Source: an optimization exercise on an open RTL-to-GDS flow (aim: small area and a short achievable clock period). Production flows keep margins and buffers that such runs may drop.
Function was checked by simulation only, so behaviour that the tests miss may differ from the original.
The series may have gaps, and a smaller design here may also do less where the tests do not look.
No driver is modelled on the clock port, so clocking that relies on it looks cheaper here than on a real chip.
Power and IR drop assume default switching activity.

`flow/config.mk`:
```
export PLATFORM = sky130hd
export DESIGN_NAME = CPU
export DESIGN_NICKNAME = CPU
export VERILOG_FILES = /design/flow/design.v
export SDC_FILE = /design/flow/constraint.sdc
export NUM_CORES = 4
export LEC_CHECK = 0
export CAP_MARGIN = 20
export CORE_MARGIN = 2
export CORE_UTILIZATION = 40
export SLEW_MARGIN = 20
```
`flow/constraint.sdc`:
```
create_clock -name core_clock -period 5.0 [get_ports {clk}]
set_input_delay 1.0000 -clock core_clock [delete_from_list [all_inputs] [get_ports {clk}]]
set_output_delay 1.0000 -clock core_clock [all_outputs]
set_load 0.01 [all_outputs]
```
`flow/design.v`:
```
module PC(clk,reset,AddrIn,AddrOut);
  input clk;
  input reset;  
  input[15:0] AddrIn;
  output[15:0] AddrOut;
  reg[15:0] R;
  assign AddrOut=R;
  always @(posedge clk)
    if (reset) R<=0;
    else R<=AddrIn;
endmodule
module IF_ID(Clk,Reset,Flush,InsIn,PCIn,InsOut,PCOut);
input Clk;
input Reset;
input Flush;
input[15:0]InsIn;
input[15:0]PCIn;
output[15:0]InsOut;
output[15:0]PCOut;
reg[31:0]R;
assign InsOut=R[31:16];
assign PCOut=R[15:0];
always@(posedge Clk)
if(Reset)R<=0;
else if(Flush)R<=0;
else begin R[31:16]<=InsIn;R[15:0]<=PCIn;end
endmodule
module DECODER(opcode,controls);
input[4:0] opcode;
output reg[7:0]controls;
parameter NOP=5'b00000,ADD=5'b00001,SUB=5'b00010,MOVI=5'b00011;
parameter LODR=5'b00100,STOR=5'b00101,JMP=5'b00110,JEQ=5'b00111;
always@(opcode)
case(opcode)
NOP:controls=8'b00000010;
ADD:controls=8'b00100011;
SUB:controls=8'b00100111;
MOVI:controls=8'b00100001;
LODR:controls=8'b10000011;
STOR:controls=8'b01000010;
JMP:controls=8'b00101010;
JEQ:controls=8'b00110110;
default:controls=8'b00000010;
endcase
endmodule
module RG(Clk, R1, R2, R3, D1, D2, D3, RegWrite);
input [2:0] R1,R2,R3;
input [15:0]D3;
input Clk;
input RegWrite;
output [15:0]D1,D2;
reg[15:0]RAM[7:0];
assign D1=RAM[R1];
assign D2=RAM[R2];
always@(posedge Clk)
if(RegWrite==1)RAM[R3]<=D3;
endmodule
module ADD5_16(in5,in16,out);
input[4:0]in5;
input[15:0]in16;
output[15:0]out;
wire[15:0]temp;
assign temp={{(11){in5[4]}},in5};
assign out=temp+in16;
endmodule
module ADD11_16(in11,in16,out);
input[10:0]in11;
input[15:0]in16;
output[15:0]out;
wire[15:0]temp;
assign temp={{(5){in11[10]}},in11};
assign out=temp+in16;
endmodule
module ID_EX(Clk,Reset,Flush,ControlsIn,Data1In,Data2In,JEQAddrIn,JMPAddrIn,Imm8In,Reg1In,Reg2In,ControlsOut,Data1Out,Data2Out,JEQAddrOut,JMPAddrOut,Imm8Out,Reg1Out,Reg2Out);
input Clk,Reset,Flush;
input[7:0]ControlsIn;
input[15:0]Data1In;
input[15:0]Data2In;
input[15:0]JEQAddrIn;
input[15:0]JMPAddrIn;
input[7:0]Imm8In;
input[2:0]Reg1In;
input[2:0]Reg2In;
output[7:0]ControlsOut;
output[15:0]Data1Out;
output[15:0]Data2Out;
output[15:0]JEQAddrOut;
output[15:0]JMPAddrOut;
output[7:0]Imm8Out;
output[2:0]Reg1Out;
output[2:0]Reg2Out;
reg[85:0]R;
assign ControlsOut=R[85:78];
assign Data1Out=R[77:62];
assign Data2Out=R[61:46];
assign JEQAddrOut=R[45:30];
assign JMPAddrOut=R[29:14];
assign Imm8Out=R[13:6];
assign Reg1Out=R[5:3];
assign Reg2Out=R[2:0];
always@(posedge Clk)
begin
if(Reset)R<=0;
else if(Flush)R<=0;
else 
begin 
R[85:78]<=ControlsIn;
R[77:62]<=Data1In;
R[61:46]<=Data2In;
R[45:30]<=JEQAddrIn;
R[29:14]<=JMPAddrIn;
R[13:6]<=Imm8In;
R[5:3]<=Reg1In;
R[2:0]<=Reg2In;
end
end
endmodule
module MUX2_1(a0,a1,s,y);
input [15:0] a0,a1;
input s;
output [15:0]y;
assign y=s? a1:a0;
endmodule
module ALU(
input[15:0] dataA,
input[15:0] dataB,
input op,
output reg[15:0] result,
output zero
);
assign zero=~|result;
always @(dataA,dataB,op)
case (op)
1'b0:result=dataA+dataB;
1'b1:result=dataA-dataB;
endcase
endmodule
module EXT8_16(
  input[7:0] in,
  output[15:0] out
);
  assign out={{(8){in[7]}},in};
endmodule
module EX_MEM(
input Clk,
input Reset,
input Flush,
input[4:0]ControlsIn,
input[15:0]ResultIn,
input ZeroIn,
input[15:0]DataIn,
input[15:0]MemAddrIn,
input[15:0]JEQAddrIn,
input[2:0]Reg1In,
output[4:0]ControlsOut,
output[15:0]ResultOut,
output ZeroOut,
output[15:0]DataOut,
output[15:0]MemAddrOut,
output[15:0]JEQAddrOut,
output[2:0]Reg1Out
);
reg[72:0]R;
assign ControlsOut=R[72:68];
assign ResultOut=R[67:52];
assign ZeroOut=R[51];
assign DataOut=R[50:35];
assign MemAddrOut=R[34:19];
assign JEQAddrOut=R[18:3];
assign Reg1Out=R[2:0];
always@(posedge Clk)
if(Reset)R<=0;
else if(Flush)R<=0;
else begin
R[72:68]<=ControlsIn;
R[67:52]<=ResultIn;
R[51]<=ZeroIn;
R[50:35]<=DataIn;
R[34:19]<=MemAddrIn;
R[18:3]<=JEQAddrIn;
R[2:0]<=Reg1In;
end
endmodule
module AND(
  input in1,
  input in2,
  output out
);
  assign out=in1&in2;
endmodule
module CONTROL_HAZARD(JEQControl,JMPControl,IF_IDFLUSH,ID_EXFLUSH,EX_MAFLUSH);
input JEQControl,JMPControl;
output IF_IDFLUSH,ID_EXFLUSH,EX_MAFLUSH;
assign IF_IDFLUSH=JMPControl|JEQControl;
assign ID_EXFLUSH=JMPControl|JEQControl;
assign EX_MAFLUSH=JEQControl;
endmodule
module DATA_HARZARD(
input EX_MEM_RW,
input[2:0]EX_MEM_Reg1,
input[2:0]ID_EX_Reg1,
input[2:0]ID_EX_Reg2,
output reg S_D1_Result,
output reg S_D2_Result
);
always@(EX_MEM_RW,EX_MEM_Reg1,ID_EX_Reg1,ID_EX_Reg2)
begin
if(EX_MEM_RW)
begin
if(EX_MEM_Reg1==ID_EX_Reg1)
S_D1_Result=1;
else S_D1_Result=0;
if(EX_MEM_Reg1==ID_EX_Reg2)
S_D2_Result=1;
else S_D2_Result=0;
end
else
begin
S_D1_Result=0;
S_D2_Result=0;
end
end
endmodule
module MEM_WB(
input clk,
input reset,
input controlsIn,
input[15:0] result2In,
input[2:0] Reg1In,
output controlsOut,
output[15:0] result2Out,
output[2:0] Reg1Out
);
reg[19:0] R;
assign controlsOut=R[19];
assign result2Out=R[18:3];
assign Reg1Out=R[2:0];
always@(posedge clk)
if (reset) R<=0;
else begin
R[19]<=controlsIn;
R[18:3]<=result2In;
R[2:0]<=Reg1In; 
end
endmodule
module PCPLUS(
  input[15:0] in,
  output[15:0] out
); 
  assign out=in+1;
endmodule
module CPU(
input clk,
input reset,
output[15:0]imem_addr,
input[15:0]imem_data,
output dmem_re,
output dmem_we,
output[15:0]dmem_addr,
output[15:0]dmem_wdata,
input[15:0]dmem_rdata,
output wb_en,
output[2:0]wb_reg,
output[15:0]wb_data
);
wire[15:0]AddrFromAddrMUX2;
wire[15:0]AddrToPC;
assign AddrToPC=AddrFromAddrMUX2;
wire[15:0]AddrFromPC;
PC pc(clk,reset,AddrToPC,AddrFromPC);
wire[15:0]AddrToIMEM;
assign AddrToIMEM=AddrFromPC;
wire[15:0]InsFromIMEM;
assign imem_addr=AddrToIMEM;
assign InsFromIMEM=imem_data;
wire[15:0]InsToIFID;
assign InsToIFID=InsFromIMEM;
wire[15:0]AddrToIFID;
assign AddrToIFID=AddrFromPC;
wire[15:0]InsFromIFID;
wire[15:0]AddrFromIFID;
wire FlushIFID;
IF_ID ifid(clk,reset,FlushIFID,InsToIFID,AddrToIFID,InsFromIFID,AddrFromIFID);
wire[4:0] OpcodeToDecoder;
assign OpcodeToDecoder=InsFromIFID[15:11];
wire[7:0]ControlsFromDecoder;
DECODER decoder(OpcodeToDecoder,ControlsFromDecoder);
wire RegWriteFromMEMWB;
wire RegWriteToRG;
assign RegWriteToRG=RegWriteFromMEMWB;
wire[2:0]Reg1ToRG;
assign Reg1ToRG=InsFromIFID[10:8];
wire[2:0]Reg2ToRG;
assign Reg2ToRG=InsFromIFID[7:5];
wire[2:0]Reg1FromMEMWB;
wire[2:0]Reg3ToRG;
assign Reg3ToRG=Reg1FromMEMWB;
wire[15:0]ResultFromMEMWB;
wire[15:0]Data3ToRG;
assign Data3ToRG=ResultFromMEMWB;
wire[15:0]Data1FromRG;
wire[15:0]Data2FromRG;
RG rg(clk,Reg1ToRG,Reg2ToRG,Reg3ToRG,Data1FromRG,Data2FromRG,Data3ToRG,RegWriteToRG);
wire[4:0]Offset5TOADDER5;
assign Offset5TOADDER5=InsFromIFID[4:0];
wire[15:0]AddrToADDER5;
assign AddrToADDER5=AddrFromIFID;
wire[15:0]JEQAddrFromADDER5;
ADD5_16 JEQADDR(Offset5TOADDER5,AddrToADDER5,JEQAddrFromADDER5);
wire[10:0]Offset11TOADDER11;
assign Offset11TOADDER11=InsFromIFID[10:0];
wire[15:0]AddrToADDER11;
assign AddrToADDER11=AddrFromIFID;
wire[15:0]JMPAddrFromADDER11;
ADD11_16 JMPaddr(Offset11TOADDER11,AddrToADDER11,JMPAddrFromADDER11);
wire[7:0]ControlsToIDEX;
assign ControlsToIDEX=ControlsFromDecoder;
wire[15:0]Data1ToIDEX;
assign Data1ToIDEX=Data1FromRG;
wire[15:0]Data2ToIDEX;
assign Data2ToIDEX=Data2FromRG;
wire[15:0]JEQAddrToIDEX;
assign JEQAddrToIDEX=JEQAddrFromADDER5;
wire[15:0]JMPAddrToIDEX;
assign JMPAddrToIDEX=JMPAddrFromADDER11;
wire[7:0]Imm8ToIDEX;
assign Imm8ToIDEX=InsFromIFID[7:0];
wire[2:0]Reg1ToIDEX;
wire[2:0]Reg2ToIDEX;
assign Reg1ToIDEX=InsFromIFID[10:8];
assign Reg2ToIDEX=InsFromIFID[7:5];
wire FlushIDEX; 
wire[7:0]ControlsFromIDEX;
wire[15:0]Data1FromIDEX;
wire[15:0]Data2FromIDEX;
wire[15:0]JEQAddrFromIDEX;
wire[15:0]JMPAddrFromIDEX;
wire[7:0]Imm8FromIDEX;
wire[2:0]Reg1FromIDEX;
wire[2:0]Reg2FromIDEX;
ID_EX idex(clk,reset,FlushIDEX,ControlsToIDEX,Data1ToIDEX,Data2ToIDEX,JEQAddrToIDEX,JMPAddrToIDEX,Imm8ToIDEX,Reg1ToIDEX,Reg2ToIDEX,ControlsFromIDEX,Data1FromIDEX,Data2FromIDEX,JEQAddrFromIDEX,JMPAddrFromIDEX,Imm8FromIDEX,Reg1FromIDEX,Reg2FromIDEX);
wire[15:0]Data1ToMux1;
wire[15:0]Data2ToMux2;
assign Data1ToMux1=Data1FromIDEX;
assign Data2ToMux2=Data2FromIDEX;
wire[15:0]ResultToMux1;   
wire[15:0]ResultToMux2;
wire SelectMux1;
wire SelectMux2;
wire[15:0]Mux1Data1ToALu;
wire[15:0]Mux2Data2ToALu;
MUX2_1 AluData1Mux(Data1ToMux1,ResultToMux1,SelectMux1,Mux1Data1ToALu);
MUX2_1 AluData2Mux(Data2ToMux2,ResultToMux2,SelectMux2,Mux2Data2ToALu);
wire AluopToAlu;
assign AluopToAlu=ControlsFromIDEX[2];
wire[15:0]ResultFromAlu;
wire ZeroFromAlu;
ALU alu(Mux1Data1ToALu,Mux2Data2ToALu,AluopToAlu,ResultFromAlu,ZeroFromAlu);
wire[7:0]Imm8ToSEXT8;
assign Imm8ToSEXT8=Imm8FromIDEX;
wire[15:0]Imm16FromSEXT8;
EXT8_16 imm8_16(Imm8ToSEXT8,Imm16FromSEXT8);
wire JMPFlag;
assign JMPFlag=ControlsFromIDEX[3];
wire opToMUXResultorImm;
assign opToMUXResultorImm=ControlsFromIDEX[1]; 
wire[15:0]Data1ToMUXResultorImm;
wire[15:0]Data0ToMUXResultorImm;
assign Data0ToMUXResultorImm=Imm16FromSEXT8;
assign Data1ToMUXResultorImm=ResultFromAlu;
wire[15:0]DataFromMUXResultorImm;
MUX2_1 MUXResultorImm(Data0ToMUXResultorImm,Data1ToMUXResultorImm,opToMUXResultorImm,DataFromMUXResultorImm);
wire[4:0]ControlsToEXMEM;
assign ControlsToEXMEM={ControlsFromIDEX[7],ControlsFromIDEX[6],ControlsFromIDEX[4],ControlsFromIDEX[5],ControlsFromIDEX[0]};
wire[15:0]ResultToEXMEM;
assign ResultToEXMEM=DataFromMUXResultorImm;
wire ZeroToEXMEM;
assign ZeroToEXMEM=ZeroFromAlu;
wire[15:0] MemAddrToEXMEM;
assign MemAddrToEXMEM=Data2FromIDEX;
wire[15:0]DataToEXMEM;
assign DataToEXMEM=Data1FromIDEX;
wire[15:0]JEQAddrToEXMEM;
assign JEQAddrToEXMEM=JEQAddrFromIDEX;
wire[2:0]Reg1ToEXMEM;
assign Reg1ToEXMEM=Reg1FromIDEX;
wire FlushEXMEM;
wire[4:0]ControlsFromEXMEM;
wire[15:0]ResultFromEXMEM;
wire ZeroFromEXMEM;
wire[15:0]MemAddrFromEXMEM;
wire[15:0]DataFromEXMEM;
wire[15:0]JEQAddrFromEXMEM;
wire[2:0]Reg1FromEXMEM;
EX_MEM exmem(clk,reset,FlushEXMEM,ControlsToEXMEM,ResultToEXMEM,ZeroToEXMEM,DataToEXMEM,MemAddrToEXMEM,JEQAddrToEXMEM,Reg1ToEXMEM,ControlsFromEXMEM,ResultFromEXMEM,ZeroFromEXMEM,DataFromEXMEM,MemAddrFromEXMEM,JEQAddrFromEXMEM,Reg1FromEXMEM);
assign ResultToMux1=ResultFromEXMEM;
assign ResultToMux2=ResultFromEXMEM;
wire ReadToDMEM;
assign ReadToDMEM=ControlsFromEXMEM[4];
wire WriteToDMEM;
assign WriteToDMEM=ControlsFromEXMEM[3];
wire[15:0]AddrToDMEM;
assign AddrToDMEM=MemAddrFromEXMEM;
wire[15:0]DataToDMEM;
assign DataToDMEM=DataFromEXMEM;
wire[15:0]DataFromDMEM;
assign dmem_re=ReadToDMEM;
assign dmem_we=WriteToDMEM;
assign dmem_addr=AddrToDMEM;
assign dmem_wdata=DataToDMEM;
assign DataFromDMEM=dmem_rdata;
wire JEQFlag;
wire JEQSignal;
assign JEQSignal=ControlsFromEXMEM[2];
AND JEQFLAG(ZeroFromEXMEM,JEQSignal,JEQFlag);
CONTROL_HAZARD controlhazard(JEQFlag,JMPFlag,FlushIFID,FlushIDEX,FlushEXMEM);
wire EXMEM_WB;
assign EXMEM_WB=ControlsFromEXMEM[0];
DATA_HARZARD datahazard(EXMEM_WB,Reg1FromEXMEM,Reg1FromIDEX,Reg2FromIDEX,SelectMux1,SelectMux2);
wire opToMUXResultorMem;
assign opToMUXResultorMem=ControlsFromEXMEM[1]; 
wire[15:0]Data0ToMUXResultorMem;
assign Data0ToMUXResultorMem=DataFromDMEM;
wire[15:0]Data1ToMUXResultorMem;
assign Data1ToMUXResultorMem=ResultFromEXMEM;
wire[15:0]DataFromMUXResultorMem;
MUX2_1 MUXResultorMem(Data0ToMUXResultorMem,Data1ToMUXResultorMem,opToMUXResultorMem,DataFromMUXResultorMem);
wire RegWriteToMEMWB;
assign RegWriteToMEMWB=ControlsFromEXMEM[0];
wire[15:0]ResultToMEMWB;
assign ResultToMEMWB=DataFromMUXResultorMem;
wire[2:0]Reg1ToMEMWB;
assign Reg1ToMEMWB=Reg1FromEXMEM;
MEM_WB memwb(clk,reset,RegWriteToMEMWB,ResultToMEMWB,Reg1ToMEMWB,RegWriteFromMEMWB,ResultFromMEMWB,Reg1FromMEMWB);
wire[15:0]AddrToPCPLUS;
assign AddrToPCPLUS=AddrFromPC;
wire[15:0]AddrFromPCPLUS;
PCPLUS pcplus(AddrToPCPLUS,AddrFromPCPLUS);
wire opToAddrMUX1;
assign opToAddrMUX1=JMPFlag; 
wire[15:0]Addr0ToAddrMUX1;
assign Addr0ToAddrMUX1=AddrFromPCPLUS;
wire[15:0]Addr1ToAddrMUX1;
assign Addr1ToAddrMUX1=JMPAddrFromIDEX;
wire[15:0]AddrFromAddrMUX1;
MUX2_1 AddrMUX1(Addr0ToAddrMUX1,Addr1ToAddrMUX1,opToAddrMUX1,AddrFromAddrMUX1);
wire opToAddrMUX2;
assign opToAddrMUX2=JEQFlag;
wire[15:0]Addr0ToAddrMUX2;
assign Addr0ToAddrMUX2=AddrFromAddrMUX1;
wire[15:0]Addr1ToAddrMUX2;
assign Addr1ToAddrMUX2=JEQAddrFromEXMEM;
MUX2_1 AddrMUX2(Addr0ToAddrMUX2,Addr1ToAddrMUX2,opToAddrMUX2,AddrFromAddrMUX2);
assign wb_en=RegWriteFromMEMWB;
assign wb_reg=Reg1FromMEMWB;
assign wb_data=ResultFromMEMWB;
endmodule
```
`flow/run.sh`:
```
#!/bin/bash
# synth_recipe.tcl (not shown) runs the flow's synth.tcl, then flattens the netlist and writes it again
# the make line also repeats each setting of config.mk as NAME=value (left out here)
make -C /OpenROAD-flow-scripts/flow DESIGN_CONFIG=/design/flow/config.mk WORK_HOME=/design/flow/orfs CLKGATE_MAP_FILE= SYNTH_SCRIPT=/design/flow/synth_recipe.tcl finish
```
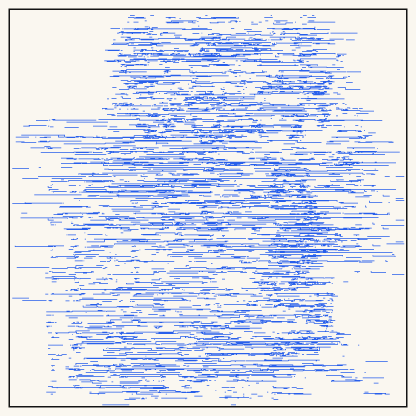
**Above:** run 1 (metal 1).
(2 px per µm)
longest straight run: 72.7 µm
share of all routed wire: 48%

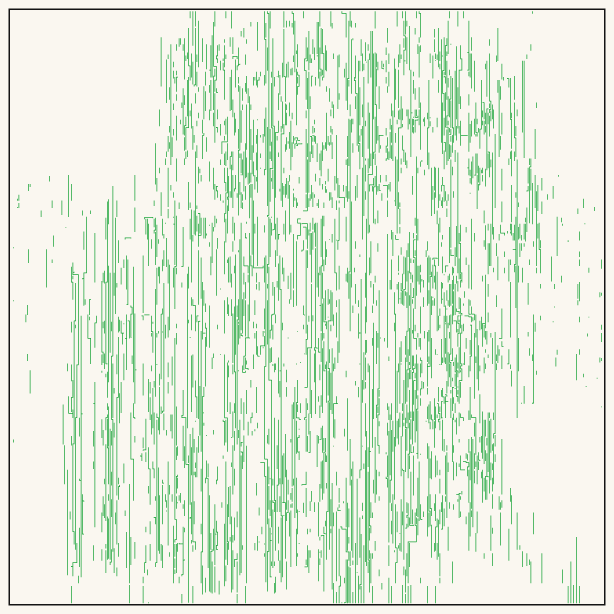
**Above:** run 1 (M2 wires).
(3 px per µm)
share of all routed wire: 45%
nets with wire on the layer: 1,157
longest straight run: 87.0 µm
wire length on this layer: 16,400 µm
main direction: vertical

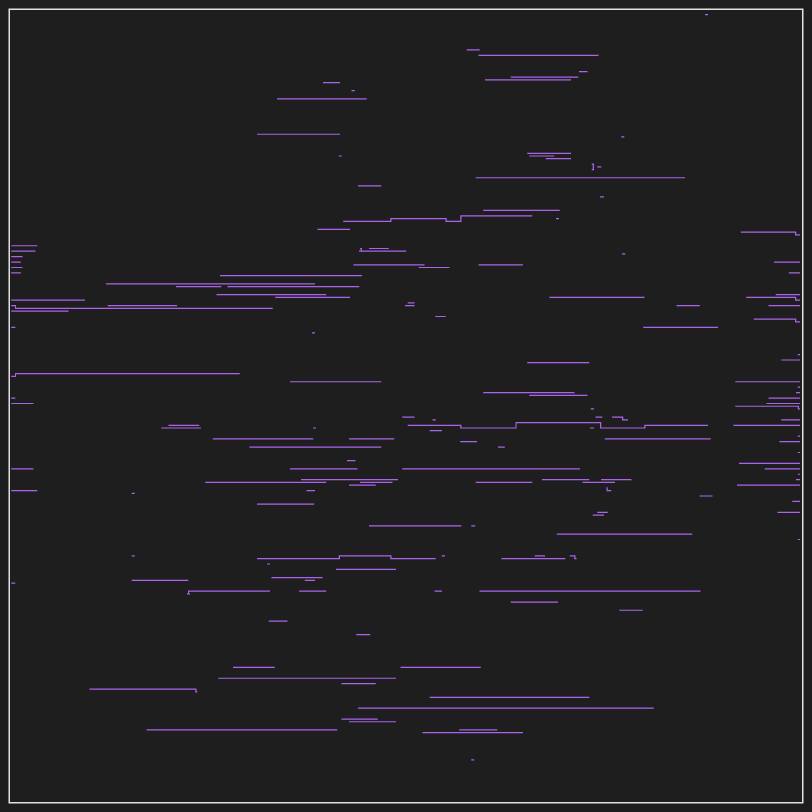
**Above:** run 1 (signal wires on met3).
(4 px per µm)
share of all routed wire: 5.6%
main direction: horizontal
nets with wire on the layer: 120
wire length on this layer: 2,040 µm
longest straight run: 73.6 µm

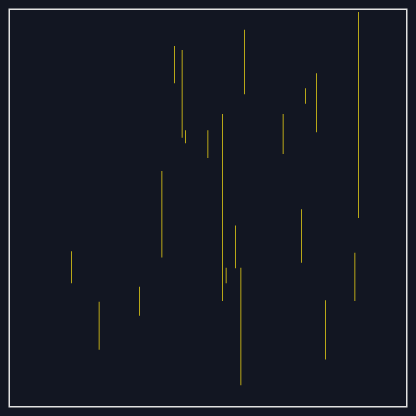
**Above:** run 1 (met4 routing).
(2 px per µm)
wire length on this layer: 629 µm
longest straight run: 103 µm
nets with wire on the layer: 11
share of all routed wire: 1.7%

==> metrics.md, run 1 <==
| Metric | Value |
|---|---|
| FF+latch area | around 8300 µm² |
| Routed WL per cell | 19.5 µm |
| Synth async-reset ratio | 0% |
| Worst R2R Path Depth | 14 |
| Crit path time final | 4.59 ns |
| Top delay family on crit path | simple AND/OR/NAND/NOR gates |
| Status | no timing/DRC/antenna violations |
| Skew final | 0.0108 ns |
| Psw | ~1.6 mW |
| Fin util | ~48% |
| Final period utilization | 91.9% |
| CP Launch Point | exmem.R[2] |
| Multi-Input Combinational | between 800 and 900 |
| Vias in the first global route | 9,783 |
| Met1 usage | 27.6% |
| Non-Clock Buffer Count | around 120 |
| Gr usage total | 19.0% |
| Resized Gates After CTS | 0 |
| H-tree levels | 2 |
| FF-to-FF setup slack | 0.41 ns |
| Area of the mapped netlist | 15,100 µm² |
| Rows | 71 |
| Largest area contributor in the netlist | dfxtp_1 |
| Top-count cell post-synth | dfxtp_1 |
| Layout fillers | 3,342 |
| Synth top area share | between 20 and 30% |
| Slowest CP cell | or4_1 |
| Clock buffer count from CTS | 37 |
==> run 2: changes to the inputs <==
==> flow/design.v (replaced) <==
module CPU(
input clk,
input reset,
output[15:0]imem_addr,
input[15:0]imem_data,
output dmem_re,
output dmem_we,
output[15:0]dmem_addr,
output[15:0]dmem_wdata,
input[15:0]dmem_rdata,
output wb_en,
output[2:0]wb_reg,
output[15:0]wb_data
);
reg [15:0] pc;
assign imem_addr = pc;
reg [4:0]  if_op;      
reg [10:0] if_f;       
reg [15:0] rf [7:0];
reg        wb_en_r;
reg [2:0]  wb_reg_r;
reg [15:0] wb_data_r;
always @(posedge clk)
  if (wb_en_r) rf[wb_reg_r] <= wb_data_r;
wire [2:0] id_ra = if_f[10:8];
wire [2:0] id_rb = if_f[7:5];
wire id_add  = (if_op == 5'd1);
wire id_sub  = (if_op == 5'd2);
wire id_movi = (if_op == 5'd3);
wire id_lodr = (if_op == 5'd4);
wire id_stor = (if_op == 5'd5);
wire id_jmp  = (if_op == 5'd6);
wire id_jeq  = (if_op == 5'd7);
wire id_rw   = id_add | id_sub | id_movi | id_lodr;
wire [11:0] id_djmp = {if_f[10], if_f} - 12'd2;
wire [15:0] id_d1 = id_jmp  ? {4'b0, id_djmp} : rf[id_ra];
wire [15:0] id_d2 = id_movi ? {{8{if_f[7]}}, if_f[7:0]} : rf[id_rb];
reg ex_rw, ex_mr, ex_mw, ex_jeq, ex_jmp, ex_sub;
reg ex_s1, ex_e1, ex_s2, ex_e2;
reg [15:0] ex_d1, ex_d2;
reg [2:0]  ex_rd;
reg [4:0]  ex_off;
reg mem_rw, mem_mr, mem_mw, mem_tk;
reg [15:0] mem_x, mem_addr;
reg [2:0]  mem_rd;
wire fwd1 = ex_rw & (ex_rd == id_ra);
wire fwd2 = ex_rw & (ex_rd == id_rb);
wire id_use1 = id_add | id_sub | id_lodr | id_jeq;
wire id_s1 = fwd1 & id_use1;
wire id_s2 = fwd2 & id_use1;
wire id_e1 = ~id_s1 & ~id_movi;
wire id_e2 = ~id_s2 & ~id_stor;
wire flush = ex_jmp | mem_tk;
wire kill  = reset | flush;
wire [15:0] opa = ({16{ex_s1}} & mem_x) | ({16{ex_e1}} & ex_d1);
wire [15:0] opb = ({16{ex_s2}} & mem_x) | ({16{ex_e2}} & ex_d2);
wire [15:0] alu = ex_sub ? (opa - opb) : (opa + opb);
wire        eq  = (opa == opb);
wire [5:0]  djeq = {ex_off[4], ex_off} - 6'd3;
assign dmem_re    = mem_mr;
assign dmem_we    = mem_mw;
assign dmem_addr  = mem_addr;
assign dmem_wdata = mem_x;
wire [15:0] mem_res = mem_mr ? dmem_rdata : mem_x;
wire [15:0] delta = mem_tk ? {{10{mem_addr[5]}}, mem_addr[5:0]} :
                    ex_jmp ? {{4{ex_d1[11]}}, ex_d1[11:0]} : 16'd1;
always @(posedge clk) begin
  if (reset) pc <= 16'd0;
  else       pc <= pc + delta;
  if (kill) if_op <= 5'd0;
  else      if_op <= imem_data[15:11];
  if_f <= imem_data[10:0];
  if (kill) begin
    ex_rw <= 1'b0; ex_mr <= 1'b0; ex_mw <= 1'b0;
    ex_jeq <= 1'b0; ex_jmp <= 1'b0;
  end else begin
    ex_rw <= id_rw; ex_mr <= id_lodr; ex_mw <= id_stor;
    ex_jeq <= id_jeq; ex_jmp <= id_jmp;
  end
  ex_sub <= id_sub;
  ex_s1 <= id_s1; ex_e1 <= id_e1;
  ex_s2 <= id_s2; ex_e2 <= id_e2;
  ex_d1 <= id_d1;
  ex_d2 <= id_d2;
  ex_rd <= id_ra;
  ex_off <= if_f[4:0];
  if (reset | mem_tk) begin
    mem_rw <= 1'b0; mem_mr <= 1'b0; mem_mw <= 1'b0; mem_tk <= 1'b0;
  end else begin
    mem_rw <= ex_rw; mem_mr <= ex_mr; mem_mw <= ex_mw; mem_tk <= ex_jeq & eq;
  end
  mem_x <= alu;
  mem_addr <= ex_jeq ? {10'b0, djeq} : ex_d2;
  mem_rd <= ex_rd;
  if (reset) wb_en_r <= 1'b0;
  else       wb_en_r <= mem_rw;
  wb_reg_r  <= mem_rd;
  wb_data_r <= mem_res;
end
assign wb_en   = wb_en_r;
assign wb_reg  = wb_reg_r;
assign wb_data = wb_data_r;
endmodule
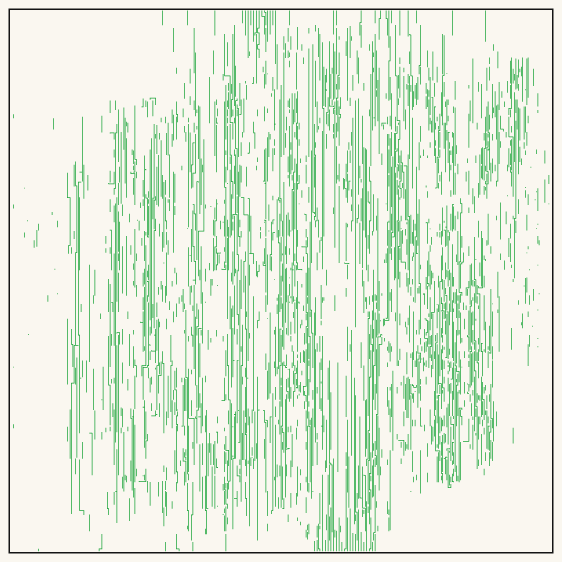
**Above:** run 2 (M2 wires).
(3 px per µm)
wire length on this layer: 14,700 µm
share of all routed wire: 48%
longest straight run: 79.6 µm
nets with wire on the layer: 949
main direction: vertical

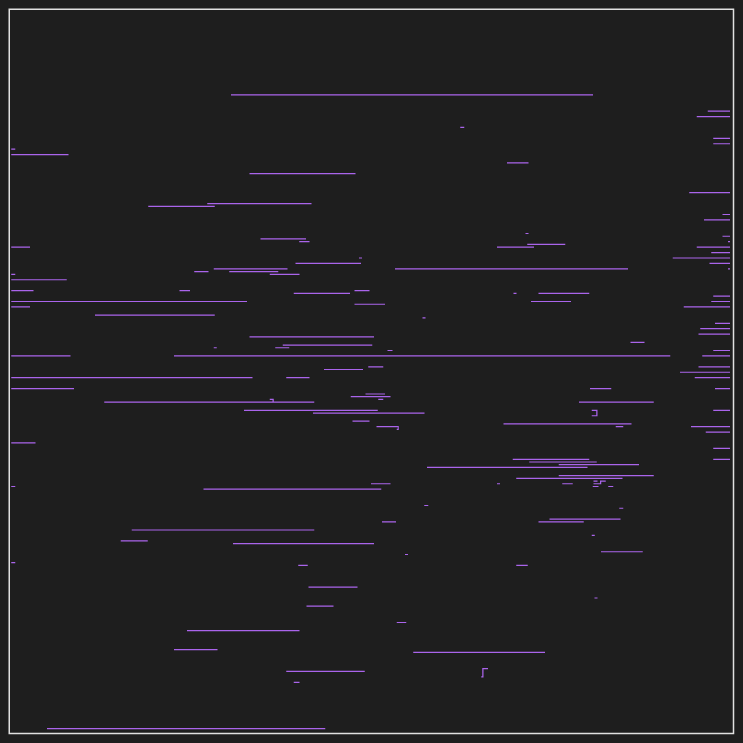
**Above:** run 2 (signal wires on met3).
(4 px per µm)
share of all routed wire: 5.5%
nets with wire on the layer: 99
main direction: horizontal
wire length on this layer: 1,690 µm
longest straight run: 124 µm

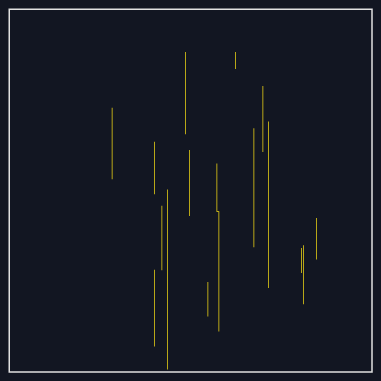
**Above:** run 2 (met4 routing).
(2 px per µm)
share of all routed wire: 2.1%
longest straight run: 89.8 µm

==> metrics.md, run 2 <==
| Metric | Value |
|---|---|
| Layout fillers | 2,711 (was 3,342) |
| Post-route design area | 14,800 µm² (was 17,800 µm²) |
| Hold-critical path endpoint | wb_reg_r[0] (was exmem.R[71]) |
| Rows | 64 (was 71) |
| Met1 usage | 25.5% (was 27.6%) |
| Routed WL per cell | 20.8 µm (was 19.5 µm) |
| Top delay family on crit path | compound AO/OA/AOI/OAI gates (was simple AND/OR/NAND/NOR gates) |
| Fin util | 48.3% (was 47.5%) |
| Vias in the first global route | 8,158 (was 9,783) |
| Slowest CP cell | nor2b_1 (was or4_1) |
| CP Launch Point | mem_tk (was exmem.R[2]) |
| Final hold viol count | 0 (unchanged) |
| Synth top area share | 30.8% (was 29.8%) |
| NonClk Buf Share | 7.77% (was 6.39%) |
| Status | no timing/DRC/antenna violations (unchanged) |
| Post-synth top cells | dfxtp_1, edfxtp_1, mux4_2 (was dfxtp_1, edfxtp_1, nor2_1) |
| Largest area contributor in the netlist | edfxtp_1 (was dfxtp_1) |
| Synth async-reset ratio | 0% (unchanged) |
| Skew final | 0.0192 ns (was 0.0108 ns) |
| IO Count | 104 (unchanged) |
| Gr usage total | 18.9% (was 19.0%) |
| Multi-Input Combinational | 615 (was 824) |
| Non-Clock Buffer Count | 119 (was 117) |
| H-tree levels | 1 (was 2) |
| Seq cells post-synth | 269 (was 352) |
| Psw | 1.61 mW (was 1.56 mW) |
| FF+latch area | 6670 µm² (was 8330 µm²) |
| Top-count cell post-synth | dfxtp_1 (unchanged) |
| Most flop-heavy register | rf (was rg.RAM) |
| Initial antenna violation count | 1 (unchanged) |
| Internal power | 4.36 mW (was 4.80 mW) |
| Worst R2R Path Depth | 10 (was 14) |
| Resized Gates After CTS | 0 (unchanged) |
==> run 3: a larger rewrite; changed files in full <==
removed: flow/run.sh
==> flow/design.v <==
module EQZ16(
  input  [15:0] p,
  output        eq
);
  assign eq = ~|p;
endmodule
module g_inv(input a, output y); assign y = ~a; endmodule
module g_nand2(input a, b, output y); assign y = ~(a & b); endmodule
module g_nor2(input a, b, output y); assign y = ~(a | b); endmodule
module g_and2(input a, b, output y); assign y = a & b; endmodule
module g_xor2(input a, b, output y); assign y = a ^ b; endmodule
module g_xnor2(input a, b, output y); assign y = ~(a ^ b); endmodule
module g_aoi21(input a, b, c, output y); assign y = ~((a & b) | c); endmodule
module g_oai21(input a, b, c, output y); assign y = ~((a | b) & c); endmodule
module g_aoi22(input a, b, c, d, output y); assign y = ~((a & b) | (c & d)); endmodule
module g_aoi222(input a, b, c, d, e, f, output y); assign y = ~((a & b) | (c & d) | (e & f)); endmodule
module g_nand4(input a, b, c, d, output y); assign y = ~(a & b & c & d); endmodule
module g_mux2(input a, b, s, output y); assign y = s ? b : a; endmodule
module pfx16_inv(input [15:0] p, input [15:0] g, input inv, output [15:0] s);
  wire w1;
  g_aoi21 u1(.a(p[1]), .b(g[0]), .c(g[1]), .y(w1));
  wire w2;
  g_aoi21 u2(.a(p[3]), .b(g[2]), .c(g[3]), .y(w2));
  wire w3;
  g_nand2 u3(.a(p[3]), .b(p[2]), .y(w3));
  wire w4;
  g_aoi21 u4(.a(p[5]), .b(g[4]), .c(g[5]), .y(w4));
  wire w5;
  g_nand2 u5(.a(p[5]), .b(p[4]), .y(w5));
  wire w6;
  g_aoi21 u6(.a(p[7]), .b(g[6]), .c(g[7]), .y(w6));
  wire w7;
  g_nand2 u7(.a(p[7]), .b(p[6]), .y(w7));
  wire w8;
  g_aoi21 u8(.a(p[9]), .b(g[8]), .c(g[9]), .y(w8));
  wire w9;
  g_nand2 u9(.a(p[9]), .b(p[8]), .y(w9));
  wire w10;
  g_aoi21 u10(.a(p[11]), .b(g[10]), .c(g[11]), .y(w10));
  wire w11;
  g_nand2 u11(.a(p[11]), .b(p[10]), .y(w11));
  wire w12;
  g_aoi21 u12(.a(p[13]), .b(g[12]), .c(g[13]), .y(w12));
  wire w13;
  g_nand2 u13(.a(p[13]), .b(p[12]), .y(w13));
  wire w14;
  g_aoi21 u14(.a(p[15]), .b(g[14]), .c(g[15]), .y(w14));
  wire w15;
  g_nand2 u15(.a(p[15]), .b(p[14]), .y(w15));
  wire w16;
  g_inv u16(.a(g[2]), .y(w16));
  wire w17;
  g_inv u17(.a(p[2]), .y(w17));
  wire w18;
  g_oai21 u18(.a(w17), .b(w1), .c(w16), .y(w18));
  wire w19;
  g_oai21 u19(.a(w3), .b(w1), .c(w2), .y(w19));
  wire w20;
  g_inv u20(.a(g[6]), .y(w20));
  wire w21;
  g_inv u21(.a(p[6]), .y(w21));
  wire w22;
  g_oai21 u22(.a(w21), .b(w4), .c(w20), .y(w22));
  wire w23;
  g_nor2 u23(.a(w21), .b(w5), .y(w23));
  wire w24;
  g_oai21 u24(.a(w7), .b(w4), .c(w6), .y(w24));
  wire w25;
  g_nor2 u25(.a(w7), .b(w5), .y(w25));
  wire w26;
  g_inv u26(.a(g[10]), .y(w26));
  wire w27;
  g_inv u27(.a(p[10]), .y(w27));
  wire w28;
  g_oai21 u28(.a(w27), .b(w8), .c(w26), .y(w28));
  wire w29;
  g_nor2 u29(.a(w27), .b(w9), .y(w29));
  wire w30;
  g_oai21 u30(.a(w11), .b(w8), .c(w10), .y(w30));
  wire w31;
  g_nor2 u31(.a(w11), .b(w9), .y(w31));
  wire w32;
  g_inv u32(.a(g[14]), .y(w32));
  wire w33;
  g_inv u33(.a(p[14]), .y(w33));
  wire w34;
  g_oai21 u34(.a(w33), .b(w12), .c(w32), .y(w34));
  wire w35;
  g_nor2 u35(.a(w33), .b(w13), .y(w35));
  wire w36;
  g_oai21 u36(.a(w15), .b(w12), .c(w14), .y(w36));
  wire w37;
  g_nor2 u37(.a(w15), .b(w13), .y(w37));
  wire w38;
  g_aoi21 u38(.a(p[4]), .b(w19), .c(g[4]), .y(w38));
  wire w39;
  g_inv u39(.a(w4), .y(w39));
  wire w40;
  g_inv u40(.a(w5), .y(w40));
  wire w41;
  g_aoi21 u41(.a(w40), .b(w19), .c(w39), .y(w41));
  wire w42;
  g_aoi21 u42(.a(w23), .b(w19), .c(w22), .y(w42));
  wire w43;
  g_aoi21 u43(.a(w25), .b(w19), .c(w24), .y(w43));
  wire w44;
  g_aoi21 u44(.a(p[12]), .b(w30), .c(g[12]), .y(w44));
  wire w45;
  g_nand2 u45(.a(p[12]), .b(w31), .y(w45));
  wire w46;
  g_inv u46(.a(w12), .y(w46));
  wire w47;
  g_inv u47(.a(w13), .y(w47));
  wire w48;
  g_aoi21 u48(.a(w47), .b(w30), .c(w46), .y(w48));
  wire w49;
  g_nand2 u49(.a(w47), .b(w31), .y(w49));
  wire w50;
  g_aoi21 u50(.a(w35), .b(w30), .c(w34), .y(w50));
  wire w51;
  g_nand2 u51(.a(w35), .b(w31), .y(w51));
  wire w52;
  g_aoi21 u52(.a(w37), .b(w30), .c(w36), .y(w52));
  wire w53;
  g_nand2 u53(.a(w37), .b(w31), .y(w53));
  wire w54;
  g_inv u54(.a(g[8]), .y(w54));
  wire w55;
  g_inv u55(.a(p[8]), .y(w55));
  wire w56;
  g_oai21 u56(.a(w55), .b(w43), .c(w54), .y(w56));
  wire w57;
  g_oai21 u57(.a(w9), .b(w43), .c(w8), .y(w57));
  wire w58;
  g_inv u58(.a(w28), .y(w58));
  wire w59;
  g_inv u59(.a(w29), .y(w59));
  wire w60;
  g_oai21 u60(.a(w59), .b(w43), .c(w58), .y(w60));
  wire w61;
  g_inv u61(.a(w30), .y(w61));
  wire w62;
  g_inv u62(.a(w31), .y(w62));
  wire w63;
  g_oai21 u63(.a(w62), .b(w43), .c(w61), .y(w63));
  wire w64;
  g_oai21 u64(.a(w45), .b(w43), .c(w44), .y(w64));
  wire w65;
  g_oai21 u65(.a(w49), .b(w43), .c(w48), .y(w65));
  wire w66;
  g_oai21 u66(.a(w51), .b(w43), .c(w50), .y(w66));
  wire w67;
  g_oai21 u67(.a(w53), .b(w43), .c(w52), .y(w67));
  wire w68;
  g_xor2 u68(.a(p[0]), .b(inv), .y(w68));
  wire w69;
  g_xor2 u69(.a(p[1]), .b(inv), .y(w69));
  wire w70;
  g_xor2 u70(.a(p[2]), .b(inv), .y(w70));
  wire w71;
  g_xor2 u71(.a(p[3]), .b(inv), .y(w71));
  wire w72;
  g_xor2 u72(.a(p[4]), .b(inv), .y(w72));
  wire w73;
  g_xor2 u73(.a(p[5]), .b(inv), .y(w73));
  wire w74;
  g_xor2 u74(.a(p[6]), .b(inv), .y(w74));
  wire w75;
  g_xor2 u75(.a(p[7]), .b(inv), .y(w75));
  wire w76;
  g_xor2 u76(.a(p[8]), .b(inv), .y(w76));
  wire w77;
  g_xor2 u77(.a(p[9]), .b(inv), .y(w77));
  wire w78;
  g_xor2 u78(.a(p[10]), .b(inv), .y(w78));
  wire w79;
  g_xor2 u79(.a(p[11]), .b(inv), .y(w79));
  wire w80;
  g_xor2 u80(.a(p[12]), .b(inv), .y(w80));
  wire w81;
  g_xor2 u81(.a(p[13]), .b(inv), .y(w81));
  wire w82;
  g_xor2 u82(.a(p[14]), .b(inv), .y(w82));
  wire w83;
  g_xor2 u83(.a(p[15]), .b(inv), .y(w83));
  wire w84;
  g_xor2 u84(.a(w69), .b(g[0]), .y(w84));
  wire w85;
  g_xnor2 u85(.a(w70), .b(w1), .y(w85));
  wire w86;
  g_xor2 u86(.a(w71), .b(w18), .y(w86));
  wire w87;
  g_xor2 u87(.a(w72), .b(w19), .y(w87));
  wire w88;
  g_xnor2 u88(.a(w73), .b(w38), .y(w88));
  wire w89;
  g_xnor2 u89(.a(w74), .b(w41), .y(w89));
  wire w90;
  g_xnor2 u90(.a(w75), .b(w42), .y(w90));
  wire w91;
  g_xnor2 u91(.a(w76), .b(w43), .y(w91));
  wire w92;
  g_xor2 u92(.a(w77), .b(w56), .y(w92));
  wire w93;
  g_xor2 u93(.a(w78), .b(w57), .y(w93));
  wire w94;
  g_xor2 u94(.a(w79), .b(w60), .y(w94));
  wire w95;
  g_xor2 u95(.a(w80), .b(w63), .y(w95));
  wire w96;
  g_xor2 u96(.a(w81), .b(w64), .y(w96));
  wire w97;
  g_xor2 u97(.a(w82), .b(w65), .y(w97));
  wire w98;
  g_xor2 u98(.a(w83), .b(w66), .y(w98));
  assign s[0] = w68;
  assign s[1] = w84;
  assign s[2] = w85;
  assign s[3] = w86;
  assign s[4] = w87;
  assign s[5] = w88;
  assign s[6] = w89;
  assign s[7] = w90;
  assign s[8] = w91;
  assign s[9] = w92;
  assign s[10] = w93;
  assign s[11] = w94;
  assign s[12] = w95;
  assign s[13] = w96;
  assign s[14] = w97;
  assign s[15] = w98;
endmodule
module pfx16(input [15:0] p, input [15:0] g, output [15:0] s);
  wire w1;
  g_aoi21 u1(.a(p[1]), .b(g[0]), .c(g[1]), .y(w1));
  wire w2;
  g_aoi21 u2(.a(p[3]), .b(g[2]), .c(g[3]), .y(w2));
  wire w3;
  g_nand2 u3(.a(p[3]), .b(p[2]), .y(w3));
  wire w4;
  g_aoi21 u4(.a(p[5]), .b(g[4]), .c(g[5]), .y(w4));
  wire w5;
  g_nand2 u5(.a(p[5]), .b(p[4]), .y(w5));
  wire w6;
  g_aoi21 u6(.a(p[7]), .b(g[6]), .c(g[7]), .y(w6));
  wire w7;
  g_nand2 u7(.a(p[7]), .b(p[6]), .y(w7));
  wire w8;
  g_aoi21 u8(.a(p[9]), .b(g[8]), .c(g[9]), .y(w8));
  wire w9;
  g_nand2 u9(.a(p[9]), .b(p[8]), .y(w9));
  wire w10;
  g_aoi21 u10(.a(p[11]), .b(g[10]), .c(g[11]), .y(w10));
  wire w11;
  g_nand2 u11(.a(p[11]), .b(p[10]), .y(w11));
  wire w12;
  g_aoi21 u12(.a(p[13]), .b(g[12]), .c(g[13]), .y(w12));
  wire w13;
  g_nand2 u13(.a(p[13]), .b(p[12]), .y(w13));
  wire w14;
  g_aoi21 u14(.a(p[15]), .b(g[14]), .c(g[15]), .y(w14));
  wire w15;
  g_nand2 u15(.a(p[15]), .b(p[14]), .y(w15));
  wire w16;
  g_inv u16(.a(g[2]), .y(w16));
  wire w17;
  g_inv u17(.a(p[2]), .y(w17));
  wire w18;
  g_oai21 u18(.a(w17), .b(w1), .c(w16), .y(w18));
  wire w19;
  g_oai21 u19(.a(w3), .b(w1), .c(w2), .y(w19));
  wire w20;
  g_inv u20(.a(g[6]), .y(w20));
  wire w21;
  g_inv u21(.a(p[6]), .y(w21));
  wire w22;
  g_oai21 u22(.a(w21), .b(w4), .c(w20), .y(w22));
  wire w23;
  g_nor2 u23(.a(w21), .b(w5), .y(w23));
  wire w24;
  g_oai21 u24(.a(w7), .b(w4), .c(w6), .y(w24));
  wire w25;
  g_nor2 u25(.a(w7), .b(w5), .y(w25));
  wire w26;
  g_inv u26(.a(g[10]), .y(w26));
  wire w27;
  g_inv u27(.a(p[10]), .y(w27));
  wire w28;
  g_oai21 u28(.a(w27), .b(w8), .c(w26), .y(w28));
  wire w29;
  g_nor2 u29(.a(w27), .b(w9), .y(w29));
  wire w30;
  g_oai21 u30(.a(w11), .b(w8), .c(w10), .y(w30));
  wire w31;
  g_nor2 u31(.a(w11), .b(w9), .y(w31));
  wire w32;
  g_inv u32(.a(g[14]), .y(w32));
  wire w33;
  g_inv u33(.a(p[14]), .y(w33));
  wire w34;
  g_oai21 u34(.a(w33), .b(w12), .c(w32), .y(w34));
  wire w35;
  g_nor2 u35(.a(w33), .b(w13), .y(w35));
  wire w36;
  g_oai21 u36(.a(w15), .b(w12), .c(w14), .y(w36));
  wire w37;
  g_nor2 u37(.a(w15), .b(w13), .y(w37));
  wire w38;
  g_aoi21 u38(.a(p[4]), .b(w19), .c(g[4]), .y(w38));
  wire w39;
  g_inv u39(.a(w4), .y(w39));
  wire w40;
  g_inv u40(.a(w5), .y(w40));
  wire w41;
  g_aoi21 u41(.a(w40), .b(w19), .c(w39), .y(w41));
  wire w42;
  g_aoi21 u42(.a(w23), .b(w19), .c(w22), .y(w42));
  wire w43;
  g_aoi21 u43(.a(w25), .b(w19), .c(w24), .y(w43));
  wire w44;
  g_aoi21 u44(.a(p[12]), .b(w30), .c(g[12]), .y(w44));
  wire w45;
  g_nand2 u45(.a(p[12]), .b(w31), .y(w45));
  wire w46;
  g_inv u46(.a(w12), .y(w46));
  wire w47;
  g_inv u47(.a(w13), .y(w47));
  wire w48;
  g_aoi21 u48(.a(w47), .b(w30), .c(w46), .y(w48));
  wire w49;
  g_nand2 u49(.a(w47), .b(w31), .y(w49));
  wire w50;
  g_aoi21 u50(.a(w35), .b(w30), .c(w34), .y(w50));
  wire w51;
  g_nand2 u51(.a(w35), .b(w31), .y(w51));
  wire w52;
  g_aoi21 u52(.a(w37), .b(w30), .c(w36), .y(w52));
  wire w53;
  g_nand2 u53(.a(w37), .b(w31), .y(w53));
  wire w54;
  g_inv u54(.a(g[8]), .y(w54));
  wire w55;
  g_inv u55(.a(p[8]), .y(w55));
  wire w56;
  g_oai21 u56(.a(w55), .b(w43), .c(w54), .y(w56));
  wire w57;
  g_oai21 u57(.a(w9), .b(w43), .c(w8), .y(w57));
  wire w58;
  g_inv u58(.a(w28), .y(w58));
  wire w59;
  g_inv u59(.a(w29), .y(w59));
  wire w60;
  g_oai21 u60(.a(w59), .b(w43), .c(w58), .y(w60));
  wire w61;
  g_inv u61(.a(w30), .y(w61));
  wire w62;
  g_inv u62(.a(w31), .y(w62));
  wire w63;
  g_oai21 u63(.a(w62), .b(w43), .c(w61), .y(w63));
  wire w64;
  g_oai21 u64(.a(w45), .b(w43), .c(w44), .y(w64));
  wire w65;
  g_oai21 u65(.a(w49), .b(w43), .c(w48), .y(w65));
  wire w66;
  g_oai21 u66(.a(w51), .b(w43), .c(w50), .y(w66));
  wire w67;
  g_oai21 u67(.a(w53), .b(w43), .c(w52), .y(w67));
  wire w68;
  g_xor2 u68(.a(p[1]), .b(g[0]), .y(w68));
  wire w69;
  g_xnor2 u69(.a(p[2]), .b(w1), .y(w69));
  wire w70;
  g_xor2 u70(.a(p[3]), .b(w18), .y(w70));
  wire w71;
  g_xor2 u71(.a(p[4]), .b(w19), .y(w71));
  wire w72;
  g_xnor2 u72(.a(p[5]), .b(w38), .y(w72));
  wire w73;
  g_xnor2 u73(.a(p[6]), .b(w41), .y(w73));
  wire w74;
  g_xnor2 u74(.a(p[7]), .b(w42), .y(w74));
  wire w75;
  g_xnor2 u75(.a(p[8]), .b(w43), .y(w75));
  wire w76;
  g_xor2 u76(.a(p[9]), .b(w56), .y(w76));
  wire w77;
  g_xor2 u77(.a(p[10]), .b(w57), .y(w77));
  wire w78;
  g_xor2 u78(.a(p[11]), .b(w60), .y(w78));
  wire w79;
  g_xor2 u79(.a(p[12]), .b(w63), .y(w79));
  wire w80;
  g_xor2 u80(.a(p[13]), .b(w64), .y(w80));
  wire w81;
  g_xor2 u81(.a(p[14]), .b(w65), .y(w81));
  wire w82;
  g_xor2 u82(.a(p[15]), .b(w66), .y(w82));
  assign s[0] = p[0];
  assign s[1] = w68;
  assign s[2] = w69;
  assign s[3] = w70;
  assign s[4] = w71;
  assign s[5] = w72;
  assign s[6] = w73;
  assign s[7] = w74;
  assign s[8] = w75;
  assign s[9] = w76;
  assign s[10] = w77;
  assign s[11] = w78;
  assign s[12] = w79;
  assign s[13] = w80;
  assign s[14] = w81;
  assign s[15] = w82;
endmodule
module CPU(
input clk,
input reset,
output[15:0]imem_addr,
input[15:0]imem_data,
output dmem_re,
output dmem_we,
output[15:0]dmem_addr,
output[15:0]dmem_wdata,
input[15:0]dmem_rdata,
output wb_en,
output[2:0]wb_reg,
output[15:0]wb_data
);
reg [15:0] pc;
assign imem_addr = pc;
reg [4:0]  if_op;      
reg [10:0] if_f;       
reg [15:0] rf [7:0];
reg        wb_en_r;
reg [2:0]  wb_reg_r;
reg [15:0] wb_data_r;
always @(posedge clk)
  if (wb_en_r) rf[wb_reg_r] <= wb_data_r;
wire [2:0] id_ra = if_f[10:8];
wire [2:0] id_rb = if_f[7:5];
wire id_add  = (if_op == 5'd1);
wire id_sub  = (if_op == 5'd2);
wire id_movi = (if_op == 5'd3);
wire id_lodr = (if_op == 5'd4);
wire id_stor = (if_op == 5'd5);
wire id_jmp  = (if_op == 5'd6);
wire id_jeq  = (if_op == 5'd7);
wire id_rw   = id_add | id_sub | id_movi | id_lodr;
wire [11:0] id_djmp = {if_f[10], if_f} - 12'd2;
wire [15:0] id_rd1 = rf[id_ra];
wire [15:0] id_d2 = id_movi ? {{8{if_f[7]}}, if_f[7:0]} : rf[id_rb];
reg ex_rw, ex_mr, ex_mw, ex_jeq, ex_jmp, ex_sub;
reg ex_s1p, ex_s1n, ex_e1, ex_s2, ex_e2;
reg [15:0] ex_d1s;     
reg [15:0] ex_d2;
reg [2:0]  ex_rd;
reg [4:0]  ex_off;
reg mem_rw, mem_mr, mem_mw, mem_tk, mem_ld;
reg [15:0] mem_x, mem_addr;
reg [2:0]  mem_rd;
wire fwd1 = ex_rw & (ex_rd == id_ra);
wire fwd2 = ex_rw & (ex_rd == id_rb);
wire id_use1 = id_add | id_sub | id_lodr | id_jeq;
wire id_s1 = fwd1 & id_use1;
wire id_s2 = fwd2 & id_use1;
wire id_e1 = ~id_s1 & ~id_movi;
wire id_e2 = ~id_s2 & ~id_stor;
wire flush = ex_jmp | mem_tk;
wire kill  = reset | flush;
wire [15:0] mem_xi, na, nb, alu_p, alu_g, alu;
genvar gi;
generate
  for (gi = 0; gi < 16; gi = gi + 1) begin : exb
    g_inv   ux(.a(mem_x[gi]), .y(mem_xi[gi]));
    g_aoi222 ua(.a(ex_s1p), .b(mem_x[gi]), .c(ex_s1n), .d(mem_xi[gi]), .e(ex_e1), .f(ex_d1s[gi]), .y(na[gi]));
    g_aoi22 ub(.a(ex_s2), .b(mem_x[gi]), .c(ex_e2), .d(ex_d2[gi]), .y(nb[gi]));
    g_xor2  up(.a(na[gi]), .b(nb[gi]), .y(alu_p[gi]));
    g_nor2  ug(.a(na[gi]), .b(nb[gi]), .y(alu_g[gi]));
  end
endgenerate
pfx16_inv alu_add(.p(alu_p), .g(alu_g), .inv(ex_sub), .s(alu));
wire [7:0] eq_a;
wire [1:0] eq_b;
wire       eq;
generate
  for (gi = 0; gi < 8; gi = gi + 1) begin : eqa
    g_nor2 u(.a(alu_p[2*gi]), .b(alu_p[2*gi+1]), .y(eq_a[gi]));
  end
  for (gi = 0; gi < 2; gi = gi + 1) begin : eqb
    g_nand4 u(.a(eq_a[4*gi]), .b(eq_a[4*gi+1]), .c(eq_a[4*gi+2]), .d(eq_a[4*gi+3]), .y(eq_b[gi]));
  end
endgenerate
g_nor2 ueq(.a(eq_b[0]), .b(eq_b[1]), .y(eq));
wire [5:0]  djeq = {ex_off[4], ex_off} - 6'd3;
assign dmem_re    = mem_mr;
assign dmem_we    = mem_mw;
assign dmem_addr  = mem_addr;
assign dmem_wdata = mem_x;
wire [15:0] mem_res = mem_ld ? dmem_rdata : mem_x;
reg  [11:0] delta;
wire tk_ok    = ~(reset | mem_tk) & ex_jeq;     
wire tk_next  = tk_ok & eq;
wire jmp_next = ~kill & id_jmp;
wire [11:0] delta_nj = jmp_next ? id_djmp : 12'd1;
wire [11:0] delta_tk = tk_ok ? {{6{djeq[5]}}, djeq} : delta_nj;
wire [11:0] delta_next;
generate
  for (gi = 0; gi < 12; gi = gi + 1) begin : dsel
    g_mux2 u(.a(delta_nj[gi]), .b(delta_tk[gi]), .s(eq), .y(delta_next[gi]));
  end
endgenerate
wire [15:0] pc_sum, pc_p, pc_g;
wire [15:0] dext = {{4{delta[11]}}, delta};
generate
  for (gi = 0; gi < 16; gi = gi + 1) begin : pcb
    g_xor2 up(.a(pc[gi]), .b(dext[gi]), .y(pc_p[gi]));
    g_and2 ug(.a(pc[gi]), .b(dext[gi]), .y(pc_g[gi]));
  end
endgenerate
pfx16 pc_add(.p(pc_p), .g(pc_g), .s(pc_sum));
always @(posedge clk) begin
  if (reset) pc <= 16'd0;
  else       pc <= pc_sum;
  delta <= delta_next;
  if (kill) if_op <= 5'd0;
  else      if_op <= imem_data[15:11];
  if_f <= imem_data[10:0];
  if (kill) begin
    ex_rw <= 1'b0; ex_mr <= 1'b0; ex_mw <= 1'b0;
    ex_jeq <= 1'b0; ex_jmp <= 1'b0;
  end else begin
    ex_rw <= id_rw; ex_mr <= id_lodr; ex_mw <= id_stor;
    ex_jeq <= id_jeq; ex_jmp <= id_jmp;
  end
  ex_sub <= id_sub;
  ex_s1p <= id_s1 & ~id_sub; ex_s1n <= id_s1 & id_sub; ex_e1 <= id_e1;
  ex_s2 <= id_s2; ex_e2 <= id_e2;
  ex_d1s <= id_rd1 ^ {16{id_sub}};
  ex_d2 <= id_d2;
  ex_rd <= id_ra;
  ex_off <= if_f[4:0];
  if (reset | mem_tk) begin
    mem_rw <= 1'b0; mem_mr <= 1'b0; mem_mw <= 1'b0;
  end else begin
    mem_rw <= ex_rw; mem_mr <= ex_mr; mem_mw <= ex_mw;
  end
  mem_tk <= tk_next;
  mem_ld <= ex_mr;         
  mem_x <= alu;
  mem_addr <= ex_d2;
  mem_rd <= ex_rd;
  if (reset) wb_en_r <= 1'b0;
  else       wb_en_r <= mem_rw;
  wb_reg_r  <= mem_rd;
  wb_data_r <= mem_res;
end
assign wb_en   = wb_en_r;
assign wb_reg  = wb_reg_r;
assign wb_data = wb_data_r;
endmodule
==> flow/flow/run.sh <==
#!/bin/bash
# Own layout flow: the standard ORFS flow (standard.sh, standard synthesis) with two changes:
#  - port buffers are sky130 buf_2 cells
#  - CTS with larger sink clusters and no dummy loads
# Each step's full output goes to its own log here; ORFS keeps its per-step logs under orfs/logs.
set -euo pipefail
export BUFFER_PORTS_ARGS="-buffer_cell sky130_fd_sc_hd__buf_2"
export CTS_ARGS="-sink_clustering_enable -repair_clock_nets -sink_clustering_size 30 -sink_clustering_max_diameter 80 -dont_use_dummy_load"
bash standard.sh synth > synth.log 2>&1
bash standard.sh finish > layout.log 2>&1
==> flow/standard.sh <==
#!/bin/bash
# synth_recipe.tcl (not shown) runs the flow's synth.tcl, then flattens the netlist and writes it again
# the make line also repeats each setting of config.mk as NAME=value (left out here)
make -C /OpenROAD-flow-scripts/flow DESIGN_CONFIG=/design/flow/config.mk WORK_HOME=/design/flow/orfs CLKGATE_MAP_FILE= SYNTH_SCRIPT=/design/flow/synth_recipe.tcl "${@:-finish}"
==> flow/config.mk <==
export PLATFORM = sky130hd
export DESIGN_NAME = CPU
export DESIGN_NICKNAME = CPU
export VERILOG_FILES = /design/flow/design.v
export SDC_FILE = /design/flow/constraint.sdc
export NUM_CORES = 4
export LEC_CHECK = 0
export CAP_MARGIN = 20
export CORE_MARGIN = 2
export CORE_UTILIZATION = 40
export SETUP_SLACK_MARGIN = 2.8
export SLEW_MARGIN = 20
export SYNTH_HIERARCHICAL = 1
export SYNTH_MINIMUM_KEEP_SIZE = 0
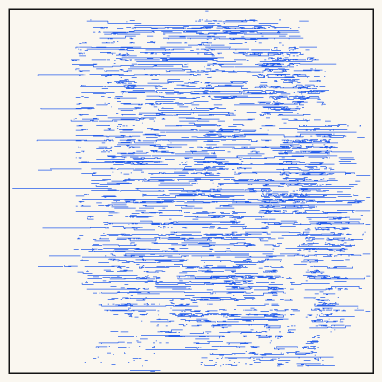
**Above:** run 3 (metal 1).
(2 px per µm)
nets with wire on the layer: 1,012
wire length on this layer: 12,700 µm
share of all routed wire: 45%

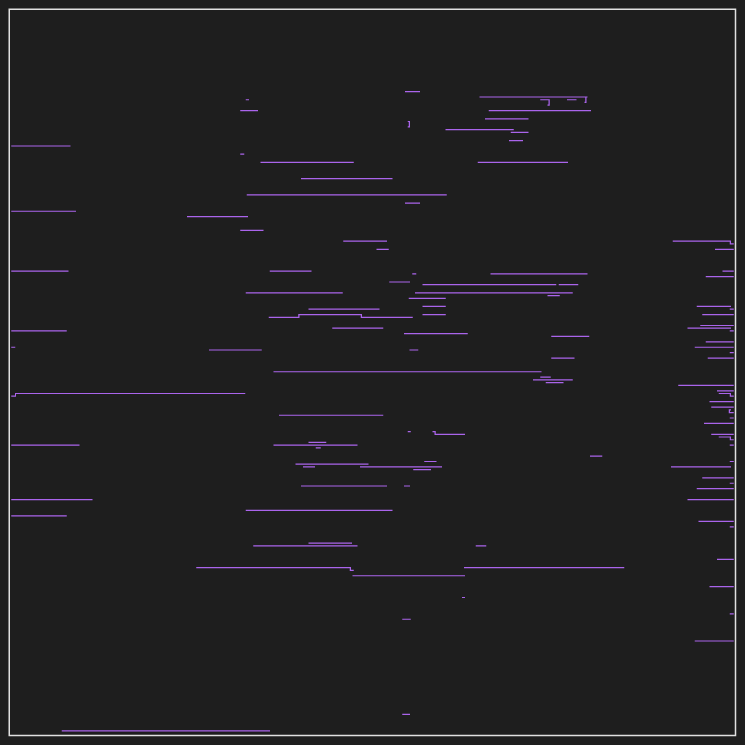
**Above:** run 3 (signal wires on met3).
(4 px per µm)
nets with wire on the layer: 91
share of all routed wire: 4.9%
main direction: horizontal
wire length on this layer: 1,370 µm
longest straight run: 66.7 µm

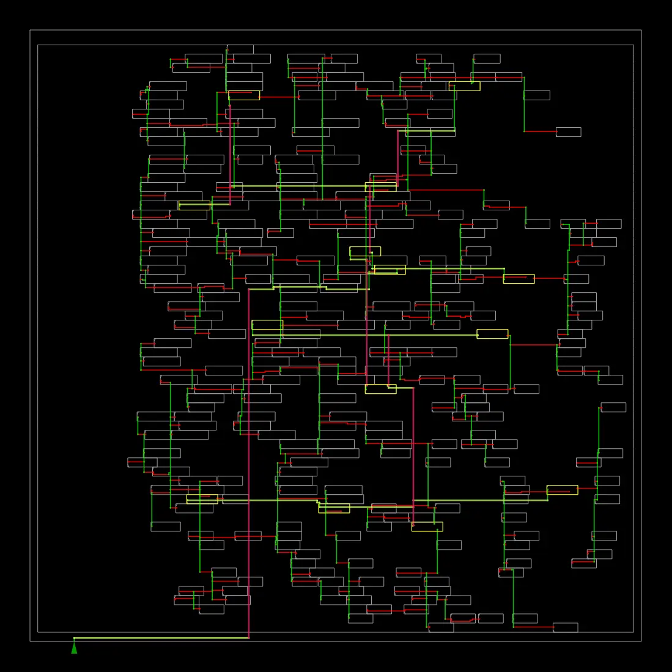
**Above:** run 3 (clock wiring as the flow saved it).
CTS sink cnt: 283
clock buffer count from CTS: 14
Clock Power: 1.19 mW
Worst-Skew Late Latency: 0.50 ns

==> metrics.md, run 3 <==
| Metric | Value |
|---|---|
| Clock group share of total power | 22.9% (was 35.3%) |
| Slowest CP cell | a222oi_1 (was nor2b_1) |
| NonClk Buf Share | 6.30% (was 7.77%) |
| Max transition margin | 31.0% (was 29.1%) |
| Vias in the first global route | 7,378 (was 8,158) |
| Routed WL per cell | 19.5 µm (was 20.8 µm) |
| Max Cap Violations | 0 (unchanged) |
| Gr usage total | 16.9% (was 18.9%) |
| Multi-Input Combinational | 537 (was 615) |
| Top power group | registers (unchanged) |
| Remaining DRCs | 0 (unchanged) |
| Layout fillers | 2,821 (was 2,711) |
| Most flop-heavy register | rf (unchanged) |
| Final period utilization | 45.0% (was 66.0%) |
| Met2 wire len | 13,500 µm (was 14,700 µm) |
| Resized Gates After CTS | 26 (was 0) |
| Area of the mapped netlist | 12,600 µm² (was 12,500 µm²) |
| Final setup fails | 0 (unchanged) |
| DR iter-0 viols | 675 (was 829) |
| Post-Syn Instances | 941 (was 986) |
| Non-Clock Buffer Count | 147 (was 119) |
| PD cells | 371 nW/µm² (was 402 nW/µm²) |
| FF-to-FF setup slack | 2.75 ns (was 1.70 ns) |
| Full die area | 32,800 µm² (was 32,600 µm²) |
| Skew final | 0.0293 ns (was 0.0192 ns) |
| Hold-critical path endpoint | wb_reg_r[2] (was wb_reg_r[0]) |
| Post-route design area | 14,000 µm² (was 14,800 µm²) |
| IO Count | 104 (unchanged) |
| Fin util | 45.5% (was 48.3%) |
| Startpoint class of the critical path | flop (unchanged) |
| Top delay family on crit path | simple AND/OR/NAND/NOR gates (was compound AO/OA/AOI/OAI gates) |
| Crit path time final | 2.25 ns (was 3.30 ns) |
| HPWL after detailed placement | 18,500 µm (was 21,700 µm) |
| Met1 usage | 23.2% (was 25.5%) |
| Status | no timing/DRC/antenna violations (unchanged) |
| Busiest grt layer | met2 (unchanged) |
| Seq/total area | 50.1% (was 45.0%) |
| Initial antenna violation count | 0 (was 1) |
| H-tree levels | 1 (unchanged) |
| Worst-path clk slew | 0.09 ns (was 0.06 ns) |
| CP Launch Point | ex_s1p (was mem_tk) |
| Worst R2R Path Depth | 7 (was 10) |
| Post-route insts no fill | 1,433 (was 1,490) |
| Internal power | 3.69 mW (was 4.36 mW) |
| Final hold viol count | 0 (unchanged) |
| Psw | 1.49 mW (was 1.61 mW) |
| Buffers & Inverters on Critical Path | 1 (was 0) |
| Gr ovfl total | 0 (unchanged) |
| Area after DPL | 13,300 µm² (was 13,900 µm²) |
| FF+latch area | 7000 µm² (was 6670 µm²) |
| Metal3 WL | 1370 µm (was 1690 µm) |
| Rows | 64 (unchanged) |
| Starting Density | 40.9% (was 40.7%) |
==> run 4: changes to the inputs <==
--- a/flow/design.v
+++ b/flow/design.v
@@ -447,8 +447,31 @@
 wire id_jeq  = (if_op == 5'd7);
 wire id_rw   = id_add | id_sub | id_movi | id_lodr;
 wire [11:0] id_djmp = {if_f[10], if_f} - 12'd2;
-wire [15:0] id_rd1 = rf[id_ra];
-wire [15:0] id_d2 = id_movi ? {{8{if_f[7]}}, if_f[7:0]} : rf[id_rb];
+wire [7:0] sel1, sel2;
+genvar gi;
+generate
+  for (gi = 0; gi < 8; gi = gi + 1) begin : dec
+    assign sel1[gi] = (id_ra == gi);
+    assign sel2[gi] = (id_rb == gi) & ~id_movi;
+  end
+endgenerate
+wire [15:0] id_imm = {{8{if_f[7]}}, if_f[7:0]};
+wire [15:0] id_rd1, id_d2;
+wire [15:0] r1a, r1b, r1c, r1d, r2a, r2b, r2c, r2d;
+generate
+  for (gi = 0; gi < 16; gi = gi + 1) begin : rd
+    g_aoi22  u1a(.a(sel1[0]), .b(rf[0][gi]), .c(sel1[1]), .d(rf[1][gi]), .y(r1a[gi]));
+    g_aoi22  u1b(.a(sel1[2]), .b(rf[2][gi]), .c(sel1[3]), .d(rf[3][gi]), .y(r1b[gi]));
+    g_aoi22  u1c(.a(sel1[4]), .b(rf[4][gi]), .c(sel1[5]), .d(rf[5][gi]), .y(r1c[gi]));
+    g_aoi22  u1d(.a(sel1[6]), .b(rf[6][gi]), .c(sel1[7]), .d(rf[7][gi]), .y(r1d[gi]));
+    g_nand4  u1(.a(r1a[gi]), .b(r1b[gi]), .c(r1c[gi]), .d(r1d[gi]), .y(id_rd1[gi]));
+    g_aoi22  u2a(.a(sel2[0]), .b(rf[0][gi]), .c(sel2[1]), .d(rf[1][gi]), .y(r2a[gi]));
+    g_aoi22  u2b(.a(sel2[2]), .b(rf[2][gi]), .c(sel2[3]), .d(rf[3][gi]), .y(r2b[gi]));
+    g_aoi22  u2c(.a(sel2[4]), .b(rf[4][gi]), .c(sel2[5]), .d(rf[5][gi]), .y(r2c[gi]));
+    g_aoi222 u2d(.a(sel2[6]), .b(rf[6][gi]), .c(sel2[7]), .d(rf[7][gi]), .e(id_movi), .f(id_imm[gi]), .y(r2d[gi]));
+    g_nand4  u2(.a(r2a[gi]), .b(r2b[gi]), .c(r2c[gi]), .d(r2d[gi]), .y(id_d2[gi]));
+  end
+endgenerate
 reg ex_rw, ex_mr, ex_mw, ex_jeq, ex_jmp, ex_sub;
 reg ex_s1p, ex_s1n, ex_e1, ex_s2, ex_e2;
 reg [15:0] ex_d1s;     
@@ -468,7 +491,6 @@
 wire flush = ex_jmp | mem_tk;
 wire kill  = reset | flush;
 wire [15:0] mem_xi, na, nb, alu_p, alu_g, alu;
-genvar gi;
 generate
   for (gi = 0; gi < 16; gi = gi + 1) begin : exb
     g_inv   ux(.a(mem_x[gi]), .y(mem_xi[gi]));
@@ -497,18 +519,11 @@
 assign dmem_addr  = mem_addr;
 assign dmem_wdata = mem_x;
 wire [15:0] mem_res = mem_ld ? dmem_rdata : mem_x;
-reg  [11:0] delta;
-wire tk_ok    = ~(reset | mem_tk) & ex_jeq;     
-wire tk_next  = tk_ok & eq;
+reg  [11:0] dnj;        
+reg  [5:0]  mem_djeq;   
+wire tk_next  = ~(reset | mem_tk) & ex_jeq & eq;
 wire jmp_next = ~kill & id_jmp;
-wire [11:0] delta_nj = jmp_next ? id_djmp : 12'd1;
-wire [11:0] delta_tk = tk_ok ? {{6{djeq[5]}}, djeq} : delta_nj;
-wire [11:0] delta_next;
-generate
-  for (gi = 0; gi < 12; gi = gi + 1) begin : dsel
-    g_mux2 u(.a(delta_nj[gi]), .b(delta_tk[gi]), .s(eq), .y(delta_next[gi]));
-  end
-endgenerate
+wire [11:0] delta = mem_tk ? {{6{mem_djeq[5]}}, mem_djeq} : dnj;
 wire [15:0] pc_sum, pc_p, pc_g;
 wire [15:0] dext = {{4{delta[11]}}, delta};
 generate
@@ -521,7 +536,8 @@
 always @(posedge clk) begin
   if (reset) pc <= 16'd0;
   else       pc <= pc_sum;
-  delta <= delta_next;
+  dnj <= jmp_next ? id_djmp : 12'd1;
+  mem_djeq <= djeq;
   if (kill) if_op <= 5'd0;
   else      if_op <= imem_data[15:11];
   if_f <= imem_data[10:0];
==> flow/flow/run.sh (replaced) <==
#!/bin/bash
# Own layout flow: the standard ORFS flow (standard.sh, standard synthesis) with these changes:
#  - port buffers are sky130 buf_2 cells
#  - CTS with larger sink clusters and no dummy loads
#  - area recovery (flow/area_recover.tcl): after CTS's timing repair,
#    cells are downsized where the worst setup slack stays at or above
#    SETUP_SLACK_MARGIN plus some headroom (post_cts.tcl)
# Each step's full output goes to its own log here; ORFS keeps its per-step logs under orfs/logs.
set -euo pipefail
here="$(cd "$(dirname "${BASH_SOURCE[0]}")" && pwd)"
export BUFFER_PORTS_ARGS="-buffer_cell sky130_fd_sc_hd__buf_2"
export CTS_ARGS="-sink_clustering_enable -repair_clock_nets -sink_clustering_size 30 -sink_clustering_max_diameter 80 -dont_use_dummy_load"
export POST_CTS_TCL="$here/post_cts.tcl"
bash standard.sh synth > synth.log 2>&1
bash standard.sh finish > layout.log 2>&1
==> flow/flow/area_recover.tcl (new file) <==
# Area recovery: try each standard cell at a smaller drive strength of the same
# function (same cell name up to the _N suffix), keeping the change only if the
# worst setup slack stays at or above the flow's setup margin and no max
# slew/capacitance violation appears.
proc my_area_recover {margin} {
  set db [ord::get_db]
  set block [ord::get_db_block]
  set lib_masters {}
  foreach lib [$db getLibs] {
    foreach m [$lib getMasters] { dict set lib_masters [$m getName] $m }
  }
  set dont_use [expr {[info exists ::env(DONT_USE_CELLS)] ? $::env(DONT_USE_CELLS) : {}}]
  set base_slew [sta::max_slew_violation_count]
  set base_cap [sta::max_capacitance_violation_count]
  set ws0 [worst_slack -max]
  set floor [expr {min($margin, $ws0)}]
  set saved 0.0
  set changed 0
  # visit cells from the largest slack down: sort by worst slack on their output pins
  set cands {}
  foreach inst [$block getInsts] {
    set mname [[$inst getMaster] getName]
    if {![regexp {^(sky130_fd_sc_hd__[a-z0-9]+)_([0-9]+)$} $mname -> base drive]} continue
    if {[string match "*clkbuf*" $base] || [string match "*clkinv*" $base] || [string match "*tap*" $base] || [string match "*fill*" $base] || [string match "*decap*" $base]} continue
    if {[$inst isFixed]} continue
    lappend cands [list $inst $base $drive]
  }
  foreach c $cands {
    lassign $c inst base drive
    set cur [$inst getMaster]
    # smaller drives of the same base, smallest first
    set opts {}
    foreach d {0 1 2 4 6 8 12 16} {
      if {$d >= $drive} continue
      set n "${base}_$d"
      if {![dict exists $lib_masters $n]} continue
      if {[lsearch -exact $dont_use $n] >= 0} continue
      set m [dict get $lib_masters $n]
      if {[$m getWidth] >= [$cur getWidth]} continue
      lappend opts $m
    }
    foreach m $opts {
      set old [$inst getMaster]
      set ok [$inst swapMaster $m]
      if {!$ok} continue
      set ws [worst_slack -max]
      if {$ws >= $floor && [sta::max_slew_violation_count] <= $base_slew && [sta::max_capacitance_violation_count] <= $base_cap} {
        set saved [expr {$saved + ([$old getWidth] - [$m getWidth]) * [$m getHeight] / 1e6}]
        incr changed
        break
      } else {
        $inst swapMaster $old
      }
    }
  }
  puts "area recovery: $changed cells downsized, [format %.1f $saved] um2 saved, worst slack [worst_slack -max]"
}
==> flow/flow/post_cts.tcl (new file) <==
# POST_CTS hook: recover area on paths with slack to spare after CTS's timing repair,
# leaving some headroom for the routing parasitics that come next.
source [file join [file dirname [info script]] area_recover.tcl]
my_area_recover [expr {$::env(SETUP_SLACK_MARGIN) + 0.15}]
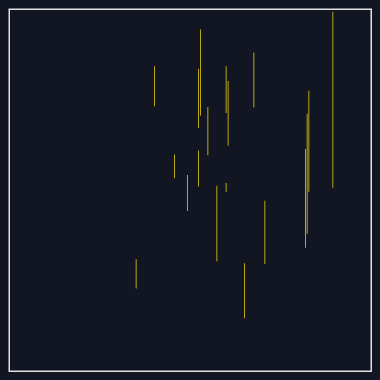
**Above:** run 4 (met4 routing).
(2 px per µm)
nets with wire on the layer: 13
wire length on this layer: 606 µm
main direction: vertical
share of all routed wire: 1.9%

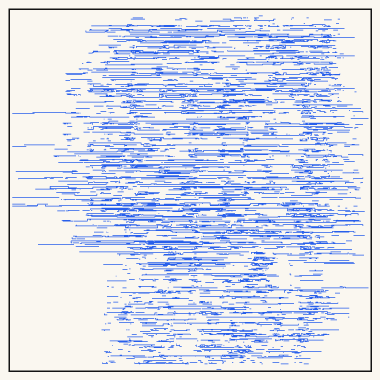
**Above:** run 4 (metal 1).
(2 px per µm)
main direction: horizontal
longest straight run: 78.7 µm
share of all routed wire: 47%
nets with wire on the layer: 1,104
wire length on this layer: 14,900 µm

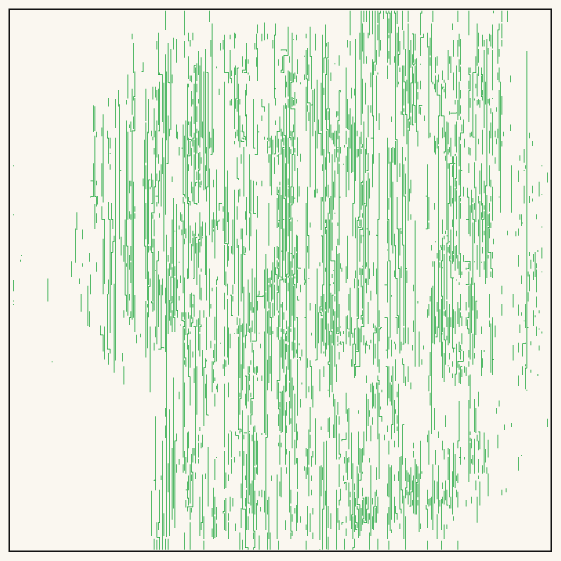
**Above:** run 4 (M2 wires).
(3 px per µm)
main direction: vertical
wire length on this layer: 14,500 µm
longest straight run: 106 µm
share of all routed wire: 46%
nets with wire on the layer: 998

==> metrics.md, run 4 <==
| Metric | Value |
|---|---|
| FF-to-FF setup slack | 2.80 ns (was 2.75 ns) |
| Slowest CP cell | dfxtp_4 (was a222oi_1) |
| Final hold viol count | 0 (unchanged) |
| Crit path time final | 2.20 ns (was 2.25 ns) |
| Startpoint class of the critical path | flop (unchanged) |
| Area after DPL | 13,400 µm² (was 13,300 µm²) |
| Skew final | 0.0624 ns (was 0.0293 ns) |
| Post-route insts no fill | 1,538 (was 1,433) |
| CTS sink cnt | 289 (was 283) |
| Busiest grt layer | met2 (unchanged) |
| Clock Power | 1.25 mW (was 1.19 mW) |
| PD cells | 390 nW/µm² (was 371 nW/µm²) |
| Fin util | 44.8% (was 45.5%) |
| Starting Density | 40.6% (was 40.9%) |
| Final setup fails | 0 (unchanged) |
| Worst R2R Path Depth | 11 (was 7) |
| DR iter-0 viols | 816 (was 675) |
| Layout fillers | 2,923 (was 2,821) |
| Worst-Skew Late Latency | 0.52 ns (was 0.50 ns) |
| Rows | 64 (unchanged) |
| Initial antenna violation count | 0 (unchanged) |
| Vias in the first global route | 7,869 (was 7,378) |
| Most flop-heavy register | rf (unchanged) |
| FF+latch area | 7130 µm² (was 7000 µm²) |
| Clock group share of total power | 23.5% (was 22.9%) |
| Hold-critical path endpoint | wb_reg_r[1] (was wb_reg_r[2]) |
| Multi-Input Combinational | 583 (was 537) |
| Final period utilization | 43.9% (was 45.0%) |
| Seq/total area | 52.1% (was 50.1%) |
| Max transition margin | 30.7% (was 31.0%) |
| Non-Clock Buffer Count | 187 (was 147) |
| Met1 usage | 27.3% (was 23.2%) |
| Status | no timing/DRC/antenna violations (unchanged) |
| Top delay family on crit path | compound AO/OA/AOI/OAI gates (was simple AND/OR/NAND/NOR gates) |
| CP Launch Point | mem_tk (was ex_s1p) |
==> run 5: changes to the inputs <==
--- a/flow/config.mk
+++ b/flow/config.mk
@@ -8,7 +8,7 @@
 export CAP_MARGIN = 20
 export CORE_MARGIN = 2
 export CORE_UTILIZATION = 40
-export SETUP_SLACK_MARGIN = 2.8
+export SETUP_SLACK_MARGIN = 2.9
 export SLEW_MARGIN = 20
 export SYNTH_HIERARCHICAL = 1
 export SYNTH_MINIMUM_KEEP_SIZE = 0
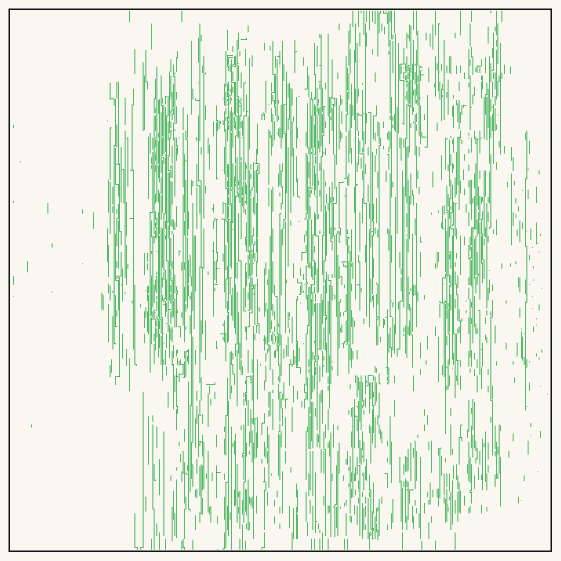
**Above:** run 5 (M2 wires).
(3 px per µm)
share of all routed wire: 45%
longest straight run: 70.0 µm
wire length on this layer: 14,500 µm
nets with wire on the layer: 971
main direction: vertical

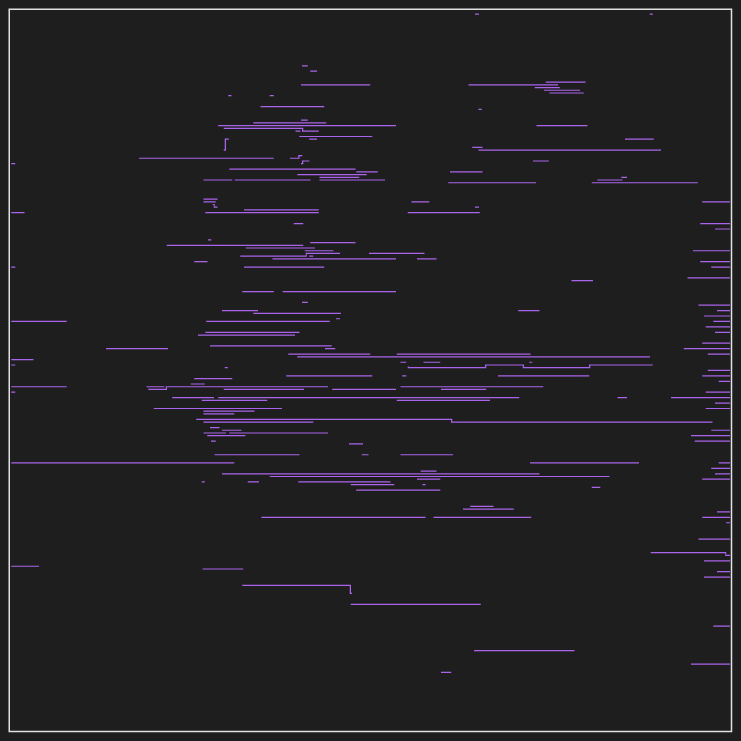
**Above:** run 5 (signal wires on met3).
(4 px per µm)
nets with wire on the layer: 134
share of all routed wire: 7.9%
main direction: horizontal

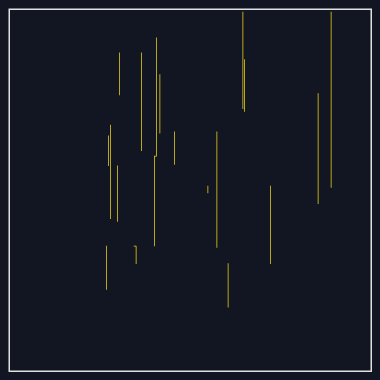
**Above:** run 5 (met4 routing).
(2 px per µm)
longest straight run: 87.7 µm
nets with wire on the layer: 13
main direction: vertical
share of all routed wire: 2.1%
wire length on this layer: 681 µm

==> metrics.md, run 5 <==
| Metric | Value |
|---|---|
| Max transition margin | 38.4% (was 30.7%) |
| PD cells | 392 nW/µm² (was 390 nW/µm²) |
| Worst-path clk slew | 0.10 ns (was 0.11 ns) |
| Seq/total area | 52.8% (was 52.1%) |
| Area of the mapped netlist | 12,400 µm² (unchanged) |
| CP Launch Point | mem_tk (unchanged) |
| Total power | 5.31 mW (was 5.34 mW) |
| Skew final | 0.0389 ns (was 0.0624 ns) |
| Fin util | 44.3% (was 44.8%) |
| Routed WL per cell | 21.2 µm (was 20.7 µm) |
| Top power group | registers (unchanged) |
| DR iter-0 viols | 881 (was 816) |
| Clock group share of total power | 23.4% (was 23.5%) |
| Worst R2R Path Depth | 10 (was 11) |
| Area after DPL | 13,400 µm² (about the same) |
| Remaining DRCs | 0 (unchanged) |
| Post-placement cell count | 1,461 (unchanged) |
| Worst-Skew Late Latency | 0.51 ns (was 0.52 ns) |
| Clock Power | 1.24 mW (was 1.25 mW) |
| Full die area | 32,500 µm² (unchanged) |
| Startpoint class of the critical path | flop (unchanged) |
| Layout fillers | 2,885 (was 2,923) |
| Most frequent cells in the layout | a22oi_1, edfxtp_1, dfxtp_1, buf_1, inv_1 (was dfxtp_1, a22oi_1, edfxtp_1, buf_1, inv_1) |
| Multi-Input Combinational | 583 (unchanged) |
| Met2 wire len | 14,500 µm (about the same) |
| FF+latch area | 7160 µm² (was 7130 µm²) |
| Vias | 8,148 (was 8,194) |
| HPWL after detailed placement | 21,500 µm (about the same) |
| Met2 GRT Util | 30.8% (was 29.8%) |
| Non-Clock Buffer Count | 173 (was 187) |
| Psw | 1.54 mW (was 1.57 mW) |
| Internal power | 3.77 mW (was 3.76 mW) |
| Starting Density | 40.6% (unchanged) |
| Met1 usage | 27.0% (was 27.3%) |
| Vias in the first global route | 7,915 (was 7,869) |
| Max Cap Violations | 0 (unchanged) |
| Nets | 1,166 (was 1,180) |
| Metal3 WL | 2540 µm (was 1800 µm) |
| Final hold viol count | 0 (unchanged) |
| Post-route design area | 13,600 µm² (was 13,700 µm²) |
| Met3 Use GR | 3.74% (was 2.20%) |
| Hold-critical path endpoint | wb_reg_r[0] (was wb_reg_r[1]) |
| Post-Syn Instances | 987 (unchanged) |
| Top delay family on crit path | compound AO/OA/AOI/OAI gates (unchanged) |
| Busiest grt layer | met2 (unchanged) |
| FF-to-FF setup slack | 2.85 ns (was 2.80 ns) |
| IO Count | 104 (unchanged) |
| Buffers & Inverters on Critical Path | 2 (was 3) |
| Crit path time final | 2.15 ns (was 2.20 ns) |
| Gr usage total | 19.3% (was 18.7%) |
| Post-route insts no fill | 1,524 (was 1,538) |
| Final period utilization | 43.0% (was 43.9%) |
| Final setup fails | 0 (unchanged) |
| NonClk Buf Share | 5.81% (was 6.68%) |
| Gr ovfl total | 0 (unchanged) |
| Rows | 64 (unchanged) |
| Hold Path Depth | 0 (unchanged) |
| CTS sink cnt | 289 (unchanged) |
| Slowest CP cell | dfxtp_4 (unchanged) |
| Status | no timing/DRC/antenna violations (unchanged) |
==> run 6: changes to the inputs <==
==> flow/flow/run.sh (replaced) <==
#!/bin/bash
# Own layout flow: the standard ORFS flow (standard.sh, standard synthesis) with these changes:
#  - port buffers are sky130 buf_2 cells
#  - CTS with larger sink clusters and no dummy loads
#  - area recovery (flow/area_recover.tcl) after CTS's timing repair (post_cts.tcl) and after
#    the global-route step's timing repair (post_grt.tcl): cells are downsized where the
#    worst setup slack stays at or above SETUP_SLACK_MARGIN
# Each step's full output goes to its own log here; ORFS keeps its per-step logs under orfs/logs.
set -euo pipefail
here="$(cd "$(dirname "${BASH_SOURCE[0]}")" && pwd)"
export BUFFER_PORTS_ARGS="-buffer_cell sky130_fd_sc_hd__buf_2"
export CTS_ARGS="-sink_clustering_enable -repair_clock_nets -sink_clustering_size 30 -sink_clustering_max_diameter 80 -dont_use_dummy_load"
export POST_CTS_TCL="$here/post_cts.tcl"
export POST_GLOBAL_ROUTE_TCL="$here/post_grt.tcl"
bash standard.sh synth > synth.log 2>&1
bash standard.sh finish > layout.log 2>&1
--- a/flow/flow/area_recover.tcl
+++ b/flow/flow/area_recover.tcl
@@ -1,8 +1,9 @@
 # Area recovery: try each standard cell at a smaller drive strength of the same
 # function (same cell name up to the _N suffix), keeping the change only if the
-# worst setup slack stays at or above the flow's setup margin and no max
-# slew/capacitance violation appears.
-proc my_area_recover {margin} {
+# worst setup slack stays at or above the flow's setup margin (or the slack before
+# recovery, if that is lower) and no max slew/capacitance violation appears.
+# Parasitics are re-estimated (placement or global_routing) after every change.
+proc my_area_recover {margin {est placement}} {
   set db [ord::get_db]
   set block [ord::get_db_block]
   set lib_masters {}
@@ -43,13 +44,15 @@
       set old [$inst getMaster]
       set ok [$inst swapMaster $m]
       if {!$ok} continue
+      estimate_parasitics -$est
       set ws [worst_slack -max]
-      if {$ws >= $floor && [sta::max_slew_violation_count] <= $base_slew && [sta::max_capacitance_violation_count] <= $base_cap} {
+      if {$ws >= $floor - 0.001 && [sta::max_slew_violation_count] <= $base_slew && [sta::max_capacitance_violation_count] <= $base_cap} {
         set saved [expr {$saved + ([$old getWidth] - [$m getWidth]) * [$m getHeight] / 1e6}]
         incr changed
         break
       } else {
         $inst swapMaster $old
+        estimate_parasitics -$est
       }
     }
   }
==> flow/flow/post_cts.tcl (replaced) <==
# POST_CTS hook: recover area on paths with slack to spare after CTS's timing repair.
source [file join [file dirname [info script]] area_recover.tcl]
my_area_recover $::env(SETUP_SLACK_MARGIN) placement
==> flow/flow/post_grt.tcl (new file) <==
# POST_GLOBAL_ROUTE hook: recover area again with global-route parasitics after the
# global-route step's timing repair; the nets of changed cells are rerouted incrementally.
source [file join [file dirname [info script]] area_recover.tcl]
global_route -start_incremental
my_area_recover $::env(SETUP_SLACK_MARGIN) global_routing
global_route -end_incremental
estimate_parasitics -global_routing
puts "after area recovery: worst setup slack [worst_slack -max]"
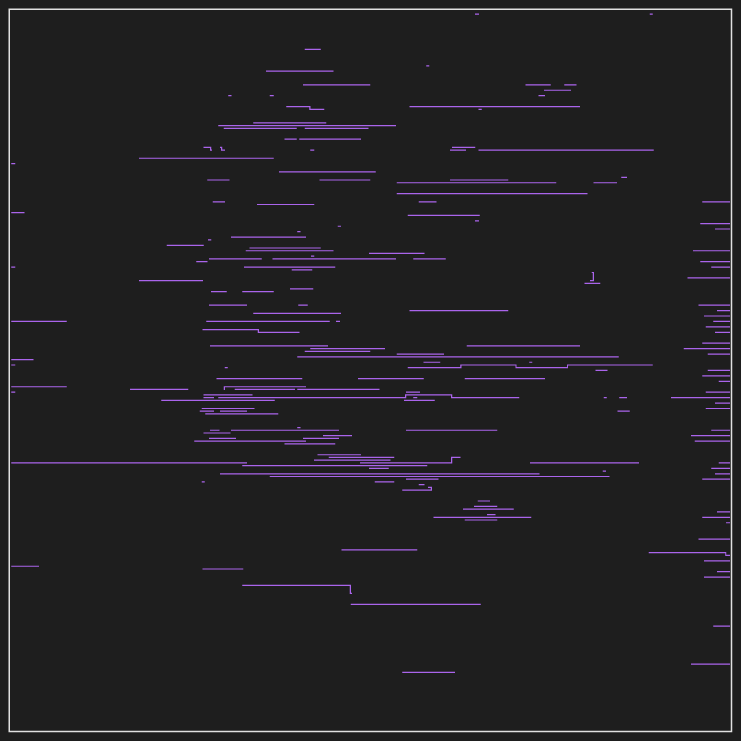
**Above:** run 6 (signal wires on met3).
(4 px per µm)
longest straight run: 84.6 µm
wire length on this layer: 2,340 µm
main direction: horizontal
share of all routed wire: 7.2%

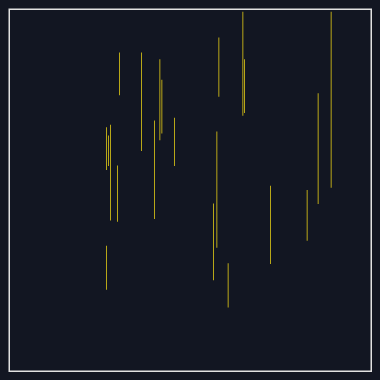
**Above:** run 6 (met4 routing).
(2 px per µm)
wire length on this layer: 775 µm
main direction: vertical

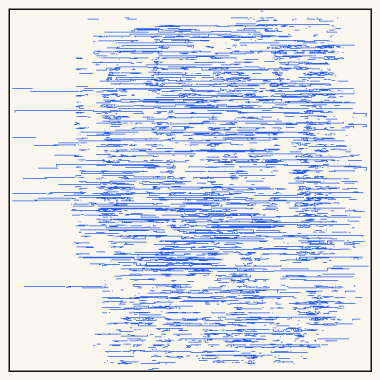
**Above:** run 6 (metal 1).
(2 px per µm)
share of all routed wire: 46%
longest straight run: 56.1 µm
main direction: horizontal
nets with wire on the layer: 1,106

==> metrics.md, run 6 <==
| Metric | Value |
|---|---|
| Status | no timing/DRC/antenna violations (unchanged) |
| Slowest CP cell | dfxtp_4 (unchanged) |
| Vias in the first global route | 7,889 (was 7,915) |
| Final setup fails | 0 (unchanged) |
| Most flop-heavy register | rf (unchanged) |
| HPWL after detailed placement | 21,500 µm (unchanged) |
| CTS sink cnt | 289 (unchanged) |
| Max Cap Violations | 0 (unchanged) |
| Busiest grt layer | met2 (unchanged) |
| Seq/total area | 53.5% (was 52.8%) |
| Buffers & Inverters on Critical Path | 3 (was 2) |
| FF-to-FF setup slack | 2.74 ns (was 2.85 ns) |
| Clock Power | 1.25 mW (was 1.24 mW) |
| Gr ovfl total | 0 (unchanged) |
| Met2 GRT Util | 30.5% (was 30.8%) |
| Worst-Skew Late Latency | 0.51 ns (about the same) |
| NonClk Buf Share | 5.73% (was 5.81%) |
| CP Launch Point | ex_e1 (was mem_tk) |
| Multi-Input Combinational | 583 (unchanged) |
| Clock group share of total power | 23.8% (was 23.4%) |
| Post-placement cell count | 1,461 (unchanged) |
| Worst-path clk slew | 0.11 ns (was 0.10 ns) |
| Remaining DRCs | 0 (unchanged) |
| Startpoint class of the critical path | flop (unchanged) |
| DR iter-0 viols | 804 (was 881) |
| IO Count | 104 (unchanged) |
| Full die area | 32,500 µm² (unchanged) |
| Fin util | 43.3% (was 44.3%) |
| Area after DPL | 13,400 µm² (unchanged) |
==> run 7: changes to the inputs <==
--- a/flow/flow/run.sh
+++ b/flow/flow/run.sh
@@ -2,7 +2,7 @@
 # Own layout flow: the standard ORFS flow (standard.sh, standard synthesis) with these changes:
 #  - port buffers are sky130 buf_2 cells
 #  - CTS with larger sink clusters and no dummy loads
-#  - area recovery (flow/area_recover.tcl) after CTS's timing repair (post_cts.tcl) and after
+#  - area recovery (flow/area_recover.tcl) after CTS's timing repair (post_cts.tcl, optimistic) and after
 #    the global-route step's timing repair (post_grt.tcl): cells are downsized where the
 #    worst setup slack stays at or above SETUP_SLACK_MARGIN
 # Each step's full output goes to its own log here; ORFS keeps its per-step logs under orfs/logs.
--- a/flow/flow/area_recover.tcl
+++ b/flow/flow/area_recover.tcl
@@ -2,7 +2,9 @@
 # function (same cell name up to the _N suffix), keeping the change only if the
 # worst setup slack stays at or above the flow's setup margin (or the slack before
 # recovery, if that is lower) and no max slew/capacitance violation appears.
-# Parasitics are re-estimated (placement or global_routing) after every change.
+# With est placement or global_routing, parasitics are re-estimated after every change;
+# with est none they are not, so the nets of changed cells keep no wire load and the
+# pass is optimistic (a later timing repair puts back what is needed).
 proc my_area_recover {margin {est placement}} {
   set db [ord::get_db]
   set block [ord::get_db_block]
@@ -17,7 +19,7 @@
   set floor [expr {min($margin, $ws0)}]
   set saved 0.0
   set changed 0
-  # visit cells from the largest slack down: sort by worst slack on their output pins
+  # candidate cells: sized standard cells, not clock buffers or physical cells
   set cands {}
   foreach inst [$block getInsts] {
     set mname [[$inst getMaster] getName]
@@ -44,7 +46,7 @@
       set old [$inst getMaster]
       set ok [$inst swapMaster $m]
       if {!$ok} continue
-      estimate_parasitics -$est
+      if {$est ne "none"} { estimate_parasitics -$est }
       set ws [worst_slack -max]
       if {$ws >= $floor - 0.001 && [sta::max_slew_violation_count] <= $base_slew && [sta::max_capacitance_violation_count] <= $base_cap} {
         set saved [expr {$saved + ([$old getWidth] - [$m getWidth]) * [$m getHeight] / 1e6}]
@@ -52,7 +54,7 @@
         break
       } else {
         $inst swapMaster $old
-        estimate_parasitics -$est
+        if {$est ne "none"} { estimate_parasitics -$est }
       }
     }
   }
==> flow/flow/post_cts.tcl (replaced) <==
# POST_CTS hook: optimistic area recovery after CTS's timing repair (no re-estimation of
# the changed nets); the global-route step's timing repair then restores what timing needs.
source [file join [file dirname [info script]] area_recover.tcl]
my_area_recover [expr {$::env(SETUP_SLACK_MARGIN) + 0.15}] none
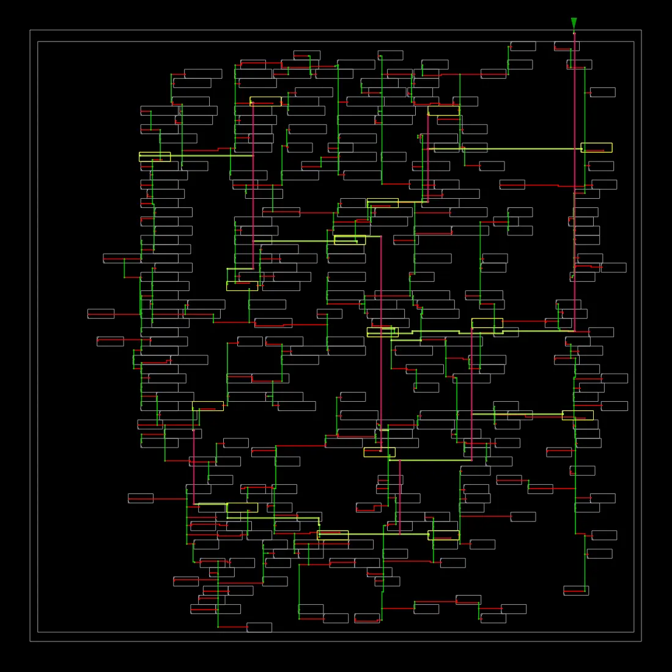
**Above:** run 7 (clock wiring as the flow saved it).
Clock Power: 1.24 mW
CTS sink cnt: 289

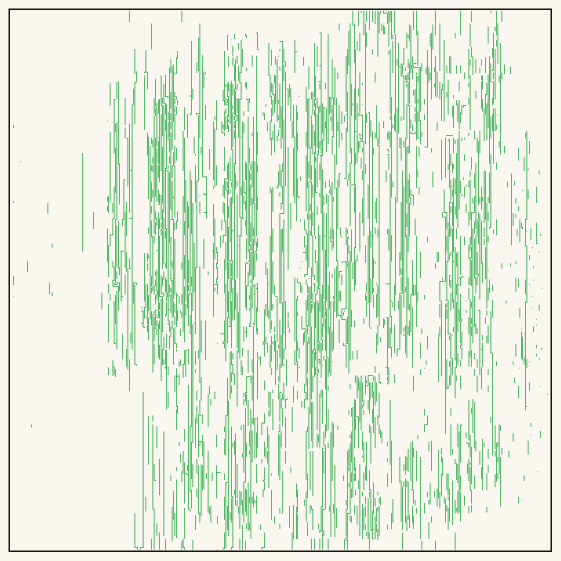
**Above:** run 7 (M2 wires).
(3 px per µm)
longest straight run: 81.6 µm
nets with wire on the layer: 964
share of all routed wire: 45%
main direction: vertical
wire length on this layer: 14,500 µm

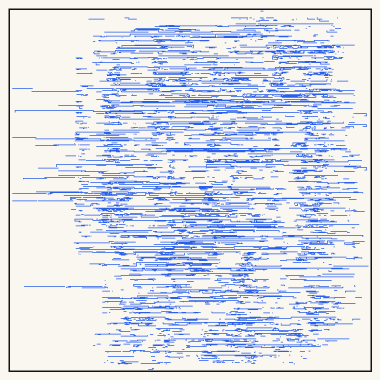
**Above:** run 7 (metal 1).
(2 px per µm)
longest straight run: 95.7 µm
wire length on this layer: 14,700 µm
main direction: horizontal
share of all routed wire: 45%

==> metrics.md, run 7 <==
| Metric | Value |
|---|---|
| Status | no timing/DRC/antenna violations (unchanged) |
| Metal3 WL | 2350 µm (was 2340 µm) |
| Post-route insts no fill | 1,524 (was 1,537) |
| Starting Density | 40.6% (unchanged) |
| Met2 wire len | 14,500 µm (was 14,600 µm) |
| Met1 usage | 27.0% (was 27.4%) |
| Worst R2R Path Depth | 5 (was 10) |
| Worst-Skew Late Latency | 0.51 ns (about the same) |
| Internal power | 3.71 mW (was 3.70 mW) |
| PD cells | 396 nW/µm² (about the same) |
| Met2 GRT Util | 30.8% (was 30.5%) |
| Multi-Input Combinational | 583 (unchanged) |
| Buffers & Inverters on Critical Path | 1 (was 3) |
| Worst-path clk slew | 0.09 ns (was 0.11 ns) |
| Gr usage total | 19.3% (was 19.2%) |
| Crit path time final | 2.24 ns (was 2.26 ns) |
| Final hold viol count | 0 (unchanged) |
| Slowest CP cell | dfxtp_1 (was dfxtp_4) |
| NonClk Buf Share | 5.47% (was 5.73%) |
| FF-to-FF setup slack | 2.79 ns (was 2.74 ns) |
| Vias in the first global route | 7,915 (was 7,889) |
| HPWL after detailed placement | 21,500 µm (unchanged) |
| Psw | 1.54 mW (about the same) |
| FF+latch area | 7100 µm² (was 7090 µm²) |
| Initial antenna violation count | 0 (unchanged) |
| Clock group share of total power | 23.7% (was 23.8%) |
| Layout fillers | 2,952 (was 2,976) |
| Area of the mapped netlist | 12,400 µm² (unchanged) |
| CP Launch Point | wb_data_r[9] (was ex_e1) |
| Gr ovfl total | 0 (unchanged) |
| Final setup fails | 0 (unchanged) |
==> run 8: changes to the inputs <==
--- a/flow/design.v
+++ b/flow/design.v
@@ -16,6 +16,8 @@
 module g_aoi222(input a, b, c, d, e, f, output y); assign y = ~((a & b) | (c & d) | (e & f)); endmodule
 module g_nand4(input a, b, c, d, output y); assign y = ~(a & b & c & d); endmodule
 module g_mux2(input a, b, s, output y); assign y = s ? b : a; endmodule
+module g_aoi221(input a, b, c, d, e, output y); assign y = ~((a & b) | (c & d) | e); endmodule
+module g_nor2b(input a, bn, output y); assign y = ~(a | ~bn); endmodule
 module pfx16_inv(input [15:0] p, input [15:0] g, input inv, output [15:0] s);
   wire w1;
   g_aoi21 u1(.a(p[1]), .b(g[0]), .c(g[1]), .y(w1));
@@ -428,7 +430,7 @@
 );
 reg [15:0] pc;
 assign imem_addr = pc;
-reg [4:0]  if_op;      
+reg if_add, if_sub, if_movi, if_lodr, if_stor, if_jmp, if_jeq;
 reg [10:0] if_f;       
 reg [15:0] rf [7:0];
 reg        wb_en_r;
@@ -438,15 +440,31 @@
   if (wb_en_r) rf[wb_reg_r] <= wb_data_r;
 wire [2:0] id_ra = if_f[10:8];
 wire [2:0] id_rb = if_f[7:5];
-wire id_add  = (if_op == 5'd1);
-wire id_sub  = (if_op == 5'd2);
-wire id_movi = (if_op == 5'd3);
-wire id_lodr = (if_op == 5'd4);
-wire id_stor = (if_op == 5'd5);
-wire id_jmp  = (if_op == 5'd6);
-wire id_jeq  = (if_op == 5'd7);
+wire id_add  = if_add;
+wire id_sub  = if_sub;
+wire id_movi = if_movi;
+wire id_lodr = if_lodr;
+wire id_stor = if_stor;
+wire id_jmp  = if_jmp;
+wire id_jeq  = if_jeq;
 wire id_rw   = id_add | id_sub | id_movi | id_lodr;
 wire [11:0] id_djmp = {if_f[10], if_f} - 12'd2;
+reg ex_rw, ex_mr, ex_mw, ex_jeq, ex_jmp, ex_sub;
+reg ex_s1p, ex_s1n, ex_s2, ex_e2;
+reg [15:0] ex_d1s;     
+reg [15:0] ex_d2;
+reg [2:0]  ex_rd;
+reg [4:0]  ex_off;
+reg mem_rw, mem_mr, mem_mw, mem_tk, mem_ld;
+reg [15:0] mem_x, mem_addr;
+reg [2:0]  mem_rd;
+wire fwd1 = ex_rw & (ex_rd == id_ra);
+wire fwd2 = ex_rw & (ex_rd == id_rb);
+wire id_use1 = id_add | id_sub | id_lodr | id_jeq;
+wire id_s1 = fwd1 & id_use1;
+wire id_s2 = fwd2 & id_use1;
+wire id_e1 = ~id_s1 & ~id_movi;
+wire id_e2 = ~id_s2 & ~id_stor;
 wire [7:0] sel1, sel2;
 genvar gi;
 generate
@@ -472,29 +490,13 @@
     g_nand4  u2(.a(r2a[gi]), .b(r2b[gi]), .c(r2c[gi]), .d(r2d[gi]), .y(id_d2[gi]));
   end
 endgenerate
-reg ex_rw, ex_mr, ex_mw, ex_jeq, ex_jmp, ex_sub;
-reg ex_s1p, ex_s1n, ex_e1, ex_s2, ex_e2;
-reg [15:0] ex_d1s;     
-reg [15:0] ex_d2;
-reg [2:0]  ex_rd;
-reg [4:0]  ex_off;
-reg mem_rw, mem_mr, mem_mw, mem_tk, mem_ld;
-reg [15:0] mem_x, mem_addr;
-reg [2:0]  mem_rd;
-wire fwd1 = ex_rw & (ex_rd == id_ra);
-wire fwd2 = ex_rw & (ex_rd == id_rb);
-wire id_use1 = id_add | id_sub | id_lodr | id_jeq;
-wire id_s1 = fwd1 & id_use1;
-wire id_s2 = fwd2 & id_use1;
-wire id_e1 = ~id_s1 & ~id_movi;
-wire id_e2 = ~id_s2 & ~id_stor;
 wire flush = ex_jmp | mem_tk;
 wire kill  = reset | flush;
 wire [15:0] mem_xi, na, nb, alu_p, alu_g, alu;
 generate
   for (gi = 0; gi < 16; gi = gi + 1) begin : exb
     g_inv   ux(.a(mem_x[gi]), .y(mem_xi[gi]));
-    g_aoi222 ua(.a(ex_s1p), .b(mem_x[gi]), .c(ex_s1n), .d(mem_xi[gi]), .e(ex_e1), .f(ex_d1s[gi]), .y(na[gi]));
+    g_aoi221 ua(.a(ex_s1p), .b(mem_x[gi]), .c(ex_s1n), .d(mem_xi[gi]), .e(ex_d1s[gi]), .y(na[gi]));
     g_aoi22 ub(.a(ex_s2), .b(mem_x[gi]), .c(ex_e2), .d(ex_d2[gi]), .y(nb[gi]));
     g_xor2  up(.a(na[gi]), .b(nb[gi]), .y(alu_p[gi]));
     g_nor2  ug(.a(na[gi]), .b(nb[gi]), .y(alu_g[gi]));
@@ -523,13 +525,21 @@
 reg  [5:0]  mem_djeq;   
 wire tk_next  = ~(reset | mem_tk) & ex_jeq & eq;
 wire jmp_next = ~kill & id_jmp;
-wire [11:0] delta = mem_tk ? {{6{mem_djeq[5]}}, mem_djeq} : dnj;
+wire        ntk;
+wire [11:0] djeq_ext = {{6{mem_djeq[5]}}, mem_djeq};
+wire [11:0] ndelta;     
+g_inv utk(.a(mem_tk), .y(ntk));
+generate
+  for (gi = 0; gi < 12; gi = gi + 1) begin : dsel
+    g_aoi22 u(.a(mem_tk), .b(djeq_ext[gi]), .c(ntk), .d(dnj[gi]), .y(ndelta[gi]));
+  end
+endgenerate
 wire [15:0] pc_sum, pc_p, pc_g;
-wire [15:0] dext = {{4{delta[11]}}, delta};
+wire [15:0] ndext = {{4{ndelta[11]}}, ndelta};
 generate
   for (gi = 0; gi < 16; gi = gi + 1) begin : pcb
-    g_xor2 up(.a(pc[gi]), .b(dext[gi]), .y(pc_p[gi]));
-    g_and2 ug(.a(pc[gi]), .b(dext[gi]), .y(pc_g[gi]));
+    g_xnor2 up(.a(pc[gi]), .b(ndext[gi]), .y(pc_p[gi]));
+    g_nor2b ug(.a(ndext[gi]), .bn(pc[gi]), .y(pc_g[gi]));
   end
 endgenerate
 pfx16 pc_add(.p(pc_p), .g(pc_g), .s(pc_sum));
@@ -538,8 +548,18 @@
   else       pc <= pc_sum;
   dnj <= jmp_next ? id_djmp : 12'd1;
   mem_djeq <= djeq;
-  if (kill) if_op <= 5'd0;
-  else      if_op <= imem_data[15:11];
+  if (kill) begin
+    if_add <= 1'b0; if_sub <= 1'b0; if_movi <= 1'b0; if_lodr <= 1'b0;
+    if_stor <= 1'b0; if_jmp <= 1'b0; if_jeq <= 1'b0;
+  end else begin
+    if_add  <= (imem_data[15:11] == 5'd1);
+    if_sub  <= (imem_data[15:11] == 5'd2);
+    if_movi <= (imem_data[15:11] == 5'd3);
+    if_lodr <= (imem_data[15:11] == 5'd4);
+    if_stor <= (imem_data[15:11] == 5'd5);
+    if_jmp  <= (imem_data[15:11] == 5'd6);
+    if_jeq  <= (imem_data[15:11] == 5'd7);
+  end
   if_f <= imem_data[10:0];
   if (kill) begin
     ex_rw <= 1'b0; ex_mr <= 1'b0; ex_mw <= 1'b0;
@@ -549,9 +569,9 @@
     ex_jeq <= id_jeq; ex_jmp <= id_jmp;
   end
   ex_sub <= id_sub;
-  ex_s1p <= id_s1 & ~id_sub; ex_s1n <= id_s1 & id_sub; ex_e1 <= id_e1;
+  ex_s1p <= id_s1 & ~id_sub; ex_s1n <= id_s1 & id_sub;
   ex_s2 <= id_s2; ex_e2 <= id_e2;
-  ex_d1s <= id_rd1 ^ {16{id_sub}};
+  ex_d1s <= (id_rd1 ^ {16{id_sub}}) & {16{id_e1}};
   ex_d2 <= id_d2;
   ex_rd <= id_ra;
   ex_off <= if_f[4:0];
==> flow/flow/run.sh (replaced) <==
#!/bin/bash
# Own layout flow: the standard ORFS flow (standard.sh, standard synthesis) with these changes:
#  - port buffers are sky130 buf_2 cells
#  - CTS with larger sink clusters and no dummy loads
#  - area recovery (flow/area_recover.tcl): after CTS's timing repair,
#    cells are downsized where the worst setup slack stays at or above
#    SETUP_SLACK_MARGIN plus some headroom (post_cts.tcl)
# Each step's full output goes to its own log here; ORFS keeps its per-step logs under orfs/logs.
set -euo pipefail
here="$(cd "$(dirname "${BASH_SOURCE[0]}")" && pwd)"
export BUFFER_PORTS_ARGS="-buffer_cell sky130_fd_sc_hd__buf_2"
export CTS_ARGS="-sink_clustering_enable -repair_clock_nets -sink_clustering_size 30 -sink_clustering_max_diameter 80 -dont_use_dummy_load"
export POST_CTS_TCL="$here/post_cts.tcl"
bash standard.sh synth > synth.log 2>&1
bash standard.sh finish > layout.log 2>&1
--- a/flow/flow/area_recover.tcl
+++ b/flow/flow/area_recover.tcl
@@ -1,11 +1,8 @@
 # Area recovery: try each standard cell at a smaller drive strength of the same
 # function (same cell name up to the _N suffix), keeping the change only if the
-# worst setup slack stays at or above the flow's setup margin (or the slack before
-# recovery, if that is lower) and no max slew/capacitance violation appears.
-# With est placement or global_routing, parasitics are re-estimated after every change;
-# with est none they are not, so the nets of changed cells keep no wire load and the
-# pass is optimistic (a later timing repair puts back what is needed).
-proc my_area_recover {margin {est placement}} {
+# worst setup slack stays at or above the flow's setup margin and no max
+# slew/capacitance violation appears.
+proc my_area_recover {margin} {
   set db [ord::get_db]
   set block [ord::get_db_block]
   set lib_masters {}
@@ -19,7 +16,7 @@
   set floor [expr {min($margin, $ws0)}]
   set saved 0.0
   set changed 0
-  # candidate cells: sized standard cells, not clock buffers or physical cells
+  # visit cells from the largest slack down: sort by worst slack on their output pins
   set cands {}
   foreach inst [$block getInsts] {
     set mname [[$inst getMaster] getName]
@@ -46,15 +43,13 @@
       set old [$inst getMaster]
       set ok [$inst swapMaster $m]
       if {!$ok} continue
-      if {$est ne "none"} { estimate_parasitics -$est }
       set ws [worst_slack -max]
-      if {$ws >= $floor - 0.001 && [sta::max_slew_violation_count] <= $base_slew && [sta::max_capacitance_violation_count] <= $base_cap} {
+      if {$ws >= $floor && [sta::max_slew_violation_count] <= $base_slew && [sta::max_capacitance_violation_count] <= $base_cap} {
         set saved [expr {$saved + ([$old getWidth] - [$m getWidth]) * [$m getHeight] / 1e6}]
         incr changed
         break
       } else {
         $inst swapMaster $old
-        if {$est ne "none"} { estimate_parasitics -$est }
       }
     }
   }
==> flow/flow/post_cts.tcl (replaced) <==
# POST_CTS hook: recover area on paths with slack to spare after CTS's timing repair,
# leaving some headroom for the routing parasitics that come next.
source [file join [file dirname [info script]] area_recover.tcl]
my_area_recover [expr {$::env(SETUP_SLACK_MARGIN) + 0.15}]
--- a/flow/config.mk
+++ b/flow/config.mk
@@ -7,7 +7,7 @@
 export LEC_CHECK = 0
 export CAP_MARGIN = 20
 export CORE_MARGIN = 2
-export CORE_UTILIZATION = 40
+export CORE_UTILIZATION = 35
 export SETUP_SLACK_MARGIN = 2.9
 export SLEW_MARGIN = 20
 export SYNTH_HIERARCHICAL = 1
removed: flow/flow/post_grt.tcl
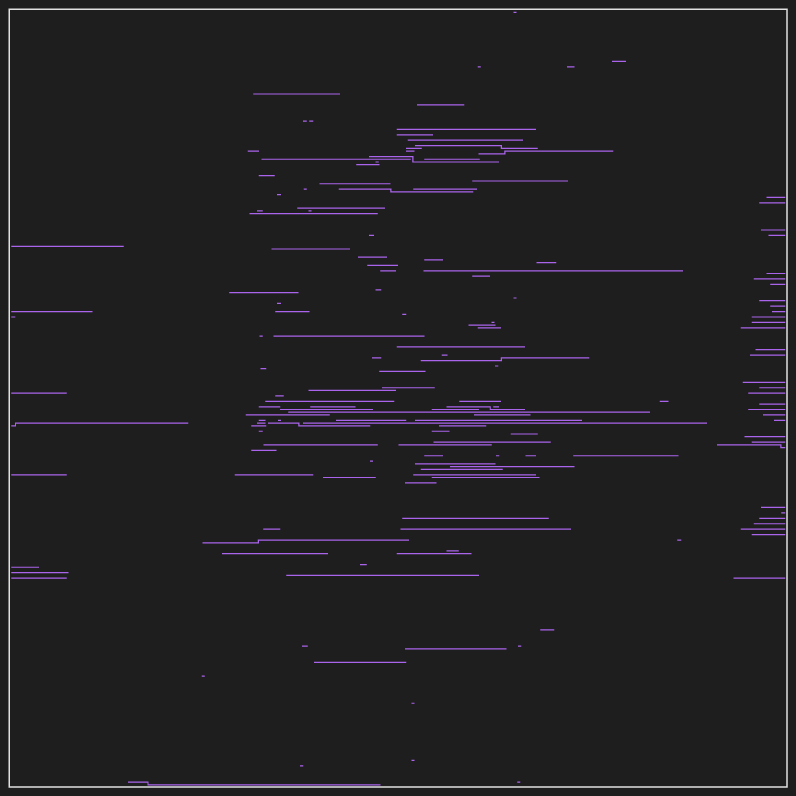
**Above:** run 8 (signal wires on met3).
(4 px per µm)
longest straight run: 101 µm
share of all routed wire: 6.7%
main direction: horizontal

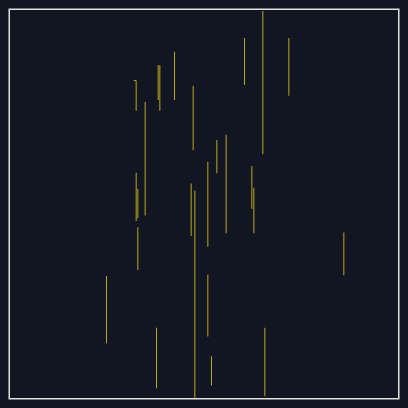
**Above:** run 8 (met4 routing).
(2 px per µm)
nets with wire on the layer: 17
wire length on this layer: 793 µm
main direction: vertical
share of all routed wire: 2.4%

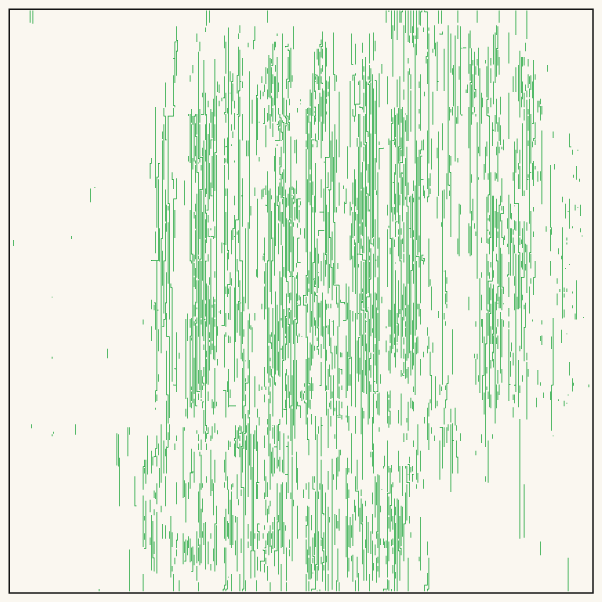
**Above:** run 8 (M2 wires).
(3 px per µm)
main direction: vertical
wire length on this layer: 15,800 µm
longest straight run: 66.6 µm

==> metrics.md, run 8 <==
| Metric | Value |
|---|---|
| Post-Syn Instances | 980 (was 987) |
| Top power group | registers (unchanged) |
| FF+latch area | 7220 µm² (was 7100 µm²) |
| Final setup fails | 0 (unchanged) |
| Slowest CP cell | dfxtp_4 (was dfxtp_1) |
| IO Count | 104 (unchanged) |
| Seq/total area | 52.3% (was 53.5%) |
| Skew final | 0.0433 ns (was 0.0373 ns) |
| Hold Path Depth | 0 (unchanged) |
| Most flop-heavy register | rf (unchanged) |
| Starting Density | 35.5% (was 40.6%) |
| PD cells | 377 nW/µm² (was 396 nW/µm²) |
| Routed WL per cell | 20.9 µm (was 21.2 µm) |
| Metal3 WL | 2220 µm (was 2350 µm) |
| Area of the mapped netlist | 12,600 µm² (was 12,400 µm²) |
| Gr ovfl total | 0 (unchanged) |
| Worst-path clk slew | 0.09 ns (about the same) |
| Met1 usage | 22.7% (was 27.0%) |
| Buffers & Inverters on Critical Path | 3 (was 1) |
| Max transition margin | 38.0% (was 36.7%) |
| Worst R2R Path Depth | 11 (was 5) |
| Remaining DRCs | 0 (unchanged) |
| Status | no timing/DRC/antenna violations (unchanged) |
| Crit path time final | 2.13 ns (was 2.24 ns) |
| Internal power | 3.72 mW (was 3.71 mW) |
| Vias | 8,287 (was 8,090) |
| HPWL after detailed placement | 21,800 µm (was 21,500 µm) |
| Area after DPL | 13,800 µm² (was 13,400 µm²) |
| Final hold viol count | 0 (unchanged) |
| Met2 GRT Util | 28.8% (was 30.8%) |
| Met2 wire len | 15,800 µm (was 14,500 µm) |
| Top delay family on crit path | compound AO/OA/AOI/OAI gates (was flip-flops) |
| Met3 Use GR | 2.89% (was 3.74%) |
| Psw | 1.47 mW (was 1.54 mW) |
| Clock group share of total power | 24.9% (was 23.7%) |

## static timing again, ports no longer ideal
In the flow no input, the clock included, has a driving cell. The finished layouts below were timed again as built, in two steps.
Step 1, drivers: a clkbuf_16 drives clk and a buf_2 each remaining input, both assumed.
Step 2, shift: input delay + t, output delay - t, t = (earliest + latest rising clock arrival at the registers) / 2. This alone moves slack from input paths to output paths.
a / b / c = ideal / step 1 / step 2; a / b = the first two.
run	t, ns	setup WS [ns]	hold slack, ns	clock arrival spread, ns	worst slew at a driven data input, ns
run 1	0.583	0.405 / 0.405 / 0.405	0.422 / 0.422 / 0.422	0.012 / 0.012	0.04
run 2	0.579	1.698 / 1.698 / 1.698	0.331 / 0.331 / 0.331	0.020 / 0.019	0.04
run 3	0.539	2.752 / 2.752 / 2.342	0.337 / 0.337 / 0.337	0.032 / 0.032	0.04
run 4	0.540	2.803 / 2.793 / 2.431	0.338 / 0.338 / 0.338	0.063 / 0.063	0.05
run 5	0.538	2.851 / 2.830 / 2.523	0.332 / 0.332 / 0.332	0.039 / 0.039	0.05
run 6	0.536	2.742 / 2.737 / 2.415	0.335 / 0.335 / 0.335	0.040 / 0.040	0.05
run 7	0.537	2.756 / 2.707 / 2.467	0.335 / 0.335 / 0.335	0.038 / 0.038	0.05
run 8	0.540	2.870 / 2.838 / 2.490	0.328 / 0.328 / 0.328	0.044 / 0.043	0.05
After both steps every run listed still meets setup and hold. For run 3, which loses most, drivers alone change the setup slack by 0.000 ns; drivers and shift together by -0.410 ns.
